This is an optimization exercise on Yosys and OpenROAD, whose aim is small area, not a production implementation. At most, simulation tests tie the RTL to the original design; equivalence was not proved. The series may have gaps, and a smaller design here may also do less where the tests do not look. Only the layout flow was run in runs 3, 4 and 12; the RTL was not checked for function there. No activity file was given, so power comes from the tool's default toggle rates.

==> run_1/met1.png <==
Scale: 3 px per µm.
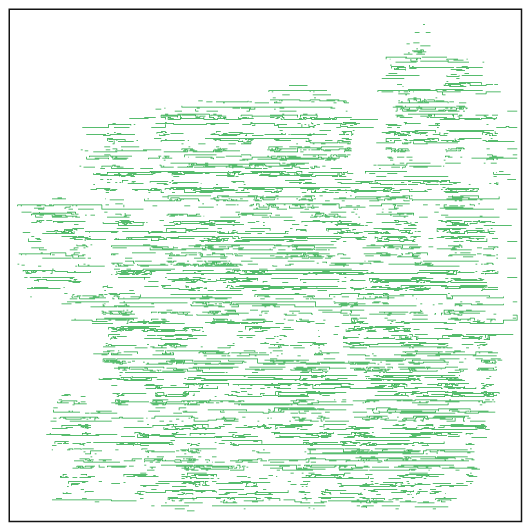
==> run_1/met2.png <==
Scale: 3 px per µm.
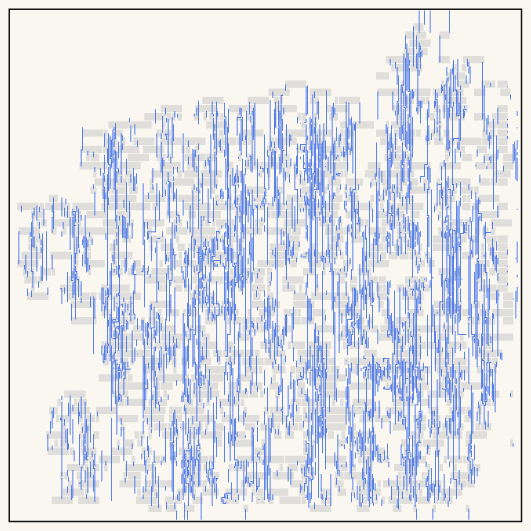
==> run_1/met3.png <==
Scale: 3 px per µm.
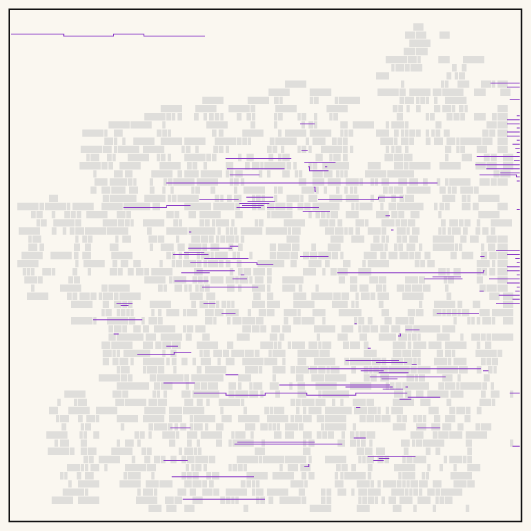
==> run_1/met4.png <==
Scale: 3 px per µm.
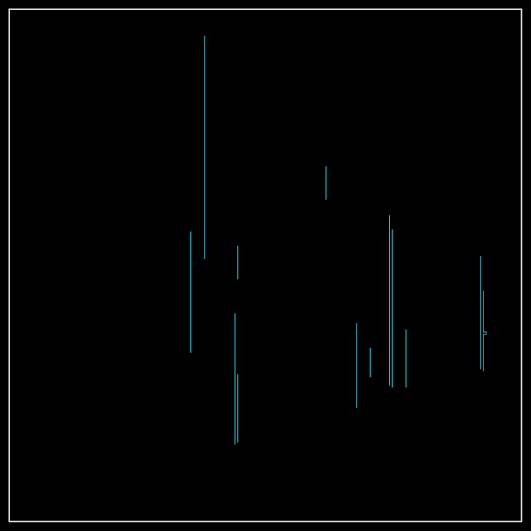
### config.mk
export PLATFORM = sky130hd
export DESIGN_NAME = Top_module
export DESIGN_NICKNAME = Top_module
export VERILOG_FILES = /design/flow/design.v
export SDC_FILE = /design/flow/constraint.sdc
export NUM_CORES = 4
export LEC_CHECK = 0
export CAP_MARGIN = 20
export CORE_MARGIN = 2
export CORE_UTILIZATION = 40
export SLEW_MARGIN = 20
### constraint.sdc
create_clock -name core_clock -period 10.0 [get_ports {clk}]
set_input_delay 2.0000 -clock core_clock [delete_from_list [all_inputs] [get_ports {clk}]]
set_output_delay 2.0000 -clock core_clock [all_outputs]
set_load 0.01 [all_outputs]
### design.v
`timescale 1ns / 1ps
module Top_module(
	input clk,
	input rstbt,
	output [8:0] aio,
	output [2:0] bo,
	input bi,
	output [17:0] mem_addr,
	input [5:0] mem_data_in,
	output [5:0] mem_data_out,
	output mem_wen,
	output mem_lbn,
	output sram_csn,
	output sram_oen,
	output sdram_csn
    );
	wire rst = ~rstbt;
	reg [10:0] hc;		 
	reg [9:0] vc;		 
	wire hc_end = hc[10] & hc[4];					 
	wire vc_end = vc[9] & vc[7] & vc[4] & vc[3] & vc[1];	 
	always @(posedge clk)
		if (rst) begin
			hc <= 11'd1;
			vc <= 10'd1;
		end else if (hc_end) begin
			hc <= 11'd1;
			vc <= vc_end ? 10'd1 : vc + 1'b1;
		end else
			hc <= hc + 1'b1;
	wire vrow = (vc <= 10'd600);
	wire visible = vrow && (hc >= 11'd200) && (hc <= 11'd603);
	wire write = vrow && (hc >= 11'd690) && (hc <= 11'd790);
	assign aio[0] = 1'b0;
	assign aio[6:1] = visible ? mem_data_in : 6'd0;
	assign aio[7] = (vc >= 10'd638) && (vc <= 10'd643);
	assign aio[8] = (hc >= 11'd857) && (hc <= 11'd976);
	assign mem_addr = {5'b0, vc[9:2], write ? hc[6:0] : hc[8:2]};
	assign mem_wen = ~write;
	assign mem_lbn = ~(visible | write);
	assign sram_csn = ~(visible | write);
	assign sram_oen = ~(visible | write);
	assign sdram_csn = 1'b1;
	reg [9:0] acnt;		 
	reg sclk;
	reg [4:0] n;		 
	reg [1:0] act;		 
	reg [7:0] tilt;
	wire a_end = (acnt == 10'd999);
	always @(posedge clk)
		if (rst) begin
			acnt <= 10'd0;
			sclk <= 1'b0;
			n <= 5'd0;
			act <= 2'd0;
			tilt <= 8'd0;
		end else if (a_end) begin
			acnt <= 10'd0;
			sclk <= ~sclk;
			if (sclk) begin
				if (n == 5'd19) begin
					n <= 5'd0;
					if (act != 2'd3) act <= act + 1'b1;
				end else
					n <= n + 1'b1;
			end else begin
				case (n)
					5'd11: tilt[7] <= bi & act[1];
					5'd12: tilt[6] <= bi & act[1];
					5'd13: tilt[5] <= bi & act[1];
					5'd14: tilt[4] <= bi & act[1];
					5'd15: tilt[3] <= bi & act[1];
					5'd16: tilt[2] <= bi & act[1];
					5'd17: tilt[1] <= bi & act[1];
					5'd18: tilt[0] <= bi & act[1];
					default: ;
				endcase
			end
		end else
			acnt <= acnt + 1'b1;
	reg mosi;
	wire [5:0] addr = (act == 2'd0) ? 6'h2D : (act == 2'd1) ? 6'h31 : 6'h34;
	always @(*)
		case (n)
			5'd3: mosi = act[1];
			5'd5: mosi = addr[5];
			5'd6: mosi = addr[4];
			5'd7: mosi = addr[3];
			5'd8: mosi = addr[2];
			5'd9: mosi = addr[1];
			5'd10: mosi = addr[0];
			5'd15: mosi = (act == 2'd0);
			5'd18, 5'd19: mosi = (act == 2'd1);
			5'd0, 5'd1, 5'd2: mosi = (act == 2'd2);
			default: mosi = 1'b0;
		endcase
	wire ncs = (n == 5'd0) | (n == 5'd1);
	wire sclk_en = (n == 5'd0) | (n == 5'd1) | (n == 5'd2);
	assign bo = {sclk_en | sclk, mosi, ncs};
	wire left = tilt[7] & (tilt[6:0] <= 7'd96);
	wire right = ~tilt[7] & (tilt[6:0] >= 7'd32);
	reg [12:0] tcnt;		 
	wire tick = tcnt[12];
	reg [6:0] bq;			 
	reg [6:0] bh;			 
	reg up;
	reg [1:0] uc;
	reg over;
	reg [5:0] P;			 
	reg [1:0] lo;			 
	reg [3:0] Q;			 
	reg [13:0] hi;			 
	reg [6:0] Bo, B0, B1, B2, B3;	 
	reg [6:0] rc;			 
	reg [6:0] rq;			 
	wire hz = (hi == 14'd0);
	wire ge12 = ~hz | (Q >= 4'd12);
	wire s0 = hz & (Q == 4'd0) & (lo == 2'd0);
	wire s01 = hz & (Q == 4'd0) & (lo[1] == 1'b0);
	wire [3:0] m3 = ge12 ? 4'd11 : Q;
	wire rc_end = (rc == {1'b1, 1'b0, m3, 1'b0});
	always @(posedge clk) begin
		if (rst) rc <= 7'd7;
		else if (rc_end) rc <= 7'd7;
		else rc <= rc + 1'b1;
		rq <= rc;
	end
	function [3:0] mfun(input [3:0] q, input b, input g12);
		mfun = g12 ? 4'd11 : (q == 4'd0) ? 4'd0 : q - b;
	endfunction
	wire [6:0] cK = hc[6:0] + 7'd83;		 
	wire [7:0] r8 = {1'b0, vc[9:2]};
	wire [7:0] Gp = r8 - {2'b0, P};			 
	wire sel0 = (Gp >= 8'd95) && (Gp <= 8'd99);
	wire sel1 = (Gp >= 8'd59) && (Gp <= 8'd63);
	wire sel2 = (Gp >= 8'd23) && (Gp <= 8'd27);
	wire selo = ~s0 && (Gp >= 8'd131) && (Gp <= 8'd135);
	wire sel3 = (P >= 6'd13) ? ((Gp >= 8'd243) && (Gp <= 8'd247)) : (vc[9:2] <= 8'd4);
	wire [6:0] Bsel = ({7{sel0}} & B0) | ({7{sel1}} & B1) | ({7{sel2}} & B2) | ({7{selo}} & Bo) | ({7{sel3}} & B3);
	wire bsel = (sel2 & (lo < 2'd1)) | (sel1 & (lo < 2'd2)) | (sel0 & (lo < 2'd3)) | selo;
	wire [3:0] msel = mfun(Q, bsel, ge12);
	wire [1:0] kmod = sel2 ? 2'd1 : sel1 ? 2'd2 : sel0 ? 2'd3 : 2'd0;	 
	wire qok = hz & (selo ? ((Q >= 4'd2) && (Q <= 4'd12)) : ((Q >= 4'd1) && (Q <= 4'd11)));
	wire dsel = qok & (lo == kmod);			 
	wire w48 = (sel0 & s0) | (selo & s01);
	wire [5:0] wsel = w48 ? 6'd48 : 6'd20 - {2'b0, msel};
	wire [7:0] t2 = {1'b0, cK} - {1'b0, Bsel} - {7'b0, dsel & ~sel3};
	wire [6:0] lim = {wsel, dsel & sel3};
	wire green = (sel0 | sel1 | sel2 | selo | sel3) & ~t2[7] & (t2[6:0] <= lim);
	wire [7:0] g = Gp - {1'b0, bq};			 
	wire [6:0] dh = cK - bh;				 
	wire h1 = (dh == 7'd127) | (dh == 7'd0) | (dh == 7'd1);
	wire h3 = (dh >= 7'd125) | (dh <= 7'd3);
	wire h4 = (dh >= 7'd124) | (dh <= 7'd4);
	wire ball = ((g == 8'd252 || g == 8'd5) & h1) |
	            ((g == 8'd253 || g == 8'd254 || g == 8'd3 || g == 8'd4) & h3) |
	            ((g == 8'd255 || g <= 8'd2) & h4);
	wire strip = (vc <= 10'd39) && (cK >= 7'd10) && (cK <= 7'd100);
	wire nrm = ~over & ~strip;
	assign mem_data_out[0] = over | (~strip & ~green & ball);
	assign mem_data_out[1] = nrm & ~green & ball;
	assign mem_data_out[2] = nrm & (green | ~ball);
	assign mem_data_out[3] = nrm & green;
	assign mem_data_out[4] = nrm & ~green & ~ball;
	assign mem_data_out[5] = nrm & ~green & ~ball;
	wire at1 = (bq == 7'd53);
	wire at0 = (bq == 7'd89);
	wire [6:0] Bl = at1 ? B1 : B0;
	wire bl = at1 ? (lo < 2'd2) : (lo < 2'd3);
	wire [3:0] ml = mfun(Q, bl, ge12);
	wire dl = hz & (Q >= 4'd1) & (Q <= 4'd11) & (lo == (at1 ? 2'd2 : 2'd3));
	wire [5:0] wl = (~at1 & s0) ? 6'd48 : 6'd20 - {2'b0, ml};
	wire [7:0] u = {1'b0, bh} + 8'd2 - {1'b0, Bl} - {7'b0, dl};
	wire onp = ~u[7] & (u[6:0] <= {wl + 6'd2, 1'b0});
	wire land = ~up & ~(bq >= 7'd114) & at1 & onp;
	wire bounce = ~up & ~(bq >= 7'd114) & at0 & onp;
	wire scroll = (P <= 6'd35);
	wire s_top = hz & (Q == 4'd0) & (lo == 2'd0);
	reg [2:0] dsum;	 
	always @(*) begin
		if (up) begin
			if (bq <= 7'd41) dsum = 3'd0;
			else if (bq <= 7'd49) dsum = 3'b111;	 
			else if (bq <= 7'd65) dsum = 3'b110;	 
			else dsum = 3'b101;			 
		end else begin
			if (bq >= 7'd114 || land || bounce) dsum = 3'd0;
			else if (bq >= 7'd65) dsum = 3'd3;
			else if (bq >= 7'd49) dsum = 3'd2;
			else dsum = 3'd1;
		end
	end
	wire s_max = (lo == 2'd0) && (Q == 4'd0) && (hi == 14'd8192);
	always @(posedge clk) begin
		if (rst) begin
			tcnt <= 13'd0;
			bq <= 7'd89;
			bh <= 7'd54;
			up <= 1'b1;
			uc <= 2'd0;
			over <= 1'b0;
			P <= 6'd35;
			lo <= 2'd0;
			Q <= 4'd0;
			hi <= 14'd0;
			B0 <= 7'd7;
			Bo <= 7'd7;
			B1 <= 7'd9;
			B2 <= 7'd44;
			B3 <= 7'd14;
		end else if (tick) begin
			tcnt <= 13'd0;
			if (up && bq <= 7'd41) begin
				if (uc == 2'd3) begin
					uc <= 2'd0;
					up <= 1'b0;
				end else
					uc <= uc + 1'b1;
			end
			if (~up && bq >= 7'd114) over <= 1'b1;
			if (bounce) up <= 1'b1;
			if (land) begin
				up <= 1'b1;
				{hi, Q, lo} <= {hi, Q, lo} + 1'b1;
				if (s_max) over <= 1'b1;
				Bo <= B0;
				B0 <= B1;
				B1 <= B2;
				B2 <= B3;
				B3 <= rq;
				P <= 6'd0;
				bq <= 7'd89;
			end else begin
				if (scroll) P <= P + 1'b1;
				bq <= bq + {{4{dsum[2]}}, dsum} - {6'd0, scroll};
			end
			if (left && bh > 7'd10) bh <= bh - 1'b1;
			if (right && bh < 7'd99) bh <= bh + 1'b1;
		end else
			tcnt <= tcnt + 1'b1;
	end
endmodule
### run.sh
#!/bin/bash
# synth_recipe.tcl (not shown) runs the flow's synth.tcl, then flattens the netlist and writes it again
# the make line also repeats each setting of config.mk as NAME=value (left out here)
make -C /OpenROAD-flow-scripts/flow DESIGN_CONFIG=/design/flow/config.mk WORK_HOME=/design/flow/orfs CLKGATE_MAP_FILE= SYNTH_SCRIPT=/design/flow/synth_recipe.tcl finish
==> impl_summary.txt, run 1 <==
----------------------------------------------------
[GRT]
  Initial antenna violation count ... 0
  Total congestion overflow after global routing ... 0
  Number of global-route vias before repair ... 9,013
  Maximum number of pins on one net before global-route repair ... 66
  Met1 layer usage reported by global route ... 25.7%
  First-pass GRT wire length ... 45,300 µm

[Routing]
  Met3 wirelength from detailed routing ... ~1300 µm
  Number of antenna-violating nets in the routed design ... 0
  Routed len/inst ... 15.2 µm
  Highest routed layer ... met4
  Final routed DRC violation total ... 0
  Met2 wirelength from detailed routing ... between 10,000 and 15,000 µm
  Wl on met1 ... 12,900 µm
  Detail-routed via count per cell ... 5.46
  DRC violation total after the first TritonRoute iteration ... 562
  Number of iterations in the first detailed-routing pass ... 5

[Critical path]
  R2R cell count ... 31
  Critical path launch point ... P[0]
  Endpoint class of the critical path ... primary output
  Slowest stage cell, crit path ... sky130_fd_sc_hd__or4_1
  Number of buffer and inverter stages on the critical path ... 5
  WP data arrival ... 7.13 ns
  Number of cells on the critical path ... 30
  Startpoint-to-endpoint class of the critical path ... reg2out
  Data required time of the worst path ... 8.00 ns
  Startpoint type of the worst setup path ... register
  Capture instance of the worst register-to-register path ... bq[6]

[Synthesis]
  Simple-gate portion of the synthesized area ... 24.4%
  Mean cell area of the mapped netlist ... 7.83 µm²
  FF+latch count, synth ... 153
  Warnings, synthesis ... 1
  Ranking of synthesized cells by area ... sky130_fd_sc_hd__dfxtp_1 28%, sky130_fd_sc_hd__ha_1 12%, sky130_fd_sc_hd__nand2_1 5.2%, sky130_fd_sc_hd__nand3_1 4.3%, sky130_fd_sc_hd__nor2_1 4.0%
  Complex-gate fraction of the synthesized area ... 17.4%
  Share of synthesized flip-flops with an asynchronous set or reset ... 0%
  Count of flip-flops with a built-in enable after synthesis ... 0
  Largest family of logic cells by synthesized area ... simple AND/OR/NAND/NOR gates
  Post-synthesis cell type count ... 84
  Commonest cells post-synth ... 154 x sky130_fd_sc_hd__nand2_1, 153 x sky130_fd_sc_hd__dfxtp_1, 117 x sky130_fd_sc_hd__nor2_1
  Synth Flop Type ... sky130_fd_sc_hd__dfxtp_1
  Top-area cell type share of the netlist area ... 27.7%
  Cell Area, Synth ... 0.0111 mm²
  Adder and majority cell fraction of the synthesized area ... 13.8%

[Cells and area]
  Register name with the most flops ... hi
  Fraction of final layout cells sized beyond drive strength 1 ... roughly 5.2%
  Area of combinational cells with multiple inputs ... just over 0.007 mm²
  Clock-cell share of area ... 5.06%
  Filler-free cell count of the finished design ... 1,758
  Sequential cell area share ... roughly 25%
  # fillers ... 2,687
  Most area-hungry cell class in the final design ... multi-input gates
  Number of multi-input logic gates ... 1,075
  Count of clock-net buffers in the final layout ... 20
  Non-clock buffer count in the final layout ... 54
  Diodes inserted ... 0

[Pwr]
  Lkg Pwr ... about 0.0050 µW
  Switching share of power ... 27.1%
  Combinational logic power ... roughly 170 µW
  Total Power Consumption ... 1490 µW
  Clk network pwr share ... 46.2%
  Sequential fraction of design power ... between 40 and 50%
  Dominant power group ... clock
  Psw ... 404 µW
  Pwr Density ... 122 mW/mm²
  Flip-flop and latch power ... about 640 µW

[Floorplan]
  Full die area ... 0.0290 mm²
  # rows ... 60
  Die boundary height ... 170 µm
  # IOs ... 50
  Initial cell density of the core ... 40.9%

[Clock tree]
  Clock transition time at the flip-flop clock pins of the worst setup and hold paths ... 0.07 ns
  Total CTS buffers ... 17
  Root buf cell ... sky130_fd_sc_hd__clkbuf_16
  CTS Sinks ... 153
  Count of hold-fix buffers inserted at cts ... 0
  Post CTS Setup Buffer Count ... 0
  Maximum number of buffers from clock root to sink ... 2
  Htree depth ... 4
  Count of cells resized by post-cts repair ... 0

[Timing]
  Post-layout worst setup margin ... between 0.8 and 0.9 ns
  Max-slew violation total from the final report ... 0
  Count of final hold-check violations ... 0
  Unrepaired setup endpoints after global routing ... false
  Highest clock frequency the design can meet ... 0.109 GHz
  Max transition margin ... 34.8%
  Total negative slack for setup checks ... 0 ns
  Post-layout min period ... just over 9 ns
  Hold Worst Slack ... 0.388 ns
  Skew final ... approximately 0.011 ns

[Hold path]
  Hold Crit Endpoint ... rq[6]
  Hold path depth ... 0
  Startpoint of the tightest hold check path ... rc[6]

[Place]
  PortBufs ... 44
  Post-DP Area ... around 0.012 mm²
  Placed cell count ... 1,726
  Placer's final routability congestion estimate ... 0.866

[Flow run]
  Max-capacitance violation count ... 0

[Outcome]
  Status ... no timing/DRC/antenna violations

----------------------------------------------------
Back to the opening pictures, met1.png:
longest straight run: 50.1 µm
nets with wire on the layer: 1,432

Back to the opening pictures, met2.png:
main direction: vertical
nets with wire on the layer: 1,221
DR vias: 9,603
WL final: 26,700 µm
met2 Usage GRT: 31.1%

Back to the opening pictures, met3.png:
nets with wire on the layer: 97
main direction: horizontal
routing usage on met3: 4.35%

Back to the opening pictures, met4.png:
share of all routed wire: 1.6%
main direction: vertical
nets with wire on the layer: 10
wire length on this layer: 433 µm
longest straight run: 74.1 µm

## Run 2: what changed since run 1
--- a/design.v
+++ b/design.v
@@ -16,4 +16,35 @@
     );
 	wire rst = ~rstbt;
+	function [7:0] rsub8(input [7:0] a, input [7:0] b, input bin);	 
+		integer i; reg c; reg [7:0] r;
+		begin
+			c = ~bin;
+			for (i = 0; i < 8; i = i + 1) begin
+				r[i] = a[i] ^ ~b[i] ^ c;
+				c = (a[i] & ~b[i]) | (a[i] & c) | (~b[i] & c);
+			end
+			rsub8 = r;
+		end
+	endfunction
+	function [7:0] radd8(input [7:0] a, input [7:0] b, input cin);	 
+		integer i; reg c; reg [7:0] r;
+		begin
+			c = cin;
+			for (i = 0; i < 8; i = i + 1) begin
+				r[i] = a[i] ^ b[i] ^ c;
+				c = (a[i] & b[i]) | (a[i] & c) | (b[i] & c);
+			end
+			radd8 = r;
+		end
+	endfunction
+	function rle7(input [6:0] a, input [6:0] b);	 
+		integer i; reg c;
+		begin
+			c = 1'b1;
+			for (i = 0; i < 7; i = i + 1)
+				c = (~a[i] & b[i]) | (~a[i] & c) | (b[i] & c);
+			rle7 = c;
+		end
+	endfunction
 	reg [10:0] hc;		 
 	reg [9:0] vc;		 
@@ -47,5 +78,6 @@
 	reg [1:0] act;		 
 	reg [7:0] tilt;
-	wire a_end = (acnt == 10'd999);
+	wire a_end = (acnt == 10'd690);	 
+	wire [9:0] acnt_nx = {acnt[8:0], ~(acnt[9] ^ acnt[6])};
 	always @(posedge clk)
 		if (rst) begin
@@ -78,5 +110,5 @@
 			end
 		end else
-			acnt <= acnt + 1'b1;
+			acnt <= acnt_nx;
 	reg mosi;
 	wire [5:0] addr = (act == 2'd0) ? 6'h2D : (act == 2'd1) ? 6'h31 : 6'h34;
@@ -101,5 +133,6 @@
 	wire right = ~tilt[7] & (tilt[6:0] >= 7'd32);
 	reg [12:0] tcnt;		 
-	wire tick = tcnt[12];
+	wire tick = (tcnt == 13'd5427);	 
+	wire [12:0] tcnt_nx = {tcnt[11:0], ~(tcnt[12] ^ tcnt[3] ^ tcnt[2] ^ tcnt[0])};
 	reg [6:0] bq;			 
 	reg [6:0] bh;			 
@@ -131,5 +164,5 @@
 	wire [6:0] cK = hc[6:0] + 7'd83;		 
 	wire [7:0] r8 = {1'b0, vc[9:2]};
-	wire [7:0] Gp = r8 - {2'b0, P};			 
+	wire [7:0] Gp = rsub8(r8, {2'b0, P}, 1'b0);			 
 	wire sel0 = (Gp >= 8'd95) && (Gp <= 8'd99);
 	wire sel1 = (Gp >= 8'd59) && (Gp <= 8'd63);
@@ -145,9 +178,10 @@
 	wire w48 = (sel0 & s0) | (selo & s01);
 	wire [5:0] wsel = w48 ? 6'd48 : 6'd20 - {2'b0, msel};
-	wire [7:0] t2 = {1'b0, cK} - {1'b0, Bsel} - {7'b0, dsel & ~sel3};
+	wire [7:0] t2 = rsub8({1'b0, cK}, {1'b0, Bsel}, dsel & ~sel3);
 	wire [6:0] lim = {wsel, dsel & sel3};
-	wire green = (sel0 | sel1 | sel2 | selo | sel3) & ~t2[7] & (t2[6:0] <= lim);
-	wire [7:0] g = Gp - {1'b0, bq};			 
-	wire [6:0] dh = cK - bh;				 
+	wire green = (sel0 | sel1 | sel2 | selo | sel3) & ~t2[7] & rle7(t2[6:0], lim);
+	wire [7:0] g = rsub8(Gp, {1'b0, bq}, 1'b0);			 
+	wire [7:0] dh8 = rsub8({1'b0, cK}, {1'b0, bh}, 1'b0);
+	wire [6:0] dh = dh8[6:0];				 
 	wire h1 = (dh == 7'd127) | (dh == 7'd0) | (dh == 7'd1);
 	wire h3 = (dh >= 7'd125) | (dh <= 7'd3);
@@ -171,6 +205,6 @@
 	wire dl = hz & (Q >= 4'd1) & (Q <= 4'd11) & (lo == (at1 ? 2'd2 : 2'd3));
 	wire [5:0] wl = (~at1 & s0) ? 6'd48 : 6'd20 - {2'b0, ml};
-	wire [7:0] u = {1'b0, bh} + 8'd2 - {1'b0, Bl} - {7'b0, dl};
-	wire onp = ~u[7] & (u[6:0] <= {wl + 6'd2, 1'b0});
+	wire [7:0] u = rsub8(radd8({1'b0, bh}, 8'd2, 1'b0), {1'b0, Bl}, dl);
+	wire onp = ~u[7] & rle7(u[6:0], {wl + 6'd2, 1'b0});
 	wire land = ~up & ~(bq >= 7'd114) & at1 & onp;
 	wire bounce = ~up & ~(bq >= 7'd114) & at0 & onp;
@@ -191,5 +225,7 @@
 		end
 	end
-	wire s_max = (lo == 2'd0) && (Q == 4'd0) && (hi == 14'd8192);
+	wire s_max = (lo == 2'd0) && (Q == 4'd0) && (hi == 14'd11557);	 
+	wire [2:0] delta = dsum - {2'b0, scroll};		 
+	wire [7:0] bqn = radd8({1'b0, bq}, {{5{delta[2]}}, delta}, 1'b0);
 	always @(posedge clk) begin
 		if (rst) begin
@@ -222,5 +258,6 @@
 			if (land) begin
 				up <= 1'b1;
-				{hi, Q, lo} <= {hi, Q, lo} + 1'b1;
+				{Q, lo} <= {Q, lo} + 1'b1;
+				if ({Q, lo} == 6'd63) hi <= {hi[12:0], ~(hi[13] ^ hi[4] ^ hi[2] ^ hi[0])};
 				if (s_max) over <= 1'b1;
 				Bo <= B0;
@@ -233,10 +270,10 @@
 			end else begin
 				if (scroll) P <= P + 1'b1;
-				bq <= bq + {{4{dsum[2]}}, dsum} - {6'd0, scroll};
+				bq <= bqn[6:0];
 			end
 			if (left && bh > 7'd10) bh <= bh - 1'b1;
 			if (right && bh < 7'd99) bh <= bh + 1'b1;
 		end else
-			tcnt <= tcnt + 1'b1;
+			tcnt <= tcnt_nx;
 	end
 endmodule
==> impl_summary.txt, run 2 <==
----------------------------------------------------
[Outcome]
  Status ... no timing/DRC/antenna violations

[Critical path]
  Slowest stage cell, crit path ... sky130_fd_sc_hd__fa_1
  WP data arrival ... 7.81 ns (+0.68 ns)
  Startpoint-to-endpoint class of the critical path ... reg2out
  Data required time of the worst path ... 8.00 ns (about the same)
  Number of buffer and inverter stages on the critical path ... 4 (-1)
  Startpoint type of the worst setup path ... register
  R2R cell count ... 28 (-9.7%)
  Critical path launch point ... vc[2]
  Endpoint class of the critical path ... primary output
  Capture instance of the worst register-to-register path ... bq[5]
  Number of cells on the critical path ... 28 (-6.7%)

[Pwr]
  Lkg Pwr ... 0.00455 µW (-9.6%)
  Cell internal power dissipation ... 1000 µW
  Total Power Consumption ... 1350 µW (-9.5%)
  Flip-flop and latch power ... 631 µW (-0.8%)
  Pwr Density ... 119 mW/mm² (-2.5%)
  Clk network pwr share ... 48.1% (+1.9 points)
  Psw ... 347 µW (-14%)
  Combinational logic power ... 68.6 µW (-59%)
  Dominant power group ... clock
  Switching share of power ... 25.7% (-1.4 points)

[Clock tree]
  Root buf cell ... sky130_fd_sc_hd__clkbuf_16
  Clock transition time at the flip-flop clock pins of the worst setup and hold paths ... 0.07 ns (about the same)
  Count of hold-fix buffers inserted at cts ... 0 (unchanged)
  Total CTS buffers ... 17 (unchanged)
  Maximum number of buffers from clock root to sink ... 2 (unchanged)
  CTS Sinks ... 153 (unchanged)
  Post CTS Setup Buffer Count ... 5 (+5)
  Count of cells resized by post-cts repair ... 30 (+30)
  Htree depth ... 4 (unchanged)

[Floorplan]
  Initial cell density of the core ... 40.6% (-0.31 points)
  Full die area ... 0.0259 mm² (-11%)
  Die boundary height ... 161 µm (-5.5%)
  # IOs ... 50 (unchanged)
  # rows ... 57 (-5.0%)

[Timing]
  Total negative slack for setup checks ... 0 ns (unchanged)
  Highest clock frequency the design can meet ... 0.102 GHz (-6.9%)
  Post-layout worst setup margin ... 0.188 ns (-0.678 ns)
  Count of final hold-check violations ... 0 (unchanged)
  Skew final ... 0.0126 ns (+0.00168 ns)
  Max-slew violation total from the final report ... 0 (unchanged)
  Max transition margin ... 25.7% (-9.0 points)
  Hold Worst Slack ... 0.387 ns (-0.00156 ns)
  Unrepaired setup endpoints after global routing ... true
  Post-layout min period ... 9.81 ns (+0.678 ns)

[GRT]
  Number of global-route vias before repair ... 7,916 (-12%)
  Met1 layer usage reported by global route ... 25.1% (-0.63 points)
  First-pass GRT wire length ... 40,100 µm (-11%)
  Total congestion overflow after global routing ... 0 (unchanged)
  Maximum number of pins on one net before global-route repair ... 68 (+3.0%)
  Initial antenna violation count ... 0 (unchanged)

[Routing]
  Final routed DRC violation total ... 0 (unchanged)
  Number of iterations in the first detailed-routing pass ... 6 (+1)
  Detail-routed via count per cell ... 5.38 (-1.5%)
  Number of antenna-violating nets in the routed design ... 0 (unchanged)
  DRC violation total after the first TritonRoute iteration ... 666 (+19%)
  Met3 wirelength from detailed routing ... 1060 µm (-17%)
  Wl on met1 ... 11,200 µm (-13%)

[Synthesis]
  Simple-gate portion of the synthesized area ... 25.0% (+0.63 points)
  FF+latch count, synth ... 153 (unchanged)
  Post-synthesis cell type count ... 78 (-7.1%)
  Cell Area, Synth ... 0.00984 mm² (-11%)
  Largest family of logic cells by synthesized area ... simple AND/OR/NAND/NOR gates
  Warnings, synthesis ... 1 (unchanged)
  Count of flip-flops with a built-in enable after synthesis ... 0 (unchanged)
  Complex-gate fraction of the synthesized area ... 14.5% (-2.9 points)
  Commonest cells post-synth ... 207 x sky130_fd_sc_hd__nand2_1, 153 x sky130_fd_sc_hd__dfxtp_1, 87 x sky130_fd_sc_hd__nor2_1
  Synth Flop Type ... sky130_fd_sc_hd__dfxtp_1
  Mean cell area of the mapped netlist ... 8.17 µm² (+4.4%)
  Ranking of synthesized cells by area ... sky130_fd_sc_hd__dfxtp_1 31%, sky130_fd_sc_hd__nand2_1 7.9%, sky130_fd_sc_hd__fa_1 7.3%, sky130_fd_sc_hd__ha_1 6.2%, sky130_fd_sc_hd__a21oi_1 3.6%
  Post-Syn Instances ... 1,204
  Share of synthesized flip-flops with an asynchronous set or reset ... 0% (unchanged)
  Adder and majority cell fraction of the synthesized area ... 13.7% (-0.14 points)

[Cells and area]
  Non-clock buffer count in the final layout ... 90 (+67%)
  Clock-cell share of area ... 5.21% (+0.15 points)
  Register name with the most flops ... hi
  Number of nets in the final layout ... roughly 1,300
  Diodes inserted ... 0 (unchanged)
  # fillers ... 2,364 (-12%)
  Sequential cell area share ... 27.0% (+2.0 points)
  Count of clock-net buffers in the final layout ... 18 (-10%)
  Fraction of final layout cells sized beyond drive strength 1 ... 10.6% (+5.4 points)
  Number of multi-input logic gates ... 910 (-15%)
  Filler-free cell count of the finished design ... 1,574 (-10%)
  Most area-hungry cell class in the final design ... multi-input gates
  Final instance area ... 0.0114 mm²
  Area of combinational cells with multiple inputs ... 0.00629 mm² (-13%)

[Flow run]
  Max-capacitance violation count ... 0 (unchanged)

[Place]
  Post-DP Area ... 0.0106 mm² (-8.5%)
  Placed cell count ... 1,537 (-11%)
  Placer's final routability congestion estimate ... 0.878 (+1.4%)

[Hold path]
  Hold path depth ... 0 (unchanged)
  Startpoint of the tightest hold check path ... rc[6]
  Hold Crit Endpoint ... rq[6]

----------------------------------------------------
==> run_2/final_routing.png <==
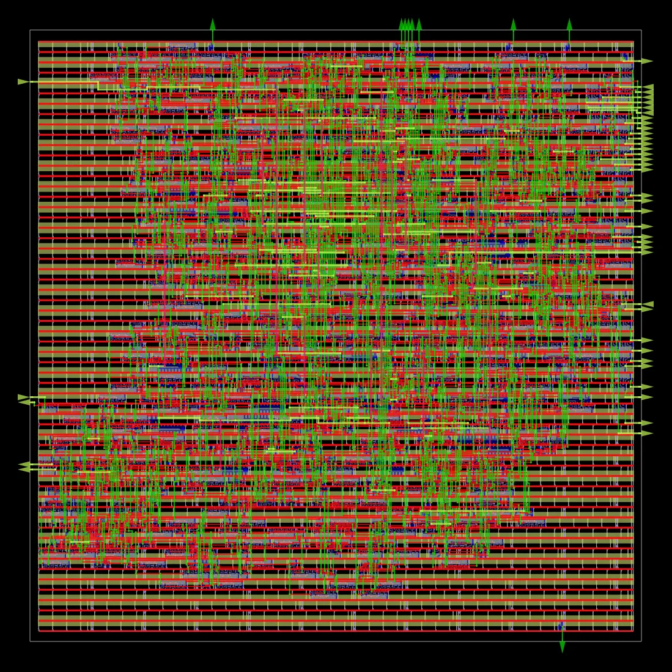
routed len/inst: 15.5 µm
DR vias: 8,471
highest routed layer: met4
met2 wirelength from detailed routing: 11,600 µm

==> run_2/met2.png <==
Scale: 3 px per µm.
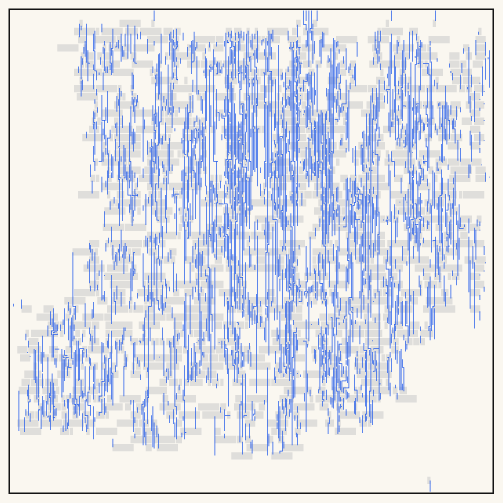
longest straight run: 54.9 µm
main direction: vertical
nets with wire on the layer: 1,067
share of all routed wire: 48%
WL final: 24,400 µm
met2 Usage GRT: 32.1%

==> run_2/met3.png <==
Scale: 3 px per µm.
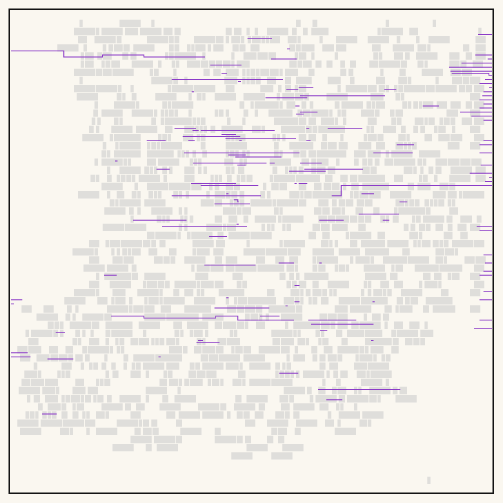
wire length on this layer: 1,060 µm
longest straight run: 50.1 µm
nets with wire on the layer: 96
share of all routed wire: 4.4%
main direction: horizontal
routing usage on met3: 3.18%

## Run 3: what changed since run 2
--- a/design.v
+++ b/design.v
@@ -51,13 +51,10 @@
 	wire hc_end = hc[10] & hc[4];					 
 	wire vc_end = vc[9] & vc[7] & vc[4] & vc[3] & vc[1];	 
-	always @(posedge clk)
-		if (rst) begin
-			hc <= 11'd1;
-			vc <= 10'd1;
-		end else if (hc_end) begin
-			hc <= 11'd1;
-			vc <= vc_end ? 10'd1 : vc + 1'b1;
-		end else
-			hc <= hc + 1'b1;
+	wire [9:0] vc_nx = rst ? 10'd1 : hc_end ? (vc_end ? 10'd1 : vc + 1'b1) : vc;
+	always @(posedge clk) begin
+		vc <= vc_nx;
+		if (rst | hc_end) hc <= 11'd1;
+		else hc <= hc + 1'b1;
+	end
 	wire vrow = (vc <= 10'd600);
 	wire visible = vrow && (hc >= 11'd200) && (hc <= 11'd603);
@@ -141,4 +138,5 @@
 	reg over;
 	reg [5:0] P;			 
+	wire [5:0] P_nx;
 	reg [1:0] lo;			 
 	reg [3:0] Q;			 
@@ -164,5 +162,5 @@
 	wire [6:0] cK = hc[6:0] + 7'd83;		 
 	wire [7:0] r8 = {1'b0, vc[9:2]};
-	wire [7:0] Gp = rsub8(r8, {2'b0, P}, 1'b0);			 
+	reg [7:0] Gp;
 	wire sel0 = (Gp >= 8'd95) && (Gp <= 8'd99);
 	wire sel1 = (Gp >= 8'd59) && (Gp <= 8'd63);
@@ -227,4 +225,9 @@
 	wire s_max = (lo == 2'd0) && (Q == 4'd0) && (hi == 14'd11557);	 
 	wire [2:0] delta = dsum - {2'b0, scroll};		 
+	assign P_nx = rst ? 6'd35 : (tick & land) ? 6'd0 : (tick & scroll) ? P + 1'b1 : P;
+	always @(posedge clk) begin
+		P <= P_nx;
+		Gp <= rsub8({1'b0, vc_nx[9:2]}, {2'b0, P_nx}, 1'b0);
+	end
 	wire [7:0] bqn = radd8({1'b0, bq}, {{5{delta[2]}}, delta}, 1'b0);
 	always @(posedge clk) begin
@@ -236,5 +239,4 @@
 			uc <= 2'd0;
 			over <= 1'b0;
-			P <= 6'd35;
 			lo <= 2'd0;
 			Q <= 4'd0;
@@ -266,8 +268,6 @@
 				B2 <= B3;
 				B3 <= rq;
-				P <= 6'd0;
 				bq <= 7'd89;
 			end else begin
-				if (scroll) P <= P + 1'b1;
 				bq <= bqn[6:0];
 			end
==> impl_summary.txt, run 3 <==
----------------------------------------------------
[Outcome]
  Status ... no timing/DRC/antenna violations

[Cells and area]
  Most common cell after layout, fill and taps aside ... sky130_fd_sc_hd__dfxtp_1
  Most area-hungry cell class in the final design ... multi-input gates
  Register name with the most flops ... hi
  Non-clock buffer count in the final layout ... 56 (-38%)
  Number of multi-input logic gates ... 932 (+2.4%)
  Area of combinational cells with multiple inputs ... 0.00639 mm² (+1.5%)
  Filler-free cell count of the finished design ... 1,591 (+1.1%)
  Count of clock-net buffers in the final layout ... 17 (-1)
  Sequential cell area ... roughly 0.0032 mm²
  Fraction of final layout cells sized beyond drive strength 1 ... 6.19% (-4.5 points)
  # fillers ... 2,485 (+5.1%)
  Clock-cell share of area ... 5.38% (+0.17 points)
  Flip-flop count of the largest register, all copies and words added ... 14
  Sequential cell area share ... 28.1% (+1.1 points)
  Final instance area ... 0.0115 mm² (+0.96%)
  Number of nets in the final layout ... 1,342 (+0.83%)
  Diodes inserted ... 0 (unchanged)

[Synthesis]
  Multiplexer share of the synthesized area ... 1.82%
  Count of flip-flops with a built-in enable after synthesis ... 0 (unchanged)
  Ranking of synthesized cells by area ... sky130_fd_sc_hd__dfxtp_1 31%, sky130_fd_sc_hd__fa_1 7.0%, sky130_fd_sc_hd__ha_1 6.0%, sky130_fd_sc_hd__nand3_1 4.9%, sky130_fd_sc_hd__nand2_1 4.5%
  Commonest cells post-synth ... 161 x sky130_fd_sc_hd__dfxtp_1, 123 x sky130_fd_sc_hd__nand2_1, 101 x sky130_fd_sc_hd__nand3_1
  FF+latch count, synth ... 161 (+5.2%)
  Leading cell type by number of instances after synthesis ... sky130_fd_sc_hd__dfxtp_1
  Share of synthesized flip-flops with an asynchronous set or reset ... 0% (unchanged)
  Adder and majority cell fraction of the synthesized area ... 13.2% (-0.49 points)
  Warnings, synthesis ... 1 (unchanged)
  Cell Area, Synth ... 0.0103 mm² (+4.5%)
  Largest family of logic cells by synthesized area ... simple AND/OR/NAND/NOR gates
  Mean cell area of the mapped netlist ... 8.17 µm² (about the same)
  Simple-gate portion of the synthesized area ... 23.5% (-1.6 points)
  Post-Syn Instances ... 1,259 (+4.6%)
  Synth Flop Type ... sky130_fd_sc_hd__dfxtp_1
  Post-synthesis cell type count ... 79 (+1.3%)
  Complex-gate fraction of the synthesized area ... 17.5% (+3.0 points)

[GRT]
  Met1 layer usage reported by global route ... 28.2% (+3.1 points)
  Total congestion overflow after global routing ... 0 (unchanged)
  Routing usage on met3 ... 3.51% (+0.33 points)
  First-pass GRT wire length ... 44,100 µm (+9.9%)
  Routing layer with the top usage in global route ... met2
  Number of global-route vias before repair ... 8,513 (+7.5%)
  Initial antenna violation count ... 0 (unchanged)
  Maximum number of pins on one net before global-route repair ... 68 (unchanged)

[Clock tree]
  Total CTS buffers ... 17 (unchanged)
  Root buf cell ... sky130_fd_sc_hd__clkbuf_16
  Count of cells resized by post-cts repair ... 0 (-100%)
  CTS Sinks ... 161 (+5.2%)
  Clock transition time at the flip-flop clock pins of the worst setup and hold paths ... 0.07 ns (about the same)
  Count of hold-fix buffers inserted at cts ... 0 (unchanged)
  Maximum number of buffers from clock root to sink ... 2 (unchanged)
  Htree depth ... 4 (unchanged)
  Insertion delay to the later sink of the worst-skew pair ... 0.43 ns
  Post CTS Setup Buffer Count ... 0 (-5)

[Floorplan]
  # rows ... 58 (+1.8%)
  Die boundary height ... 164 µm (+2.2%)
  Full die area ... 0.0270 mm² (+4.4%)
  # IOs ... 50 (unchanged)
  Initial cell density of the core ... 40.8% (+0.26 points)

[Pwr]
  Psw ... 374 µW (+7.7%)
  Clk network pwr share ... 48.0% (about the same)
  Total Power Consumption ... 1410 µW (+4.9%)
  Lkg Pwr ... 0.00443 µW (-2.5%)
  Switching share of power ... 26.4% (+0.70 points)
  Dominant power group ... clock
  Pwr Density ... 123 mW/mm² (+3.9%)
  Power dissipated in the clock network ... roughly 680 µW
  Cell internal power dissipation ... 1040 µW (+3.9%)
  Flip-flop and latch power ... 664 µW (+5.2%)
  Combinational logic power ... 71.7 µW (+4.5%)

[Flow run]
  Max-capacitance violation count ... 0 (unchanged)

[Critical path]
  R2R cell count ... 30 (+7.1%)
  Slowest stage cell, crit path ... sky130_fd_sc_hd__or4_1
  Origin of the critical flop-to-flop path ... bq[2]
  Data required time of the worst path ... 8.00 ns (about the same)
  Number of cells on the critical path ... 20 (-29%)
  Startpoint type of the worst setup path ... register
  WP data arrival ... 7.07 ns (-0.74 ns)
  Startpoint-to-endpoint class of the critical path ... reg2out
  Capture instance of the worst register-to-register path ... Gp[7]
  Endpoint class of the critical path ... primary output
  Critical path launch point ... P[1]
  Number of buffer and inverter stages on the critical path ... 3 (-1)

[Timing]
  Count of final hold-check violations ... 0 (unchanged)
  Max transition margin ... 31.4% (+5.7 points)
  Max-slew violation total from the final report ... 0 (unchanged)
  Hold Worst Slack ... 0.394 ns (+0.00767 ns)
  Skew final ... 0.0155 ns (+0.00293 ns)
  Post-layout worst setup margin ... 0.932 ns (+0.744 ns)
  Unrepaired setup endpoints after global routing ... false
  Highest clock frequency the design can meet ... 0.110 GHz (+8.2%)
  Total negative slack for setup checks ... 0 ns (unchanged)
  Post-layout min period ... 9.07 ns (-0.744 ns)

[Routing]
  WL final ... 26,800 µm (+9.9%)
  Detail-routed via count per cell ... 5.63 (+4.6%)
  Number of iterations in the first detailed-routing pass ... 8 (+2)
  Routed len/inst ... 16.8 µm (+8.7%)
  Final routed DRC violation total ... 0 (unchanged)
  Number of antenna-violating nets in the routed design ... 0 (unchanged)
  DRC violation total after the first TritonRoute iteration ... 809 (+21%)
  Highest routed layer ... met4
  Met2 wirelength from detailed routing ... 12,300 µm (+5.7%)

[Hold path]
  Hold Crit Endpoint ... rq[6]
  Startpoint of the tightest hold check path ... rc[6]
  Hold path depth ... 0 (unchanged)

[Place]
  Dpl hpwl ... around 19,000 µm
  Placement Setup Slack ... between 1 and 1.5 ns
  Placed cell count ... 1,559 (+1.4%)
  Placer's final routability congestion estimate ... 0.913 (+4.0%)
  Post-DP Area ... 0.0108 mm² (+1.9%)

----------------------------------------------------
==> run_3/met2.png <==
Scale: 3 px per µm.
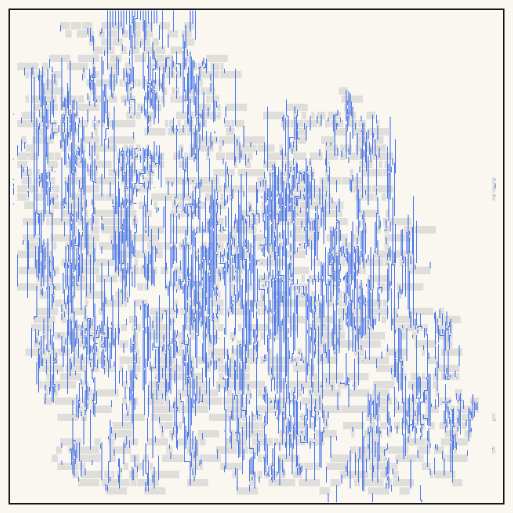
nets with wire on the layer: 1,076
wire length on this layer: 12,300 µm
share of all routed wire: 46%
main direction: vertical
met2 Usage GRT: 32.0%
DR vias: 8,954

==> run_3/met4.png <==
Scale: 3 px per µm.
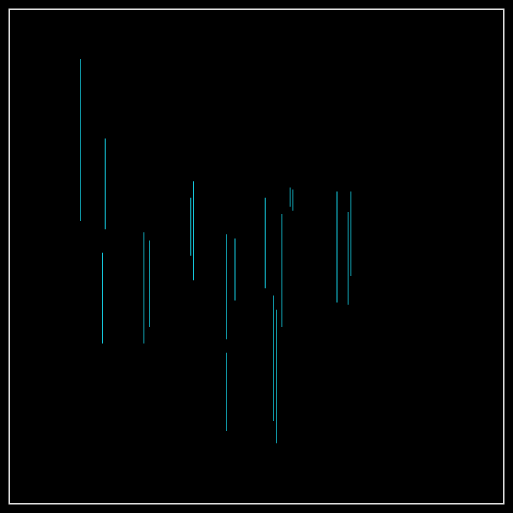
nets with wire on the layer: 18
share of all routed wire: 2.1%
main direction: vertical

==> run_3/final_routing.png <==
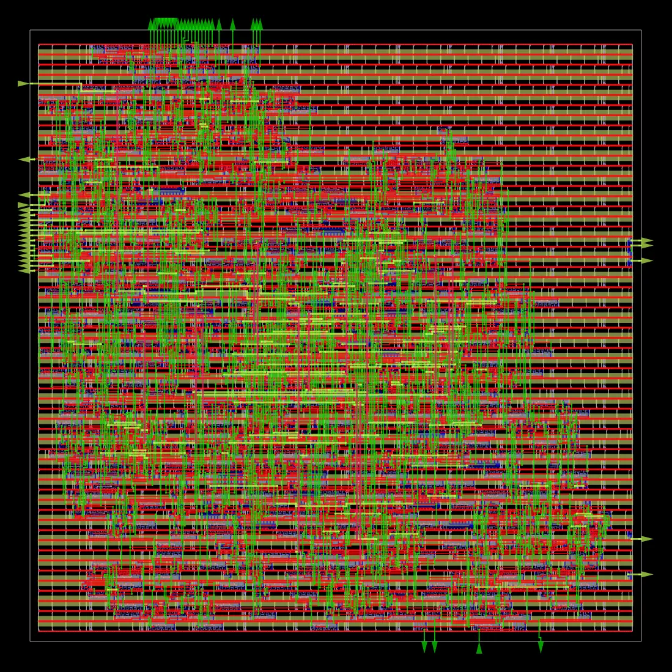
met3 wirelength from detailed routing: 1390 µm
aggregate global-route resource usage: 20.3%
wl on met1: 12,500 µm

## Run 4: what changed since run 3
==> flow/run.sh (new file) <==
#!/bin/bash
# Own flow: the standard layout, with the combinational logic of the standard
# synthesis re-mapped for area by ABC. Registers (instances, names, cell types)
# are those of the standard synthesis.
set -euo pipefail
WORK=$(pwd)
R=$WORK/orfs/results/$FLOW_PLATFORM/Top_module/base
LIB=$FLOW_HOME/platforms/$FLOW_PLATFORM/lib/sky130_fd_sc_hd__tt_025C_1v80.lib
YOSYS=$FLOW_HOME/../tools/install/yosys/bin/yosys
[ -x "$YOSYS" ] || YOSYS=yosys

# 1. standard synthesis
bash standard.sh synth > $WORK/1_standard_synth.log 2>&1

# 2. re-map the combinational logic for area
mkdir -p $WORK/remap
cp $R/1_2_yosys.v $WORK/remap/standard.v
DONT_USE=""
for c in $(grep -o "\-dont_use [^ ]*" $WORK/orfs/logs/$FLOW_PLATFORM/Top_module/base/1_2_yosys.log | awk '{print $2}' | sort -u); do
  DONT_USE="$DONT_USE -dont_use $c"
done
REMAP_LIB=$LIB REMAP_DONT_USE="$DONT_USE" REMAP_IN=$WORK/remap/standard.v REMAP_TOP=$FLOW_TOP \
  REMAP_SCRIPT=$WORK/flow/remap.abc REMAP_OUT=$WORK/remap/remapped.v \
  $YOSYS -c $WORK/flow/remap.tcl > $WORK/2_remap.log 2>&1

# 3. the standard layout of the re-mapped netlist
bash standard.sh clean_synth > $WORK/3_clean_synth.log 2>&1
bash standard.sh SYNTH_NETLIST_FILES=$WORK/remap/remapped.v finish > $WORK/4_layout.log 2>&1
==> flow/remap.abc (new file) <==
strash
&get -n
&deepsyn -T 30
&put
dch -f
map -a
topo
==> flow/remap.tcl (new file) <==
# Re-map the combinational logic of the standard synthesis netlist for area.
# Registers stay as they are (same instances, names and cell types).
yosys -import
set lib $::env(REMAP_LIB)
set dont_use $::env(REMAP_DONT_USE)
read_liberty -ignore_miss_func $lib
read_verilog $::env(REMAP_IN)
hierarchy -check -top $::env(REMAP_TOP)
# registers and clock cells keep their hierarchy (they are not re-mapped)
foreach pat {sky130_fd_sc_hd__df* sky130_fd_sc_hd__edf* sky130_fd_sc_hd__sdf* sky130_fd_sc_hd__dl* sky130_fd_sc_hd__sedf*} {
  catch { setattr -mod -set keep_hierarchy 1 $pat }
}
flatten
opt_clean -purge
techmap
opt -fast -purge
abc -liberty $lib {*}$dont_use -script $::env(REMAP_SCRIPT)
opt_clean -purge
splitnets
opt_clean -purge
hilomap -singleton -hicell sky130_fd_sc_hd__conb_1 HI -locell sky130_fd_sc_hd__conb_1 LO
insbuf -buf sky130_fd_sc_hd__buf_4 A X
opt_clean -purge
select -module $::env(REMAP_TOP)
stat -liberty $lib
write_verilog -noattr -nohex -nodec -selected $::env(REMAP_OUT)
==> standard.sh (new file) <==
#!/bin/bash
# synth_recipe.tcl (not shown) runs the flow's synth.tcl, then flattens the netlist and writes it again
# the make line also repeats each setting of config.mk as NAME=value (left out here)
make -C /OpenROAD-flow-scripts/flow DESIGN_CONFIG=/design/flow/config.mk WORK_HOME=/design/flow/orfs CLKGATE_MAP_FILE= SYNTH_SCRIPT=/design/flow/synth_recipe.tcl "${@:-finish}"
removed: run.sh
==> impl_summary.txt, run 4 <==
----------------------------------------------------
[Outcome]
  Status ... no timing/DRC/antenna violations

[Cells and area]
  Fraction of final layout cells sized beyond drive strength 1 ... 4.35% (-1.8 points)
  Sequential cell area ... 0.00322 mm² (unchanged)
  Non-clock buffer count in the final layout ... 50 (-11%)
  Area of combinational cells with multiple inputs ... 0.00445 mm² (-30%)
  Most area-hungry cell class in the final design ... multi-input gates
  Diodes inserted ... 0 (unchanged)
  Number of nets in the final layout ... 1,375 (+2.5%)
  Register name with the most flops ... hi
  Number of multi-input logic gates ... 898 (-3.6%)
  Flip-flop count of the largest register, all copies and words added ... 14 (unchanged)
  Clock-cell share of area ... 5.79% (+0.41 points)
  Most common cell after layout, fill and taps aside ... sky130_fd_sc_hd__nor2_1
  Sequential cell area share ... 32.3% (+4.2 points)
  # fillers ... 2,177 (-12%)

[Clock tree]
  Clock transition time at the flip-flop clock pins of the worst setup and hold paths ... 0.07 ns (about the same)
  Count of hold-fix buffers inserted at cts ... 0 (unchanged)
  Htree depth ... 4 (unchanged)
  CTS Sinks ... 161 (unchanged)
  Count of cells resized by post-cts repair ... 0 (unchanged)
  Post CTS Setup Buffer Count ... 0 (unchanged)
  Maximum number of buffers from clock root to sink ... 2 (unchanged)
  Root buf cell ... sky130_fd_sc_hd__clkbuf_16
  Total CTS buffers ... 17 (unchanged)

[GRT]
  First-pass GRT wire length ... 37,100 µm (-16%)
  Aggregate global-route resource usage ... 20.4% (+0.029 points)
  Number of global-route vias before repair ... 7,591 (-11%)
  Routing layer with the top usage in global route ... met2
  Met2 Usage GRT ... 33.1% (+1.1 points)
  Initial antenna violation count ... 0 (unchanged)
  Total congestion overflow after global routing ... 0 (unchanged)

[Pwr]
  Switching share of power ... 25.1% (-1.3 points)
  Clk network pwr share ... 47.5% (-0.5 points)
  Combinational logic power ... 60.1 µW (-16%)
  Total Power Consumption ... 1360 µW (-3.6%)
  Dominant power group ... registers
  Power dissipated in the clock network ... 648 µW (-4.6%)
  Lkg Pwr ... 0.00355 µW (-20%)
  Psw ... 342 µW (-8.5%)

[Routing]
  Met3 wirelength from detailed routing ... 1060 µm (-24%)
  WL final ... 22,500 µm (-16%)
  Final routed DRC violation total ... 0 (unchanged)
  Routed len/inst ... 13.6 µm (-19%)
  Met2 wirelength from detailed routing ... 10,100 µm (-18%)
  Number of antenna-violating nets in the routed design ... 0 (unchanged)
  Wl on met1 ... 11,000 µm (-12%)
  Detail-routed via count per cell ... 5.13 (-8.9%)

[Hold path]
  Hold path depth ... 0 (unchanged)
  Startpoint of the tightest hold check path ... rc[1]
  Hold Crit Endpoint ... rq[1]

[Timing]
  Unrepaired setup endpoints after global routing ... false
  Max-slew violation total from the final report ... 0 (unchanged)
  Total negative slack for setup checks ... 0 ns (unchanged)
  Post-layout min period ... 7.76 ns (-1.31 ns)
  Highest clock frequency the design can meet ... 0.129 GHz (+17%)
  Hold Worst Slack ... 0.373 ns (-0.0216 ns)
  Max transition margin ... 31.3% (-0.10 points)
  Skew final ... 0.0125 ns (-0.00297 ns)
  Post-layout worst setup margin ... 2.24 ns (+1.31 ns)

[Floorplan]
  Initial cell density of the core ... 41.0% (+0.15 points)
  Die boundary height ... 151 µm (-8.0%)
  # IOs ... 50 (unchanged)
  # rows ... 53 (-8.6%)
  Full die area ... 0.0229 mm² (-15%)

[Critical path]
  Data required time of the worst path ... 8.00 ns (about the same)
  Critical path launch point ... Q[2]
  Number of cells on the critical path ... 32 (+60%)
  Number of buffer and inverter stages on the critical path ... 7 (+4)
  R2R cell count ... 32 (+6.7%)
  Startpoint-to-endpoint class of the critical path ... reg2out
  Capture instance of the worst register-to-register path ... bq[6]
  Endpoint class of the critical path ... primary output
  WP data arrival ... 5.76 ns (-1.31 ns)
  Slowest stage cell, crit path ... sky130_fd_sc_hd__clkdlybuf4s50_1
  Startpoint type of the worst setup path ... register

[Synthesis]
  Warnings, synthesis ... 0 (-1)
  Mean cell area of the mapped netlist ... 6.62 µm² (-19%)
  Cell Area, Synth ... 0.00867 mm² (-16%)
  Post-Syn Instances ... 1,310 (+4.1%)

[Place]
  PortBufs ... 44
  Placed cell count ... 1,622 (+4.0%)
  Placement Setup Slack ... 2.71 ns (+1.30 ns)
  Dpl hpwl ... 17,000 µm (-10%)
  Post-DP Area ... 0.00939 mm² (-13%)

----------------------------------------------------
==> run_4/met3.png <==
Scale: 3 px per µm.
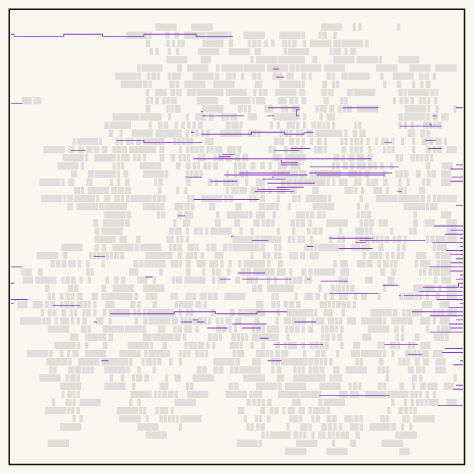
share of all routed wire: 4.7%
longest straight run: 59.1 µm
main direction: horizontal
nets with wire on the layer: 96
wire length on this layer: 1,060 µm

==> run_4/met2.png <==
Scale: 3 px per µm.
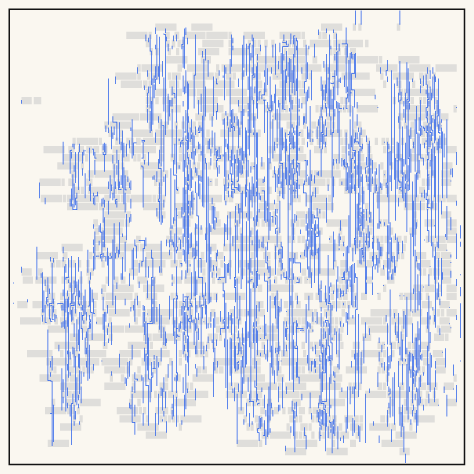
nets with wire on the layer: 1,079
main direction: vertical
share of all routed wire: 45%
longest straight run: 84.0 µm
wire length on this layer: 10,100 µm

==> run_4/met1.png <==
Scale: 3 px per µm.
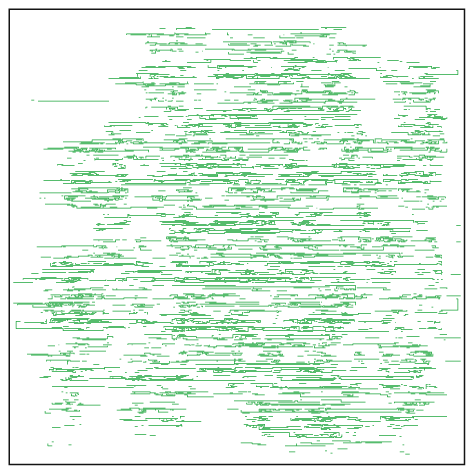
wire length on this layer: 11,000 µm
main direction: horizontal
share of all routed wire: 49%
longest straight run: 48.7 µm
nets with wire on the layer: 1,300
met1 layer usage reported by global route: 27.4%
DR vias: 8,477

## Run 5: what changed since run 4
--- a/design.v
+++ b/design.v
@@ -168,21 +168,31 @@
 	wire selo = ~s0 && (Gp >= 8'd131) && (Gp <= 8'd135);
 	wire sel3 = (P >= 6'd13) ? ((Gp >= 8'd243) && (Gp <= 8'd247)) : (vc[9:2] <= 8'd4);
-	wire [6:0] Bsel = ({7{sel0}} & B0) | ({7{sel1}} & B1) | ({7{sel2}} & B2) | ({7{selo}} & Bo) | ({7{sel3}} & B3);
-	wire bsel = (sel2 & (lo < 2'd1)) | (sel1 & (lo < 2'd2)) | (sel0 & (lo < 2'd3)) | selo;
+	wire at1 = (bq == 7'd53);
+	wire at0 = (bq == 7'd89);
+	wire gs0 = write ? sel0 : ~at1;
+	wire gs1 = write ? sel1 : at1;
+	wire gs2 = write & sel2;
+	wire gso = write & selo;
+	wire gs3 = write & sel3;
+	wire [6:0] Bsel = ({7{gs0}} & B0) | ({7{gs1}} & B1) | ({7{gs2}} & B2) | ({7{gso}} & Bo) | ({7{gs3}} & B3);
+	wire bsel = (gs2 & (lo < 2'd1)) | (gs1 & (lo < 2'd2)) | (gs0 & (lo < 2'd3)) | gso;
 	wire [3:0] msel = mfun(Q, bsel, ge12);
-	wire [1:0] kmod = sel2 ? 2'd1 : sel1 ? 2'd2 : sel0 ? 2'd3 : 2'd0;	 
-	wire qok = hz & (selo ? ((Q >= 4'd2) && (Q <= 4'd12)) : ((Q >= 4'd1) && (Q <= 4'd11)));
+	wire [1:0] kmod = gs2 ? 2'd1 : gs1 ? 2'd2 : gs0 ? 2'd3 : 2'd0;	 
+	wire qok = hz & (gso ? ((Q >= 4'd2) && (Q <= 4'd12)) : ((Q >= 4'd1) && (Q <= 4'd11)));
 	wire dsel = qok & (lo == kmod);			 
-	wire w48 = (sel0 & s0) | (selo & s01);
-	wire [5:0] wsel = w48 ? 6'd48 : 6'd20 - {2'b0, msel};
-	wire [7:0] t2 = rsub8({1'b0, cK}, {1'b0, Bsel}, dsel & ~sel3);
-	wire [6:0] lim = {wsel, dsel & sel3};
-	wire green = (sel0 | sel1 | sel2 | selo | sel3) & ~t2[7] & rle7(t2[6:0], lim);
+	wire w48 = (gs0 & s0) | (gso & s01);
+	wire [5:0] wsel = w48 ? (write ? 6'd48 : 6'd50) : (write ? 6'd20 : 6'd22) - {2'b0, msel};
+	wire [6:0] xa = write ? cK : bh;
+	wire [7:0] t2 = rsub8({1'b0, xa}, {1'b0, Bsel}, dsel & ~gs3);
+	wire [6:0] lim = {wsel, dsel & gs3};
+	wire green = (gs0 | gs1 | gs2 | gso | gs3) & ~t2[7] & rle7(t2[6:0], lim);
+	reg onp;
+	always @(posedge clk) if (~write) onp <= green;
 	wire [7:0] g = rsub8(Gp, {1'b0, bq}, 1'b0);			 
 	wire [7:0] dh8 = rsub8({1'b0, cK}, {1'b0, bh}, 1'b0);
 	wire [6:0] dh = dh8[6:0];				 
-	wire h1 = (dh == 7'd127) | (dh == 7'd0) | (dh == 7'd1);
-	wire h3 = (dh >= 7'd125) | (dh <= 7'd3);
-	wire h4 = (dh >= 7'd124) | (dh <= 7'd4);
+	wire h1 = (dh >= 7'd125);
+	wire h3 = (dh >= 7'd123) | (dh <= 7'd1);
+	wire h4 = (dh >= 7'd122) | (dh <= 7'd2);
 	wire ball = ((g == 8'd252 || g == 8'd5) & h1) |
 	            ((g == 8'd253 || g == 8'd254 || g == 8'd3 || g == 8'd4) & h3) |
@@ -196,13 +206,4 @@
 	assign mem_data_out[4] = nrm & ~green & ~ball;
 	assign mem_data_out[5] = nrm & ~green & ~ball;
-	wire at1 = (bq == 7'd53);
-	wire at0 = (bq == 7'd89);
-	wire [6:0] Bl = at1 ? B1 : B0;
-	wire bl = at1 ? (lo < 2'd2) : (lo < 2'd3);
-	wire [3:0] ml = mfun(Q, bl, ge12);
-	wire dl = hz & (Q >= 4'd1) & (Q <= 4'd11) & (lo == (at1 ? 2'd2 : 2'd3));
-	wire [5:0] wl = (~at1 & s0) ? 6'd48 : 6'd20 - {2'b0, ml};
-	wire [7:0] u = rsub8(radd8({1'b0, bh}, 8'd2, 1'b0), {1'b0, Bl}, dl);
-	wire onp = ~u[7] & rle7(u[6:0], {wl + 6'd2, 1'b0});
 	wire land = ~up & ~(bq >= 7'd114) & at1 & onp;
 	wire bounce = ~up & ~(bq >= 7'd114) & at0 & onp;
@@ -235,5 +236,5 @@
 			tcnt <= 13'd0;
 			bq <= 7'd89;
-			bh <= 7'd54;
+			bh <= 7'd56;
 			up <= 1'b1;
 			uc <= 2'd0;
@@ -272,6 +273,6 @@
 				bq <= bqn[6:0];
 			end
-			if (left && bh > 7'd10) bh <= bh - 1'b1;
-			if (right && bh < 7'd99) bh <= bh + 1'b1;
+			if (left && bh > 7'd12) bh <= bh - 1'b1;
+			if (right && bh < 7'd101) bh <= bh + 1'b1;
 		end else
 			tcnt <= tcnt_nx;
==> impl_summary.txt, run 5 <==
----------------------------------------------------
[Outcome]
  Status ... no timing/DRC/antenna violations

[Critical path]
  Slowest stage cell, crit path ... sky130_fd_sc_hd__clkdlybuf4s50_1
  Capture instance of the worst register-to-register path ... onp
  Data required time of the worst path ... 8.00 ns (about the same)
  R2R cell count ... 31 (-3.1%)
  Number of cells on the critical path ... 33 (+3.1%)

[Place]
  Post-DP Area ... 0.00888 mm² (-5.4%)
  PortBufs ... 44 (unchanged)

[Pwr]
  Switching share of power ... 21.2% (-3.8 points)
  Psw ... 296 µW (-13%)
  Total Power Consumption ... 1390 µW (+2.2%)
  Lkg Pwr ... 0.00333 µW (-6.3%)
  Combinational logic power ... 46.1 µW (-23%)
  Dominant power group ... clock

[Clock tree]
  Count of hold-fix buffers inserted at cts ... 0 (unchanged)
  CTS Sinks ... 162 (+0.62%)
  Clock transition time at the flip-flop clock pins of the worst setup and hold paths ... 0.06 ns (about the same)
  Total CTS buffers ... 17 (unchanged)
  Post CTS Setup Buffer Count ... 0 (unchanged)
  Htree depth ... 4 (unchanged)

[Cells and area]
  Sequential cell area share ... 34.3% (+1.9 points)
  # fillers ... 2,067 (-5.1%)
  Diodes inserted ... 0 (unchanged)
  Register name with the most flops ... hi
  Fraction of final layout cells sized beyond drive strength 1 ... 3.57% (-0.79 points)
  Number of multi-input logic gates ... 802 (-11%)
  Most common cell after layout, fill and taps aside ... sky130_fd_sc_hd__nor2_1
  Flip-flop count of the largest register, all copies and words added ... 14 (unchanged)
  Number of nets in the final layout ... 1,261 (-8.3%)
  Sequential cell area ... 0.00325 mm² (+0.93%)
  Clock-cell share of area ... 6.46% (+0.67 points)

[GRT]
  Total congestion overflow after global routing ... 0 (unchanged)
  Routing layer with the top usage in global route ... met2
  Initial antenna violation count ... 0 (unchanged)

[Floorplan]
  Full die area ... 0.0216 mm² (-5.5%)
  Initial cell density of the core ... 40.6% (-0.43 points)
  # IOs ... 50 (unchanged)

[Routing]
  Detail-routed via count per cell ... 5.11 (-0.21%)
  Final routed DRC violation total ... 0 (unchanged)
  Routed len/inst ... 13.4 µm (-1.5%)

[Hold path]
  Hold path depth ... 0 (unchanged)

[Timing]
  Hold Worst Slack ... 0.353 ns (-0.0199 ns)
  Post-layout worst setup margin ... 1.11 ns (-1.13 ns)

[Synthesis]
  Post-Syn Instances ... 1,198 (-8.5%)
  Warnings, synthesis ... 0 (unchanged)
  Cell Area, Synth ... 0.00818 mm² (-5.7%)

----------------------------------------------------
==> run_5/met3.png <==
Scale: 3 px per µm.
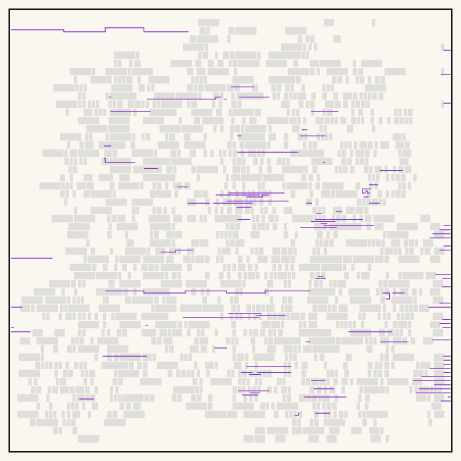
nets with wire on the layer: 80
wire length on this layer: 778 µm
main direction: horizontal
longest straight run: 25.3 µm

==> run_5/met2.png <==
Scale: 3 px per µm.
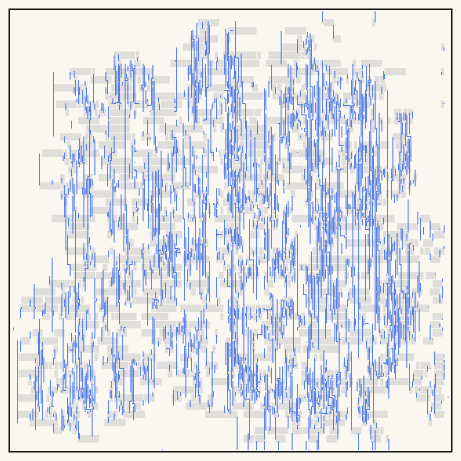
longest straight run: 54.1 µm
wire length on this layer: 9,220 µm
share of all routed wire: 45%
WL final: 20,500 µm
DR vias: 7,835
met2 Usage GRT: 31.6%

==> run_5/final_routing.png <==
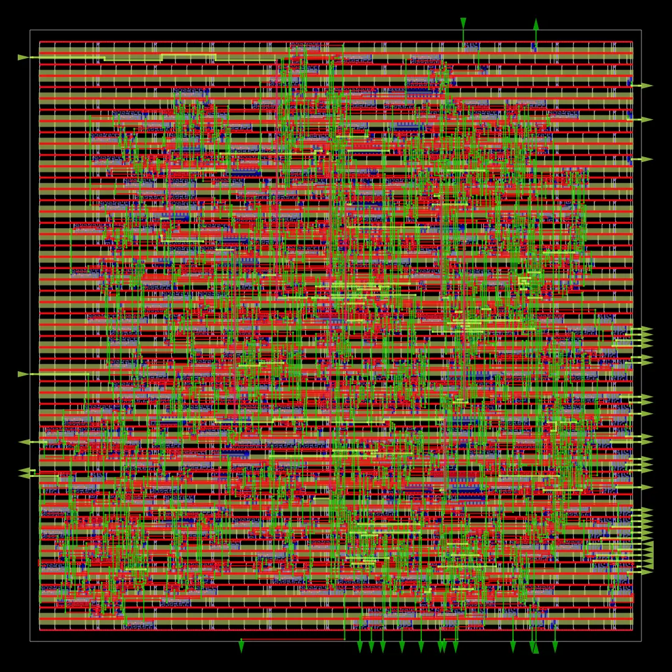
aggregate global-route resource usage: 19.7%
wl on met1: 10,200 µm
met3 wirelength from detailed routing: 777 µm

## Run 6: what changed since run 5
--- a/config.mk
+++ b/config.mk
@@ -9,3 +9,6 @@
 export CORE_MARGIN = 2
 export CORE_UTILIZATION = 40
+export CTS_BUF_LIST = sky130_fd_sc_hd__clkbuf_8
+export CTS_CLUSTER_DIAMETER = 100
+export CTS_CLUSTER_SIZE = 30
 export SLEW_MARGIN = 20
==> impl_summary.txt, run 6 <==
----------------------------------------------------
[Cells and area]
  Diodes inserted ... 0 (unchanged)
  Fraction of final layout cells sized beyond drive strength 1 ... 3.57% (unchanged)
  Sequential cell area ... 0.00325 mm² (unchanged)
  Most common cell after layout, fill and taps aside ... sky130_fd_sc_hd__nor2_1
  Layout sequential cell count ... 162
  Sequential cell area share ... 35.0% (+0.71 points)
  Non-clock buffer count in the final layout ... between 40 and 50
  Signal inverters ... 221
  Flip-flop count of the largest register, all copies and words added ... 14 (unchanged)
  Most used cells in the layout excluding fill and tap cells ... 226 x sky130_fd_sc_hd__nor2_1, 221 x sky130_fd_sc_hd__clkinv_1, 161 x sky130_fd_sc_hd__dfxtp_1
  Area of combinational cells with multiple inputs ... 0.00399 mm²
  Number of multi-input logic gates ... 802 (unchanged)
  Register name with the most flops ... hi
  Filler-free cell count of the finished design ... 1,532
  Number of nets in the final layout ... 1,261 (unchanged)
  Most area-hungry cell class in the final design ... multi-input gates
  Clock-cell share of area ... 4.53% (-1.9 points)
  Count of clock-net buffers in the final layout ... 19
  # fillers ... 2,097 (+1.5%)
  Registers with the highest flip-flop counts ... hi: 14 flops, tcnt: 13 flops, hc: 11 flops
  Share of the final layout cell area in multi-input gates ... 42.9%

[GRT]
  Routing layer with the top usage in global route ... met2
  Aggregate global-route resource usage ... 19.5% (-0.19 points)
  Total congestion overflow after global routing ... 0 (unchanged)
  First-pass GRT wire length ... 34,800 µm
  Maximum number of pins on one net before global-route repair ... 35
  Met1 layer usage reported by global route ... 27.2%
  Routing usage on met3 ... 2.98%
  Met2 Usage GRT ... 31.4% (-0.28 points)
  Initial antenna violation count ... 0 (unchanged)

[Hold path]
  Hold path depth ... 0 (unchanged)
  Class of the most critical hold timing path ... reg2reg
  Startpoint of the tightest hold check path ... rc[6]

[Routing]
  Highest routed layer ... met4
  Routed len/inst ... 13.4 µm (about the same)
  Number of antenna-violating nets in the routed design ... 0
  Met2 wirelength from detailed routing ... roughly 9200 µm
  Final routed DRC violation total ... 0 (unchanged)
  Detail-routed via count per cell ... 5.11 (-0.17%)
  DRC violation total after the first TritonRoute iteration ... 404

[Synthesis]
  Post-Syn Instances ... 1,198 (unchanged)
  Cell Area, Synth ... 0.00818 mm² (unchanged)
  Warnings, synthesis ... 0 (unchanged)
  Mean cell area of the mapped netlist ... 6.83 µm²

[Critical path]
  Startpoint type of the worst setup path ... register
  Number of cells on the critical path ... 33 (unchanged)
  Origin of the critical flop-to-flop path ... hc[0]
  Slowest stage cell, crit path ... sky130_fd_sc_hd__clkdlybuf4s50_1
  Worst setup endpoint ... mem_data_out[4]
  Startpoint-to-endpoint class of the critical path ... reg2out
  Capture instance of the worst register-to-register path ... onp
  Data required time of the worst path ... 8.00 ns (about the same)
  R2R cell count ... 31 (unchanged)

[Pwr]
  Cell internal power dissipation ... 949 µW
  Total Power Consumption ... 1220 µW (-12%)
  Psw ... 275 µW (-7.3%)
  Lkg Pwr ... 0.00325 µW (-2.4%)
  Logic pwr share ... under 10%
  Dominant power group ... registers
  Combinational logic power ... 46.1 µW (about the same)
  Clk network pwr share ... between 40% and 50%
  Sequential fraction of design power ... 53.8%
  Switching share of power ... 22.4% (+1.2 points)

[Clock tree]
  Total CTS buffers ... 17 (unchanged)
  Post CTS Setup Buffer Count ... 0 (unchanged)
  Htree depth ... 4 (unchanged)
  Clock transition time at the flip-flop clock pins of the worst setup and hold paths ... 0.08 ns (+0.02 ns)
  Count of cells resized by post-cts repair ... 0
  CTS Sinks ... 162 (unchanged)
  Count of hold-fix buffers inserted at cts ... 0 (unchanged)

[Timing]
  Slew of the pin with the lowest slew margin ... about 1.0 ns
  Period utilisation layout ... between 80% and 90%
  Post-layout worst setup margin ... 1.08 ns (-0.0364 ns)
  Total negative slack for setup checks ... 0 ns
  Skew final ... 0.0167 ns
  Highest clock frequency the design can meet ... about 0.11 GHz
  Hold Worst Slack ... 0.356 ns (+0.00351 ns)
  Count of final hold-check violations ... 0

[Floorplan]
  # rows ... 52
  Initial cell density of the core ... 40.6% (unchanged)
  # IOs ... 50 (unchanged)
  Die boundary height ... 147 µm
  Full die area ... 0.0216 mm² (unchanged)
  Number of tapcells ... 270
  Core area ... 0.0202 mm²
  Width of the chip ... 147 µm

[Place]
  PortBufs ... 44 (unchanged)
  Dpl hpwl ... around 16,000 µm
  Post-DP Area ... 0.00888 mm² (unchanged)

[Flow run]
  Max-capacitance violation count ... 0

[Outcome]
  Status ... no timing/DRC/antenna violations

----------------------------------------------------
==> run_6/met2.png <==
Scale: 3 px per µm.
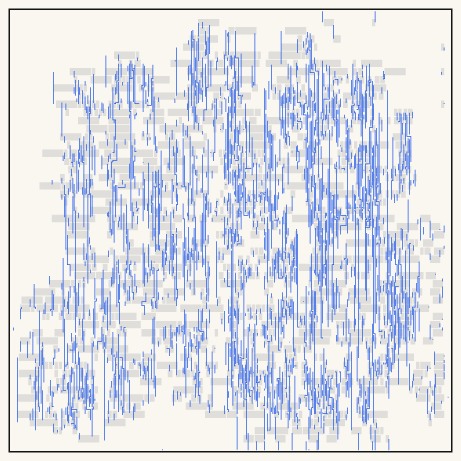
share of all routed wire: 45%
nets with wire on the layer: 1,023
main direction: vertical

==> run_6/met1.png <==
Scale: 3 px per µm.
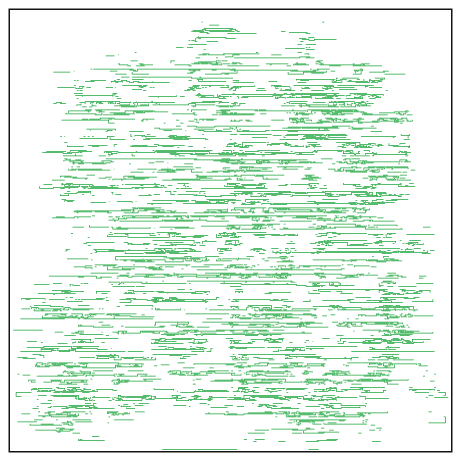
nets with wire on the layer: 1,189
longest straight run: 37.7 µm
main direction: horizontal
wire length on this layer: 10,100 µm

==> run_6/final_routing.png <==
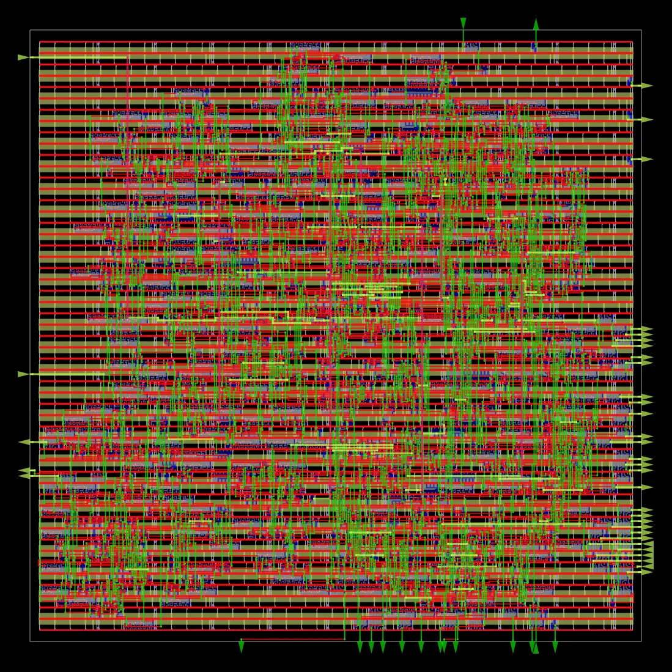
met3 wirelength from detailed routing: 829 µm
DR vias: 7,822
wl on met1: 10,100 µm
WL final: 20,500 µm

## Run 7: what changed since run 6
==> flow/remap.abc (replaced) <==
strash
 &get -n
 &deepsyn -T 30
 &put
 dch -f
 amap
 topo
==> impl_summary.txt, run 7 <==
----------------------------------------------------
[Floorplan]
  Number of tapcells ... 265 (-1.9%)
  # rows ... 51 (-1.9%)
  Initial cell density of the core ... 40.7% (+0.16 points)
  Width of the chip ... 145 µm (-1.5%)
  # IOs ... 50 (unchanged)
  Full die area ... 0.0210 mm² (-3.0%)
  Core area ... 0.0195 mm² (-3.5%)
  Die boundary height ... 145 µm (-1.5%)

[GRT]
  Aggregate global-route resource usage ... 19.9% (+0.37 points)
  Total congestion overflow after global routing ... 0 (unchanged)
  Initial antenna violation count ... 0 (unchanged)
  Routing layer with the top usage in global route ... met2
  Maximum number of pins on one net before global-route repair ... 35 (unchanged)
  First-pass GRT wire length ... 33,100 µm (-4.7%)
  Met2 Usage GRT ... 33.2% (+1.8 points)

[Timing]
  Total negative slack for setup checks ... 0 ns (unchanged)
  Slew of the pin with the lowest slew margin ... 0.953 ns (-0.0499 ns)
  Hold Worst Slack ... 0.360 ns (+0.00412 ns)
  Period utilisation layout ... 88.6% (-0.65 points)
  Count of final hold-check violations ... 0 (unchanged)
  Post-layout worst setup margin ... 1.14 ns (+0.0647 ns)
  Highest clock frequency the design can meet ... 0.113 GHz (+0.73%)
  Skew final ... 0.0164 ns (-0.000344 ns)

[Clock tree]
  Clock transition time at the flip-flop clock pins of the worst setup and hold paths ... 0.09 ns (about the same)
  Post CTS Setup Buffer Count ... 0 (unchanged)

[Pwr]
  Dominant power group ... registers
  Psw ... 295 µW (+7.3%)
  Clk network pwr share ... 39.4% (-3.0 points)
  Logic pwr share ... 3.9% (about the same)
  Total Power Consumption ... 1160 µW (-5.3%)
  Sequential fraction of design power ... 56.7% (+2.9 points)
  Combinational logic power ... 45.2 µW (-2%)

[Flow run]
  Max-capacitance violation count ... 0 (unchanged)

[Synthesis]
  Post-Syn Instances ... 1,079 (-9.9%)
  Mean cell area of the mapped netlist ... 7.35 µm² (+7.6%)
  Cell Area, Synth ... 0.00793 mm² (-3.1%)

[Critical path]
  Slowest stage cell, crit path ... sky130_fd_sc_hd__clkdlybuf4s50_1
  Endpoint class of the critical path ... primary output
  Worst setup endpoint ... mem_data_out[2]
  Capture instance of the worst register-to-register path ... onp
  Origin of the critical flop-to-flop path ... hc[0]
  Startpoint type of the worst setup path ... register
  Number of cells on the critical path ... 36 (+9.1%)

[Routing]
  Wl on met1 ... 9520 µm (-6.0%)
  Met3 wirelength from detailed routing ... 1070 µm (+28%)
  DRC violation total after the first TritonRoute iteration ... 459 (+14%)
  Number of antenna-violating nets in the routed design ... 0 (unchanged)
  Final routed DRC violation total ... 0 (unchanged)
  Detail-routed via count per cell ... 5.34 (+4.6%)

[Hold path]
  Hold path depth ... 0 (unchanged)
  Class of the most critical hold timing path ... reg2reg
  Startpoint of the tightest hold check path ... rc[3]

[Cells and area]
  Layout sequential cell count ... 162 (unchanged)
  Signal inverters ... 170 (-23%)
  Registers with the highest flip-flop counts ... hi: 14 flops, tcnt: 13 flops, hc: 11 flops
  Fraction of final layout cells sized beyond drive strength 1 ... 3.57% (+0.0088 points)
  Most common cell after layout, fill and taps aside ... sky130_fd_sc_hd__nor2_1
  Area of combinational cells with multiple inputs ... 0.00394 mm² (-1.2%)
  Share of the final layout cell area in multi-input gates ... 43.7% (+0.80 points)
  # fillers ... 1,976 (-5.8%)
  Flip-flop count of the largest register, all copies and words added ... 14 (unchanged)
  Number of nets in the final layout ... 1,143 (-9.4%)
  Count of clock-net buffers in the final layout ... 20 (+1)
  Most area-hungry cell class in the final design ... multi-input gates
  Non-clock buffer count in the final layout ... 49 (+2.1%)
  Diodes inserted ... 0 (unchanged)
  Number of multi-input logic gates ... 734 (-8.5%)
  Register name with the most flops ... hi

[Place]
  Placement Setup Slack ... 1.39 ns
  PortBufs ... 44 (unchanged)

[Outcome]
  Status ... no timing/DRC/antenna violations

----------------------------------------------------
==> run_7/final_routing.png <==
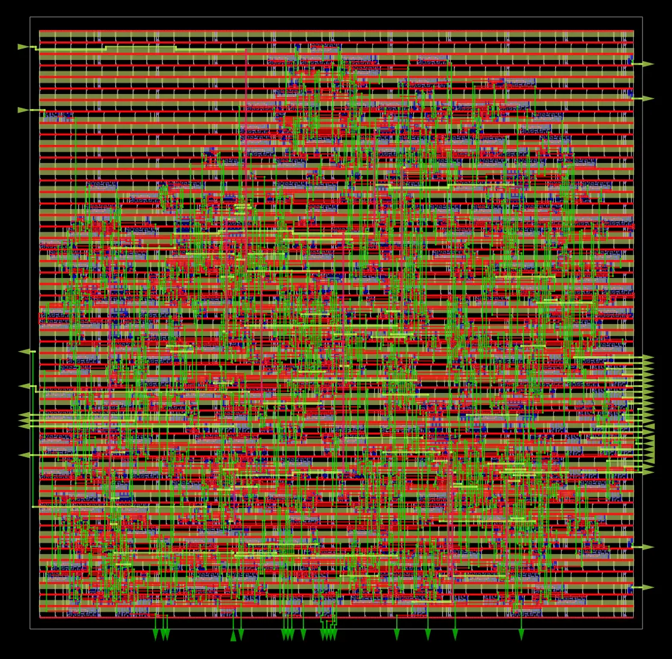
routed len/inst: 14.2 µm
met2 wirelength from detailed routing: 9140 µm

==> run_7/met2.png <==
Scale: 3 px per µm.
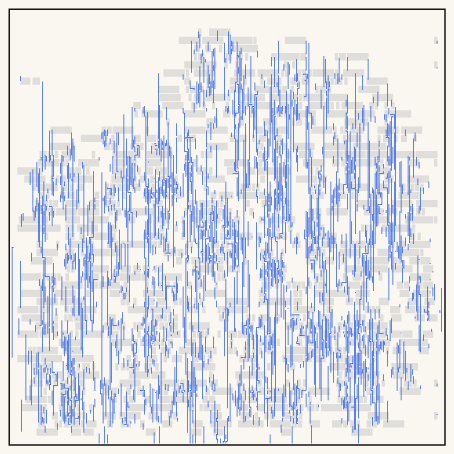
nets with wire on the layer: 953
wire length on this layer: 9,140 µm

==> run_7/met1.png <==
Scale: 3 px per µm.
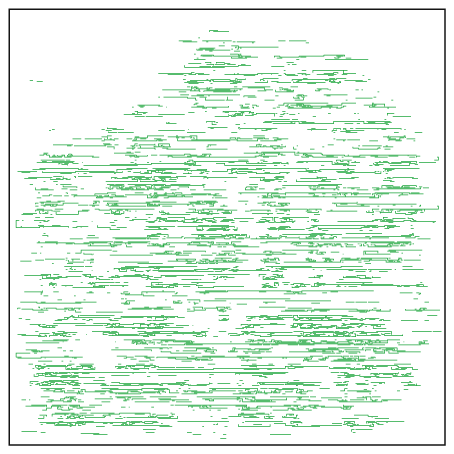
main direction: horizontal
nets with wire on the layer: 1,093
share of all routed wire: 47%
met1 layer usage reported by global route: 25.6%
WL final: 20,100 µm
DR vias: 7,543

## Run 8: what changed since run 7
--- a/flow/run.sh
+++ b/flow/run.sh
@@ -26,3 +26,7 @@
 # 3. the standard layout of the re-mapped netlist
 bash standard.sh clean_synth > $WORK/3_clean_synth.log 2>&1
-bash standard.sh SYNTH_NETLIST_FILES=$WORK/remap/remapped.v finish > $WORK/4_layout.log 2>&1
+if [ -f $WORK/flow/cts_args ]; then
+  bash standard.sh SYNTH_NETLIST_FILES=$WORK/remap/remapped.v "CTS_ARGS=$(cat $WORK/flow/cts_args)" finish > $WORK/4_layout.log 2>&1
+else
+  bash standard.sh SYNTH_NETLIST_FILES=$WORK/remap/remapped.v finish > $WORK/4_layout.log 2>&1
+fi
==> flow/cts_args (new file) <==
-sink_clustering_enable -repair_clock_nets -sink_clustering_size 30 -sink_clustering_max_diameter 100 -buf_list sky130_fd_sc_hd__clkbuf_8 -sink_buffer_max_cap_derate 3.0
==> impl_summary.txt, run 8 <==
----------------------------------------------------
[Outcome]
  Error msg ... [ERROR CTS-0109] sink_buffer_max_cap_derate needs to be between 0 and 1.0.
  Stage reached ... clock tree synthesis (4_1_cts)
  Status ... aborted with a tool error

[Place]
  PortBufs ... 44 (unchanged)
  Dpl hpwl ... 15,200 µm
  Post-DP Area ... ~0.0086 mm²
  Placer's final routability congestion estimate ... 0.863
  Placement Setup Slack ... 1.39 ns (unchanged)
  Placed cell count ... around 1,400

[Synthesis]
  Post-Syn Instances ... 1,079 (unchanged)
  Cell Area, Synth ... 0.00793 mm² (unchanged)
  Mean cell area of the mapped netlist ... 7.35 µm² (unchanged)
  Warnings, synthesis ... 0

[Floorplan]
  Die boundary height ... 145 µm (unchanged)
  # IOs ... 50 (unchanged)
  # rows ... 51 (unchanged)
  Initial cell density of the core ... 40.7% (unchanged)
  Width of the chip ... 145 µm (unchanged)

----------------------------------------------------
## Run 9: what changed since run 8
==> flow/cts_args (replaced) <==
-sink_clustering_enable -repair_clock_nets -sink_clustering_size 30 -sink_clustering_max_diameter 100 -buf_list sky130_fd_sc_hd__clkbuf_8 -sink_buffer_max_cap_derate 1.0
==> impl_summary.txt, run 9 <==
----------------------------------------------------
[Outcome]
  Status ... no timing/DRC/antenna violations

[Clock tree]
  Clock tree from TritonCTS ... done
  Total CTS buffers ... 17
  Count of hold-fix buffers inserted at cts ... 0
  Root buf cell ... sky130_fd_sc_hd__clkbuf_8
  Post CTS Setup Buffer Count ... 0
  Clock transition time at the flip-flop clock pins of the worst setup and hold paths ... about 0.090 ns
  Maximum number of buffers from clock root to sink ... 2
  CTS Sinks ... 162

[Floorplan]
  Number of tapcells ... around 270
  Die boundary height ... 145 µm (unchanged)
  Width of the chip ... 145 µm (unchanged)
  Initial cell density of the core ... 40.7% (unchanged)
  # IOs ... 50 (unchanged)
  Full die area ... 0.0210 mm²
  # rows ... 51 (unchanged)
  Core area ... 0.0195 mm²

[Critical path]
  Critical path peak fanout ... 22
  Data required time of the worst path ... roughly 8.0 ns
  Origin of the critical flop-to-flop path ... hc[0]
  Critical path launch point ... hc[0]
  Top delay family on crit path ... simple AND/OR/NAND/NOR gates
  Capture instance of the worst register-to-register path ... onp
  Setup slack of the most critical reg-to-reg path ... 4.41 ns
  Number of buffer and inverter stages on the critical path ... 7
  Endpoint class of the critical path ... primary output
  Number of cells on the critical path ... 36
  Startpoint type of the worst setup path ... register
  Worst setup endpoint ... mem_data_out[2]

[Cells and area]
  Layout sequential cell count ... 162
  Non-clock buffer count in the final layout ... 49
  Share of the final layout cell area in multi-input gates ... 43.7%
  Area growth, synth to finish ... 13.8%
  Clock-cell share of area ... 4.16%
  Number of nets in the final layout ... 1,143
  Layout buffering overhead excluding clock cells ... 5.30%
  Most area-hungry cell class in the final design ... multi-input gates
  Register name with the most flops ... hi
  Most common cell after layout, fill and taps aside ... sky130_fd_sc_hd__nor2_1
  Flip-flop count of the largest register, all copies and words added ... 14
  Count of clock-net buffers in the final layout ... 20
  Area of combinational cells with multiple inputs ... 0.00394 mm²
  Final core utilization ... 46.4%
  Most used cells in the layout excluding fill and tap cells ... 186 x sky130_fd_sc_hd__nor2_1, 169 x sky130_fd_sc_hd__clkinv_1, 161 x sky130_fd_sc_hd__dfxtp_1
  Filler-free cell count of the finished design ... around 1,400
  Registers with the highest flip-flop counts ... hi: 14 flops, tcnt: 13 flops, hc: 11 flops
  Final instance area ... between 0.009 and 0.01 mm²
  Fraction of final layout cells sized beyond drive strength 1 ... 3.57%
  Sequential cell area ... 0.00325 mm²

[Pwr]
  Total Power Consumption ... 1160 µW
  Worst-case vdd ir drop ... 0.0000910 V
  Combinational logic power ... 45.2 µW
  Clk network pwr share ... between 30% and 40%
  Sequential fraction of design power ... 56.7%
  Lkg Pwr ... 0.00301 µW
  Logic pwr share ... under 10%
  Psw ... just under 300 µW
  Flip-flop and latch power ... between 600 and 700 µW
  Cell internal power dissipation ... 864 µW
  Switching share of power ... approximately 25%

[Timing]
  Post-layout worst setup margin ... 1.14 ns
  Final setup violating endpoints ... 0
  Max transition margin ... 36.1%
  Skew final ... 0.0164 ns
  Highest clock frequency the design can meet ... approximately 0.11 GHz
  Hold Worst Slack ... around 0.36 ns
  Max-slew violation total from the final report ... 0
  Slew of the pin with the lowest slew margin ... roughly 0.95 ns
  Total negative slack for setup checks ... 0 ns
  Unrepaired setup endpoints after global routing ... false

[Hold path]
  Class of the most critical hold timing path ... reg2reg
  Startpoint of the tightest hold check path ... rc[3]
  Hold path depth ... 0

[Place]
  Dpl hpwl ... 15,200 µm (unchanged)
  Placement Setup Slack ... 1.39 ns (unchanged)
  Placer's final routability congestion estimate ... 0.863 (unchanged)
  Post-DP Area ... 0.00864 mm² (unchanged)
  Placed cell count ... 1,380 (unchanged)
  PortBufs ... 44 (unchanged)

[GRT]
  Maximum number of pins on one net before global-route repair ... 35
  Met2 Usage GRT ... 33.2%
  Aggregate global-route resource usage ... about 20%
  Met1 layer usage reported by global route ... 25.6%
  Initial antenna violation count ... 0

[Routing]
  WL final ... 20,100 µm
  Number of antenna-violating nets in the routed design ... 0
  DRC violation total after the first TritonRoute iteration ... 459
  DR vias ... approximately 7,500
  Met2 wirelength from detailed routing ... 9140 µm
  Routed len/inst ... 14.2 µm
  Met3 wirelength from detailed routing ... 1070 µm
  Wl on met1 ... 9520 µm
  Final routed DRC violation total ... 0
  Number of iterations in the first detailed-routing pass ... 5
  Highest routed layer ... met4

[Synthesis]
  Cell Area, Synth ... 0.00793 mm² (unchanged)
  Warnings, synthesis ... 0 (unchanged)
  Mean cell area of the mapped netlist ... 7.35 µm² (unchanged)
  Post-Syn Instances ... 1,079 (unchanged)

[Flow run]
  Max-capacitance violation count ... 0

----------------------------------------------------
==> run_9/met3.png <==
Scale: 3 px per µm.
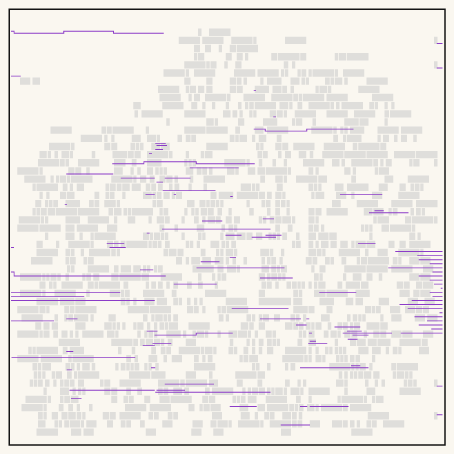
wire length on this layer: 1,070 µm
main direction: horizontal
nets with wire on the layer: 80
longest straight run: 50.4 µm
share of all routed wire: 5.3%

==> run_9/met4.png <==
Scale: 4 px per µm.
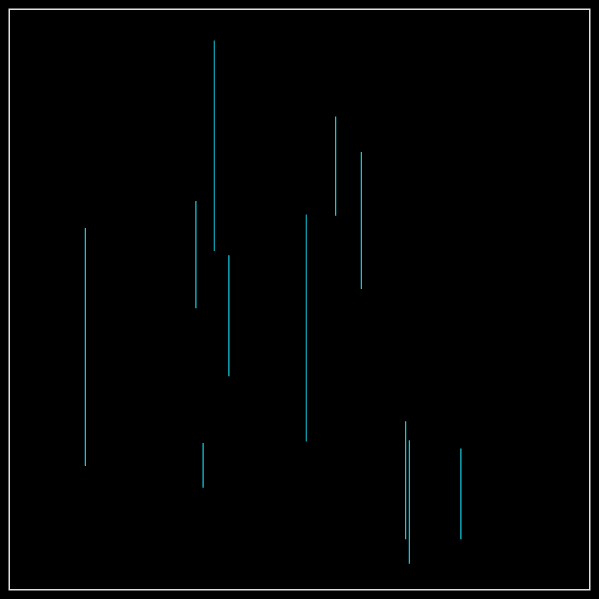
wire length on this layer: 376 µm
longest straight run: 59.2 µm
share of all routed wire: 1.9%
main direction: vertical

## Run 10: what changed since run 9
==> flow/cts_args (replaced) <==
-sink_clustering_enable -repair_clock_nets -sink_clustering_size 60 -sink_clustering_max_diameter 250 -buf_list sky130_fd_sc_hd__clkbuf_8
==> impl_summary.txt, run 10 <==
----------------------------------------------------
[Outcome]
  Status ... no timing/DRC/antenna violations

[Cells and area]
  Number of nets in the final layout ... 1,143 (unchanged)
  Layout buffering overhead excluding clock cells ... 5.30% (unchanged)
  Clock-cell share of area ... 4.16% (unchanged)
  Filler-free cell count of the finished design ... 1,412 (unchanged)
  Non-clock buffer count in the final layout ... 49 (unchanged)
  Register name with the most flops ... hi
  Fraction of final layout cells sized beyond drive strength 1 ... 3.57% (unchanged)
  Registers with the highest flip-flop counts ... hi: 14 flops, tcnt: 13 flops, hc: 11 flops
  Area of combinational cells with multiple inputs ... 0.00394 mm² (unchanged)
  Count of clock-net buffers in the final layout ... 20 (unchanged)
  Area growth, synth to finish ... 13.8% (unchanged)
  Final instance area ... 0.00902 mm² (unchanged)

[Floorplan]
  Core area ... 0.0195 mm² (unchanged)
  Die boundary height ... 145 µm (unchanged)
  Initial cell density of the core ... 40.7% (unchanged)
  # rows ... 51 (unchanged)
  Number of tapcells ... 265 (unchanged)

[Pwr]
  Combinational logic power ... 45.2 µW (about the same)
  Lkg Pwr ... 0.00301 µW (unchanged)
  Worst-case vdd ir drop ... 0.0000910 V (unchanged)
  Switching share of power ... 25.4% (unchanged)
  Psw ... 295 µW (unchanged)
  Flip-flop and latch power ... 657 µW (about the same)

[Hold path]
  Startpoint of the tightest hold check path ... rc[3]
  Hold path depth ... 0 (unchanged)

[Routing]
  DR vias ... 7,543 (unchanged)
  Final routed DRC violation total ... 0 (unchanged)
  WL final ... 20,100 µm (unchanged)
  Met2 wirelength from detailed routing ... 9140 µm (unchanged)
  Number of iterations in the first detailed-routing pass ... 5 (unchanged)
  Met3 wirelength from detailed routing ... 1070 µm (unchanged)
  Routed len/inst ... 14.2 µm (unchanged)

[Clock tree]
  Total CTS buffers ... 17 (unchanged)
  Post CTS Setup Buffer Count ... 0 (unchanged)
  Root buf cell ... sky130_fd_sc_hd__clkbuf_8
  Count of hold-fix buffers inserted at cts ... 0 (unchanged)
  Clock tree from TritonCTS ... done

[Timing]
  Final setup violating endpoints ... 0 (unchanged)
  Slew of the pin with the lowest slew margin ... 0.953 ns (unchanged)
  Skew final ... 0.0164 ns (unchanged)
  Unrepaired setup endpoints after global routing ... false
  Max transition margin ... 36.1% (unchanged)
  Max-slew violation total from the final report ... 0 (unchanged)
  Total negative slack for setup checks ... 0 ns (unchanged)
  Highest clock frequency the design can meet ... 0.113 GHz (unchanged)

[Critical path]
  Number of buffer and inverter stages on the critical path ... 7 (unchanged)
  Endpoint class of the critical path ... primary output
  Critical path peak fanout ... 22 (unchanged)
  Setup slack of the most critical reg-to-reg path ... 4.41 ns (about the same)
  Top delay family on crit path ... simple AND/OR/NAND/NOR gates
  Origin of the critical flop-to-flop path ... hc[0]
  Number of cells on the critical path ... 36 (unchanged)
  Data required time of the worst path ... 8.00 ns (about the same)

[GRT]
  Maximum number of pins on one net before global-route repair ... 35 (unchanged)
  Met1 layer usage reported by global route ... 25.6% (unchanged)
  Aggregate global-route resource usage ... 19.9% (unchanged)
  Met2 Usage GRT ... 33.2% (unchanged)

[Place]
  Placer's final routability congestion estimate ... 0.863 (unchanged)
  PortBufs ... 44 (unchanged)

[Synthesis]
  Cell Area, Synth ... 0.00793 mm² (unchanged)
  Mean cell area of the mapped netlist ... 7.35 µm² (unchanged)

[Flow run]
  Max-capacitance violation count ... 0 (unchanged)

----------------------------------------------------
## Run 11: what changed since run 10
--- a/design.v
+++ b/design.v
@@ -226,4 +226,5 @@
 	wire s_max = (lo == 2'd0) && (Q == 4'd0) && (hi == 14'd11557);	 
 	wire [2:0] delta = dsum - {2'b0, scroll};		 
+	always @(posedge clk) if (tick & land) Bo <= B0;
 	assign P_nx = rst ? 6'd35 : (tick & land) ? 6'd0 : (tick & scroll) ? P + 1'b1 : P;
 	always @(posedge clk) begin
@@ -244,5 +245,4 @@
 			hi <= 14'd0;
 			B0 <= 7'd7;
-			Bo <= 7'd7;
 			B1 <= 7'd9;
 			B2 <= 7'd44;
@@ -264,5 +264,4 @@
 				if ({Q, lo} == 6'd63) hi <= {hi[12:0], ~(hi[13] ^ hi[4] ^ hi[2] ^ hi[0])};
 				if (s_max) over <= 1'b1;
-				Bo <= B0;
 				B0 <= B1;
 				B1 <= B2;
--- a/flow/run.sh
+++ b/flow/run.sh
@@ -26,7 +26,4 @@
 # 3. the standard layout of the re-mapped netlist
 bash standard.sh clean_synth > $WORK/3_clean_synth.log 2>&1
-if [ -f $WORK/flow/cts_args ]; then
-  bash standard.sh SYNTH_NETLIST_FILES=$WORK/remap/remapped.v "CTS_ARGS=$(cat $WORK/flow/cts_args)" finish > $WORK/4_layout.log 2>&1
-else
-  bash standard.sh SYNTH_NETLIST_FILES=$WORK/remap/remapped.v finish > $WORK/4_layout.log 2>&1
-fi
+# ports get the smallest plain buffer
+bash standard.sh SYNTH_NETLIST_FILES=$WORK/remap/remapped.v "BUFFER_PORTS_ARGS=-buffer_cell sky130_fd_sc_hd__buf_1" finish > $WORK/4_layout.log 2>&1
==> flow/remap.abc (replaced) <==
strash
dc2
&get -n
&deepsyn -T 30
&put
dch -f
amap -F 20 -A 50 -C 5000
topo
removed: flow/cts_args
==> impl_summary.txt, run 11 <==
----------------------------------------------------
[Timing]
  Unrepaired setup endpoints after global routing ... false
  Skew final ... 0.0240 ns (+0.00764 ns)
  Total negative slack for setup checks ... 0 ns (unchanged)
  Count of final hold-check violations ... 0
  Period utilisation layout ... between 80 and 90%
  Slew of the pin with the lowest slew margin ... 0.943 ns (-0.0103 ns)
  Post-layout worst setup margin ... 1.17 ns
  Highest clock frequency the design can meet ... 0.113 GHz (+0.31%)
  Final setup violating endpoints ... 0 (unchanged)

[GRT]
  Maximum number of pins on one net before global-route repair ... 37 (+5.7%)
  Met2 Usage GRT ... 31.6% (-1.5 points)
  Met1 layer usage reported by global route ... 26.1% (+0.55 points)

[Clock tree]
  Count of cells resized by post-cts repair ... 0
  Total CTS buffers ... 17 (unchanged)
  Clock transition time at the flip-flop clock pins of the worst setup and hold paths ... 0.09 ns
  Clock tree from TritonCTS ... done
  Post CTS Setup Buffer Count ... 0 (unchanged)
  Maximum number of buffers from clock root to sink ... 2
  Root buf cell ... sky130_fd_sc_hd__clkbuf_8

[Critical path]
  Startpoint-to-endpoint class of the critical path ... reg2out
  Data required time of the worst path ... 8.00 ns (about the same)
  Number of cells on the critical path ... 34 (-5.6%)
  Critical path peak fanout ... 22 (unchanged)
  WP data arrival ... 6.83 ns
  Endpoint class of the critical path ... primary output
  Top delay family on crit path ... simple AND/OR/NAND/NOR gates
  Setup slack of the most critical reg-to-reg path ... 4.04 ns (-0.37 ns)

[Hold path]
  Startpoint of the tightest hold check path ... rc[6]
  Hold path depth ... 0 (unchanged)

[Pwr]
  Combinational logic power ... 45.1 µW (about the same)
  Switching share of power ... 26.7% (+1.3 points)
  Psw ... 323 µW (+9.5%)
  Worst-case vdd ir drop ... 0.0000820 V (-9.9%)
  Flip-flop and latch power ... 664 µW (+1%)
  Lkg Pwr ... 0.00289 µW (-3.9%)
  Logic pwr share ... 3.7%

[Synthesis]
  Cell Area, Synth ... 0.00785 mm² (-0.96%)
  Mean cell area of the mapped netlist ... 7.63 µm² (+3.8%)

[Cells and area]
  Registers with the highest flip-flop counts ... hi: 14 flops, tcnt: 13 flops, hc: 11 flops
  Area of combinational cells with multiple inputs ... 0.00381 mm² (-3.2%)
  Layout buffering overhead excluding clock cells ... 2.51% (-2.8 points)
  Area growth, synth to finish ... 11.0%
  Clock-cell share of area ... 4.84% (+0.68 points)
  Final instance area ... 0.00871 mm² (-3.4%)
  Non-clock buffer count in the final layout ... 51 (+4.1%)
  Count of clock-net buffers in the final layout ... 17 (-15%)
  Fraction of final layout cells sized beyond drive strength 1 ... 3.64% (+0.065 points)
  Filler-free cell count of the finished design ... 1,364 (-3.4%)

[Place]
  Post-DP Area ... around 0.0083 mm²
  Placer's final routability congestion estimate ... 0.925 (+7.1%)

[Flow run]
  Max-capacitance violation count ... 0 (unchanged)

[Floorplan]
  Core area ... 0.0193 mm² (-0.66%)
  Initial cell density of the core ... 40.6% (-0.13 points)
  Die boundary height ... 144 µm (-0.47%)
  Number of tapcells ... 265 (unchanged)

[Outcome]
  Status ... no timing/DRC/antenna violations

[Routing]
  Final routed DRC violation total ... 0 (unchanged)
  Met2 wirelength from detailed routing ... 8680 µm (-5.1%)

----------------------------------------------------
==> run_11/final_routing.png <==
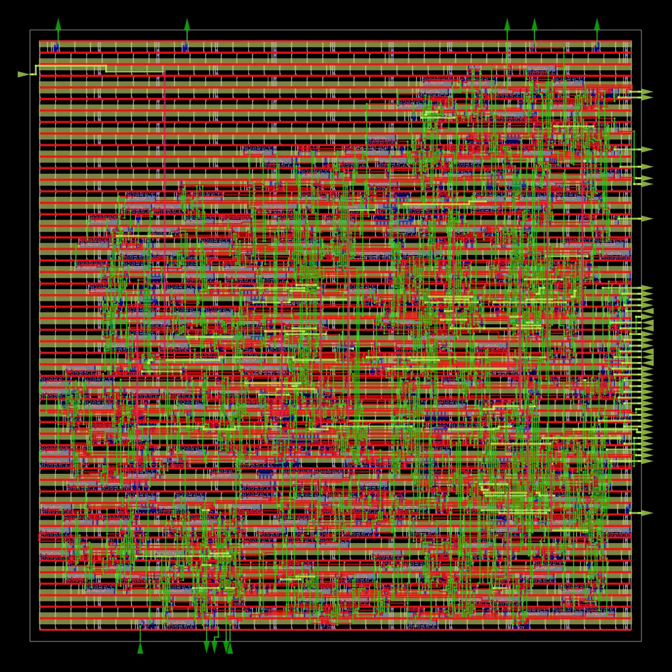
routed len/inst: 14.4 µm
WL final: 19,600 µm
DR vias: 7,387
aggregate global-route resource usage: 19.7%

==> run_11/met2.png <==
Scale: 3 px per µm.
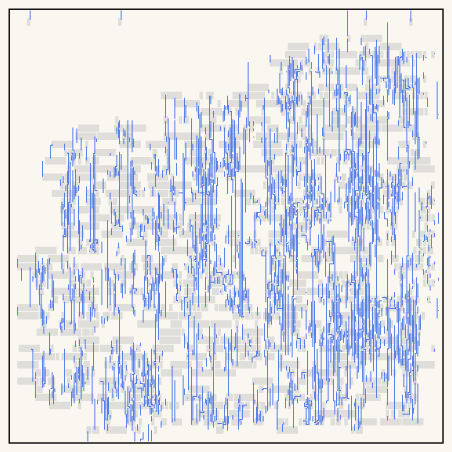
wire length on this layer: 8,680 µm
nets with wire on the layer: 919
main direction: vertical
share of all routed wire: 44%

==> run_11/met3.png <==
Scale: 3 px per µm.
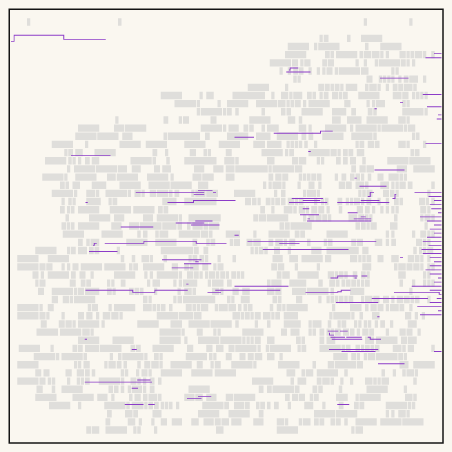
main direction: horizontal
nets with wire on the layer: 98
routing usage on met3: 3.61%

## Run 12: what changed since run 11
--- a/design.v
+++ b/design.v
@@ -168,11 +168,12 @@
 	wire selo = ~s0 && (Gp >= 8'd131) && (Gp <= 8'd135);
 	wire sel3 = (P >= 6'd13) ? ((Gp >= 8'd243) && (Gp <= 8'd247)) : (vc[9:2] <= 8'd4);
+	wire rmode = hc[9];
 	wire at1 = (bq == 7'd53);
 	wire at0 = (bq == 7'd89);
-	wire gs0 = write ? sel0 : ~at1;
-	wire gs1 = write ? sel1 : at1;
-	wire gs2 = write & sel2;
-	wire gso = write & selo;
-	wire gs3 = write & sel3;
+	wire gs0 = rmode ? sel0 : ~at1;
+	wire gs1 = rmode ? sel1 : at1;
+	wire gs2 = rmode & sel2;
+	wire gso = rmode & selo;
+	wire gs3 = rmode & sel3;
 	wire [6:0] Bsel = ({7{gs0}} & B0) | ({7{gs1}} & B1) | ({7{gs2}} & B2) | ({7{gso}} & Bo) | ({7{gs3}} & B3);
 	wire bsel = (gs2 & (lo < 2'd1)) | (gs1 & (lo < 2'd2)) | (gs0 & (lo < 2'd3)) | gso;
@@ -182,11 +183,11 @@
 	wire dsel = qok & (lo == kmod);			 
 	wire w48 = (gs0 & s0) | (gso & s01);
-	wire [5:0] wsel = w48 ? (write ? 6'd48 : 6'd50) : (write ? 6'd20 : 6'd22) - {2'b0, msel};
-	wire [6:0] xa = write ? cK : bh;
+	wire [5:0] wsel = w48 ? (rmode ? 6'd48 : 6'd50) : (rmode ? 6'd20 : 6'd22) - {2'b0, msel};
+	wire [6:0] xa = rmode ? cK : bh;
 	wire [7:0] t2 = rsub8({1'b0, xa}, {1'b0, Bsel}, dsel & ~gs3);
 	wire [6:0] lim = {wsel, dsel & gs3};
 	wire green = (gs0 | gs1 | gs2 | gso | gs3) & ~t2[7] & rle7(t2[6:0], lim);
 	reg onp;
-	always @(posedge clk) if (~write) onp <= green;
+	always @(posedge clk) if (~rmode) onp <= green;
 	wire [7:0] g = rsub8(Gp, {1'b0, bq}, 1'b0);			 
 	wire [7:0] dh8 = rsub8({1'b0, cK}, {1'b0, bh}, 1'b0);
==> impl_summary.txt, run 12 <==
----------------------------------------------------
[Cells and area]
  Filler-free cell count of the finished design ... 1,367 (+0.22%)
  Fraction of final layout cells sized beyond drive strength 1 ... 3.72% (+0.081 points)
  Count of clock-net buffers in the final layout ... 19 (+2)
  Clock-cell share of area ... 4.69% (-0.15 points)
  Most common cell after layout, fill and taps aside ... sky130_fd_sc_hd__nor2_1
  Final instance area ... 0.00873 mm² (+0.22%)
  Registers with the highest flip-flop counts ... hi: 14 flops, tcnt: 13 flops, hc: 11 flops
  Area growth, synth to finish ... 10.9%
  Area of combinational cells with multiple inputs ... 0.00385 mm² (+0.92%)
  Layout buffering overhead excluding clock cells ... 2.51% (-0.0054 points)
  Non-clock buffer count in the final layout ... 51 (unchanged)

[Place]
  Dpl hpwl ... ~15,000 µm
  Placer's final routability congestion estimate ... 0.888 (-4.0%)

[Floorplan]
  Die boundary height ... 144 µm (+0.15%)
  Number of tapcells ... 265 (unchanged)
  Core area ... 0.0194 mm² (+0.33%)
  Initial cell density of the core ... 40.6% (about the same)

[Critical path]
  Number of cells on the critical path ... 30 (-12%)
  Data required time of the worst path ... 8.00 ns (about the same)
  Endpoint class of the critical path ... primary output
  Top delay family on crit path ... compound AO/OA/AOI/OAI gates
  Critical path peak fanout ... 9 (-59%)
  WP data arrival ... 6.01 ns (-0.82 ns)
  Setup slack of the most critical reg-to-reg path ... 4.86 ns (+0.82 ns)

[Clock tree]
  Total CTS buffers ... 17 (unchanged)
  Maximum number of buffers from clock root to sink ... 2 (unchanged)
  Root buf cell ... sky130_fd_sc_hd__clkbuf_8
  Clock transition time at the flip-flop clock pins of the worst setup and hold paths ... 0.10 ns (about the same)
  Clock tree from TritonCTS ... done
  Post CTS Setup Buffer Count ... 0 (unchanged)

[Timing]
  Slew of the pin with the lowest slew margin ... 0.769 ns (-0.174 ns)
  Skew final ... 0.0174 ns (-0.00664 ns)
  Period utilisation layout ... 80.1% (-8.2 points)
  Count of final hold-check violations ... 0 (unchanged)
  Post-layout worst setup margin ... 1.99 ns (+0.823 ns)
  Final setup violating endpoints ... 0 (unchanged)

[Hold path]
  Hold path depth ... 0 (unchanged)
  Startpoint of the tightest hold check path ... rc[4]
  Class of the most critical hold timing path ... reg2reg

[Flow run]
  Max-capacitance violation count ... 0 (unchanged)

[Pwr]
  Logic pwr share ... 3.7% (about the same)
  Sequential fraction of design power ... 54.8%
  Combinational logic power ... 44.7 µW (-0.9%)
  Flip-flop and latch power ... 663 µW (about the same)
  Lkg Pwr ... 0.00296 µW (+2.4%)
  Psw ... 298 µW (-7.5%)
  Switching share of power ... 24.7% (-2.1 points)

[GRT]
  Maximum number of pins on one net before global-route repair ... 42 (+14%)
  Aggregate global-route resource usage ... 19.5% (-0.15 points)
  Met1 layer usage reported by global route ... 28.0% (+1.9 points)

[Routing]
  Met2 wirelength from detailed routing ... 8570 µm (-1.2%)
  DRC violation total after the first TritonRoute iteration ... 596

[Synthesis]
  Warnings, synthesis ... 0
  Mean cell area of the mapped netlist ... 7.63 µm² (about the same)

[Outcome]
  Status ... no timing/DRC/antenna violations

----------------------------------------------------
==> run_12/met2.png <==
Scale: 3 px per µm.
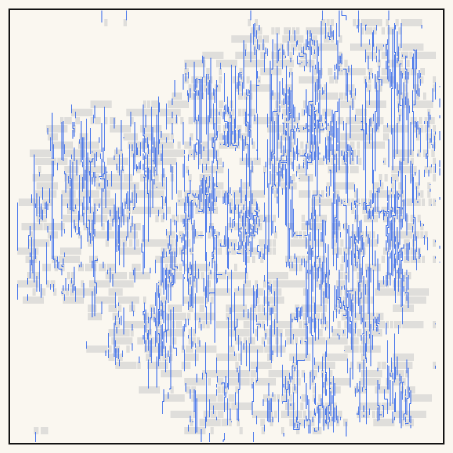
nets with wire on the layer: 898
wire length on this layer: 8,570 µm
longest straight run: 47.6 µm
share of all routed wire: 43%
main direction: vertical
WL final: 19,700 µm
met2 Usage GRT: 29.7%

==> run_12/met3.png <==
Scale: 3 px per µm.
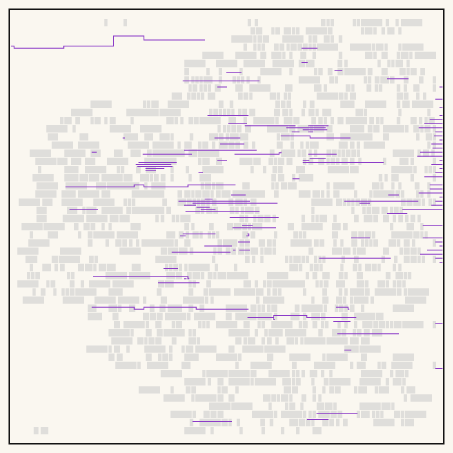
wire length on this layer: 1,030 µm
main direction: horizontal
share of all routed wire: 5.2%
longest straight run: 31.5 µm
DR vias: 7,395
routing usage on met3: 4.04%

==> run_12/met4.png <==
Scale: 4 px per µm.
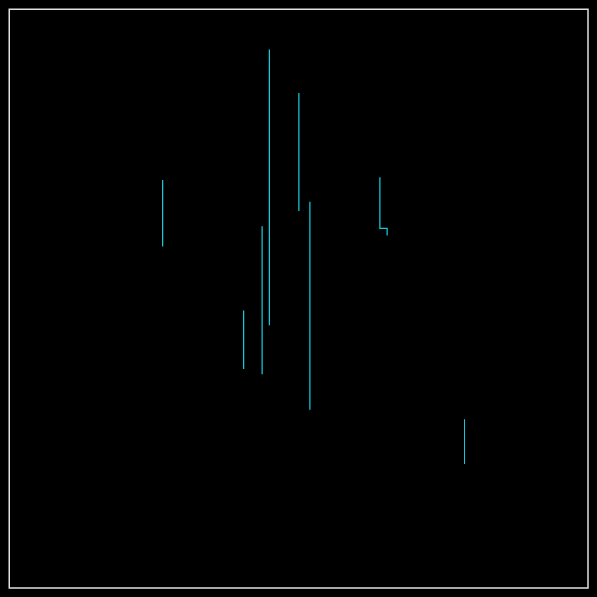
share of all routed wire: 1.2%
wire length on this layer: 244 µm
nets with wire on the layer: 5

## Run 13: what changed since run 12
--- a/design.v
+++ b/design.v
@@ -162,5 +162,5 @@
 	wire [6:0] cK = hc[6:0] + 7'd83;		 
 	wire [7:0] r8 = {1'b0, vc[9:2]};
-	reg [7:0] Gp;
+	wire [7:0] Gp = rsub8(r8, {2'b0, P}, 1'b0);		 
 	wire sel0 = (Gp >= 8'd95) && (Gp <= 8'd99);
 	wire sel1 = (Gp >= 8'd59) && (Gp <= 8'd63);
@@ -231,5 +231,4 @@
 	always @(posedge clk) begin
 		P <= P_nx;
-		Gp <= rsub8({1'b0, vc_nx[9:2]}, {2'b0, P_nx}, 1'b0);
 	end
 	wire [7:0] bqn = radd8({1'b0, bq}, {{5{delta[2]}}, delta}, 1'b0);
==> impl_summary.txt, run 13 <==
----------------------------------------------------
[Outcome]
  Status ... no timing/DRC/antenna violations

[Floorplan]
  # rows ... 50
  Initial cell density of the core ... 41.0% (+0.38 points)
  Core area ... 0.0188 mm² (-3.3%)
  Number of tapcells ... 234 (-12%)
  # IOs ... 50
  Die boundary height ... 143 µm (-1.1%)
  Full die area ... 0.0204 mm²

[GRT]
  First-pass GRT wire length ... approximately 33,000 µm
  Met1 layer usage reported by global route ... 28.4% (+0.42 points)
  Routing usage on met3 ... 3.39% (-0.65 points)
  Total congestion overflow after global routing ... 0
  Met2 Usage GRT ... 31.1% (+1.4 points)
  Maximum number of pins on one net before global-route repair ... 47 (+12%)
  Routing layer with the top usage in global route ... met2

[Cells and area]
  Count of clock-net buffers in the final layout ... 17 (-2)
  Registers with the highest flip-flop counts ... hi: 14 flops, tcnt: 13 flops, hc: 11 flops
  Number of nets in the final layout ... 1,089
  Most area-hungry cell class in the final design ... multi-input gates
  Filler-free cell count of the finished design ... 1,327 (-2.9%)
  Flip-flop count of the largest register, all copies and words added ... 14
  Area of combinational cells with multiple inputs ... 0.00382 mm² (-0.68%)
  Clock-cell share of area ... 4.35% (-0.33 points)
  Sequential cell area ... 0.00316 mm²
  Signal inverters ... 159
  Number of multi-input logic gates ... 695
  Share of the final layout cell area in multi-input gates ... a little under half
  Non-clock buffer count in the final layout ... 53 (+3.9%)
  Sequential cell area share ... between 30% and 40%
  Final instance area ... 0.00848 mm² (-2.9%)
  Most common cell after layout, fill and taps aside ... sky130_fd_sc_hd__nor2_1
  Fraction of final layout cells sized beyond drive strength 1 ... 3.84% (+0.12 points)
  # fillers ... 1,918
  Diodes inserted ... 0
  Area growth, synth to finish ... 10.2%
  Layout buffering overhead excluding clock cells ... 2.76% (+0.25 points)

[Pwr]
  Combinational logic power ... 50.9 µW (+14%)
  Dominant power group ... registers
  Logic pwr share ... 4.5% (+0.8 points)
  Flip-flop and latch power ... 634 µW (-4.4%)
  Worst-case vdd ir drop ... roughly 0.000091 V
  Psw ... 306 µW (+2.5%)
  Sequential fraction of design power ... 56.2% (+1.4 points)
  Power dissipated in the clock network ... roughly 440 µW
  Lkg Pwr ... 0.00280 µW (-5.5%)
  Pwr Density ... 133 mW/mm²
  Switching share of power ... 27.1% (+2.5 points)

[Synthesis]
  Post-Syn Instances ... a little over 1,000
  Warnings, synthesis ... 0 (unchanged)
  Mean cell area of the mapped netlist ... 7.53 µm² (-1.3%)

[Timing]
  Post-layout min period ... 9.06 ns
  Skew final ... 0.0128 ns (-0.00465 ns)
  Final setup violating endpoints ... 0 (unchanged)
  Post-layout worst setup margin ... 0.938 ns (-1.05 ns)
  Count of final hold-check violations ... 0 (unchanged)
  Total negative slack for setup checks ... 0 ns
  Period utilisation layout ... 90.6% (+11 points)
  Slew of the pin with the lowest slew margin ... 0.965 ns (+0.196 ns)

[Clock tree]
  Total CTS buffers ... 17 (unchanged)
  Htree depth ... 4
  CTS Sinks ... 154
  Post CTS Setup Buffer Count ... 0 (unchanged)
  Root buf cell ... sky130_fd_sc_hd__clkbuf_8
  Insertion delay to the later sink of the worst-skew pair ... about 0.46 ns
  Clock transition time at the flip-flop clock pins of the worst setup and hold paths ... 0.09 ns (about the same)
  Maximum number of buffers from clock root to sink ... 2 (unchanged)
  Clock tree from TritonCTS ... done

[Place]
  Post-DP Area ... just over 0.008 mm²
  Placer's final routability congestion estimate ... 0.943 (+6.1%)
  Dpl hpwl ... 14,600 µm (+0.24%)

[Critical path]
  Cell repeated most along the worst path ... sky130_fd_sc_hd__clkinv_1
  Largest stage delay on the critical path ... between 0.4 and 0.5 ns
  Data required time of the worst path ... 8.00 ns (about the same)
  Critical path peak fanout ... 8 (-1)
  Top delay family on crit path ... compound AO/OA/AOI/OAI gates
  Critical path launch point ... P[0]
  Capture instance of the worst register-to-register path ... onp
  Setup slack of the most critical reg-to-reg path ... 3.86 ns (-1.00 ns)
  Number of cells on the critical path ... 35 (+17%)
  R2R cell count ... 31
  WP data arrival ... 7.06 ns (+1.05 ns)
  Endpoint class of the critical path ... primary output

[Routing]
  DRC violation total after the first TritonRoute iteration ... 568 (-4.7%)
  Final routed DRC violation total ... 0
  Met2 wirelength from detailed routing ... 8820 µm (+2.9%)
  Highest routed layer ... met4
  Detail-routed via count per cell ... 5.57

[Hold path]
  Startpoint of the tightest hold check path ... rc[6]
  Hold path depth ... 0 (unchanged)
  Class of the most critical hold timing path ... reg2reg
  Hold Crit Endpoint ... rq[6]

[Flow run]
  Max-capacitance violation count ... 0 (unchanged)

----------------------------------------------------
==> run_13/met1.png <==
Scale: 3 px per µm.
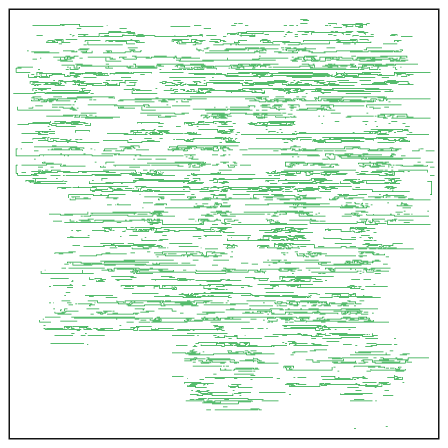
main direction: horizontal
share of all routed wire: 50%
wire length on this layer: 9,820 µm

==> run_13/met4.png <==
Scale: 4 px per µm.
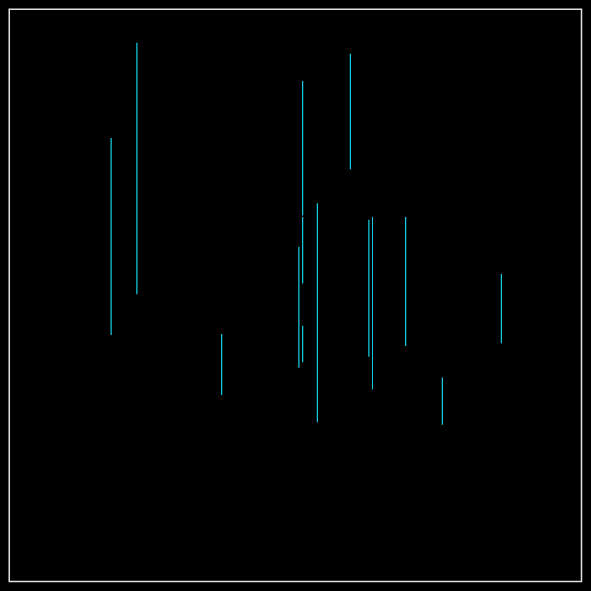
share of all routed wire: 2.2%
wire length on this layer: 435 µm
WL final: 19,800 µm
DR vias: 7,397

==> run_13/final_routing.png <==
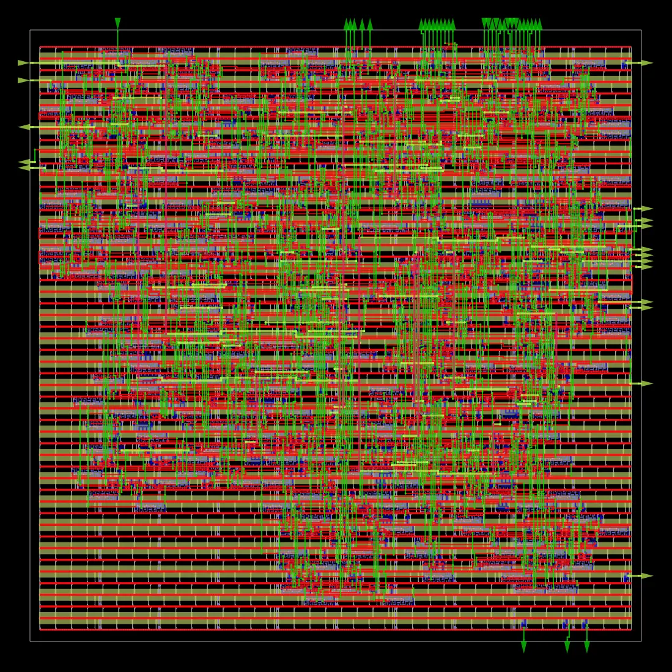
aggregate global-route resource usage: 20.2%
routed len/inst: 14.9 µm
wl on met1: 9820 µm


==> gallery <==
The metal 4 layer.
Scale: 4 px per µm.
Plate I
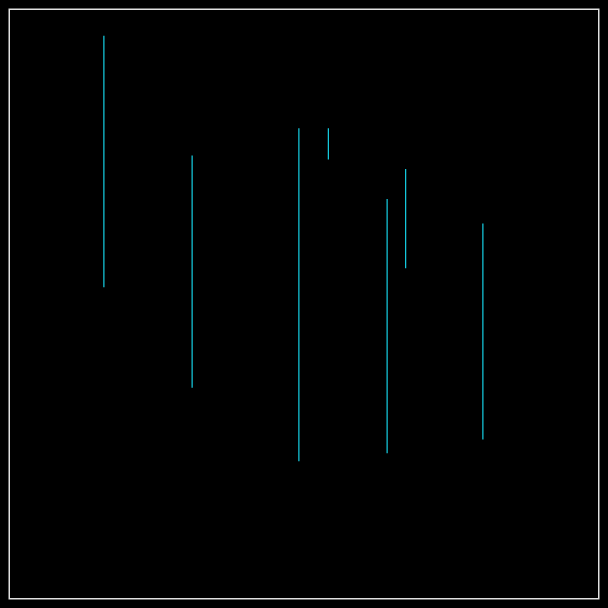
Plate II
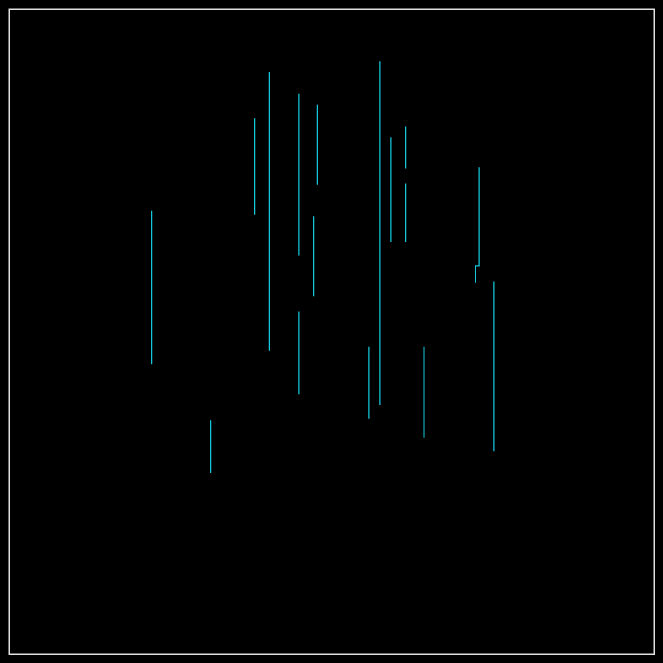
Plate III
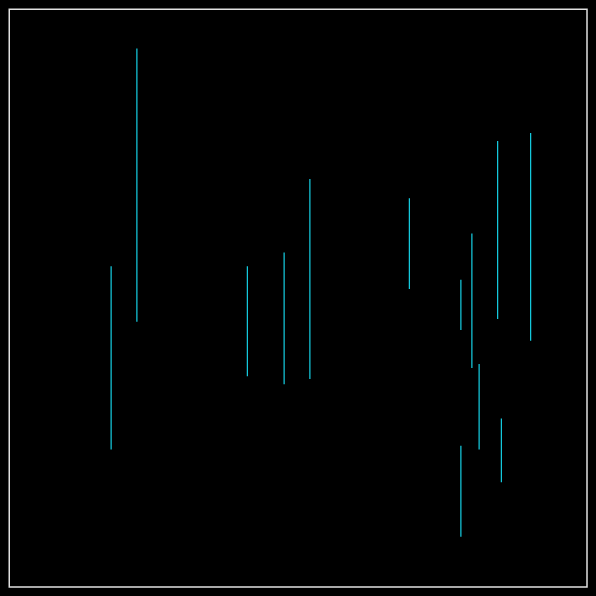
Plate IV
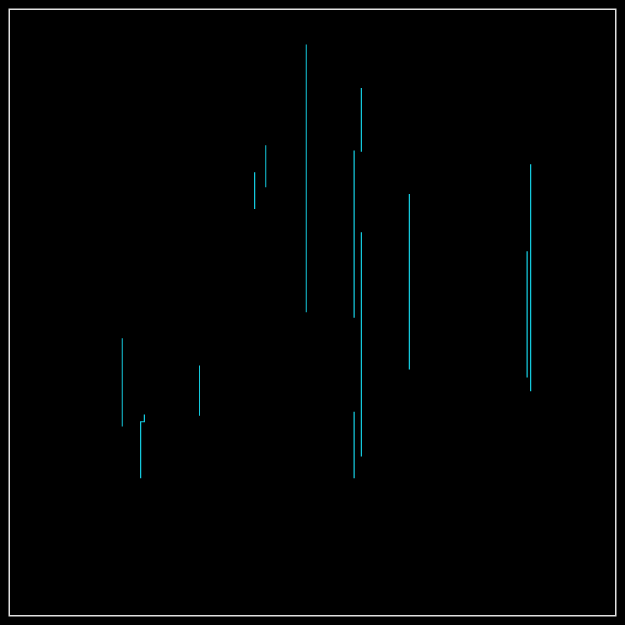
Plate V
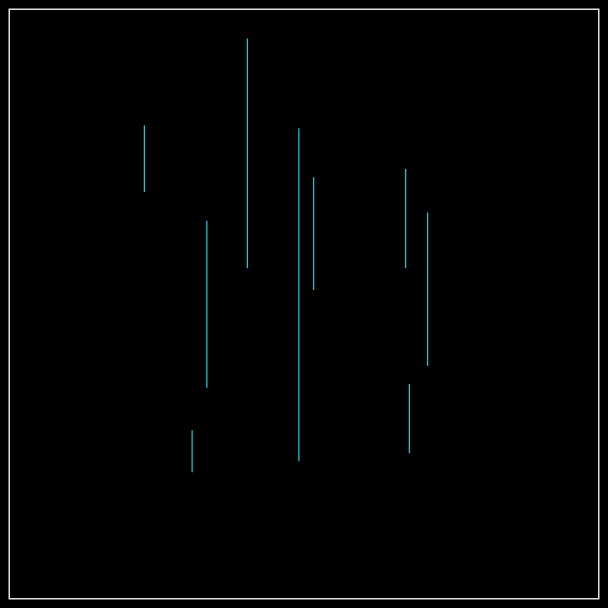
Plate III -> run 11
Plate II -> run 2
Plate I -> run 6
Plate IV -> run 4
Plate V -> run 5

Key to Plate III:
share of all routed wire: 2.3%
nets with wire on the layer: 11
longest straight run: 68.0 µm
main direction: vertical
wire length on this layer: 446 µm


==> gallery <==
The metal 3 layer.
Scale: 3 px per µm.
shot_01.png
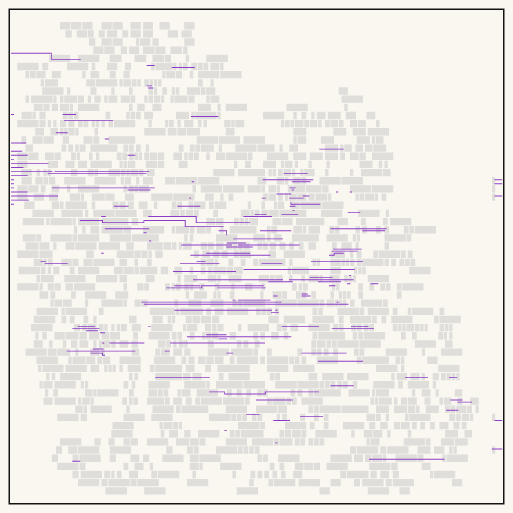
shot_02.png
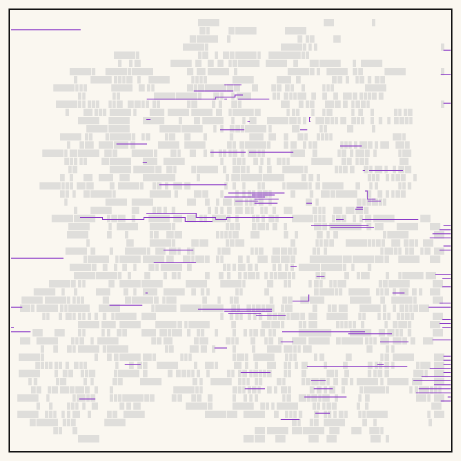
shot_03.png
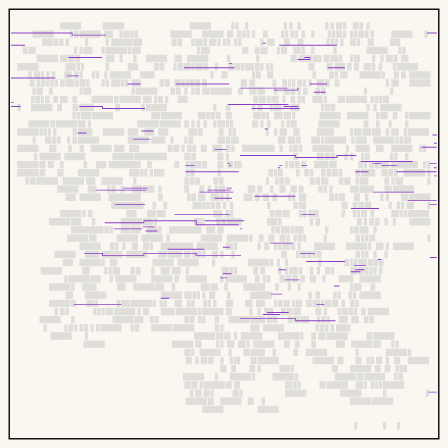
run 3: shot_01.png
run 13: shot_03.png
run 6: shot_02.png
- largest die: shot_01.png

Key to shot_01.png:
longest straight run: 67.9 µm
share of all routed wire: 5.2%

## what the ideal ports hide
How much do the figures lean on ideal ports? The routed layouts below were timed once more, with nothing changed but the port constraints. Step 1 (the two cells are an assumption about what drives the block):
set clk [get_ports {clk}]
set_driving_cell -lib_cell sky130_fd_sc_hd__clkbuf_16 $clk
set_driving_cell -lib_cell sky130_fd_sc_hd__buf_2 [delete_from_list [all_inputs] $clk]
Step 2, shift: input delay + t, output delay - t, t = (earliest + latest rising clock arrival at the registers) / 2. This alone moves slack from input paths to output paths. Slacks: no drivers / after step 1 / after step 2; pairs: no drivers / after step 1.
run | t (ns) | slack for setup (ns) | worst hold slack (ns) | latest minus earliest clock arrival (ns)
run 1 | 0.477 | 0.866 / 0.819 / 1.297 | 0.388 / 0.388 / 0.388 | 0.012 / 0.011
run 2 | 0.477 | 0.188 / 0.138 / 0.615 | 0.387 / 0.387 / 0.387 | 0.013 / 0.012
run 3 | 0.473 | 0.932 / 0.886 / 1.358 | 0.394 / 0.394 / 0.394 | 0.015 / 0.015
run 4 | 0.475 | 2.241 / 2.193 / 2.668 | 0.373 / 0.373 / 0.373 | 0.013 / 0.013
run 5 | 0.466 | 1.112 / 1.068 / 1.534 | 0.353 / 0.353 / 0.353 | 0.017 / 0.017
run 6 | 0.484 | 1.076 / 1.036 / 1.520 | 0.356 / 0.356 / 0.356 | 0.017 / 0.017
run 7 | 0.495 | 1.141 / 1.104 / 1.599 | 0.360 / 0.360 / 0.360 | 0.016 / 0.016
run 9 | 0.495 | 1.141 / 1.104 / 1.599 | 0.360 / 0.360 / 0.360 | 0.016 / 0.016
run 10 | 0.495 | 1.141 / 1.104 / 1.599 | 0.360 / 0.360 / 0.360 | 0.016 / 0.016
run 11 | 0.498 | 1.168 / 1.128 / 1.626 | 0.362 / 0.362 / 0.362 | 0.024 / 0.024
run 12 | 0.506 | 1.991 / 1.949 / 2.455 | 0.374 / 0.374 / 0.374 | 0.024 / 0.024
run 13 | 0.502 | 0.938 / 0.893 / 1.395 | 0.356 / 0.356 / 0.356 | 0.013 / 0.013
After both steps setup and hold are still met in every run listed.
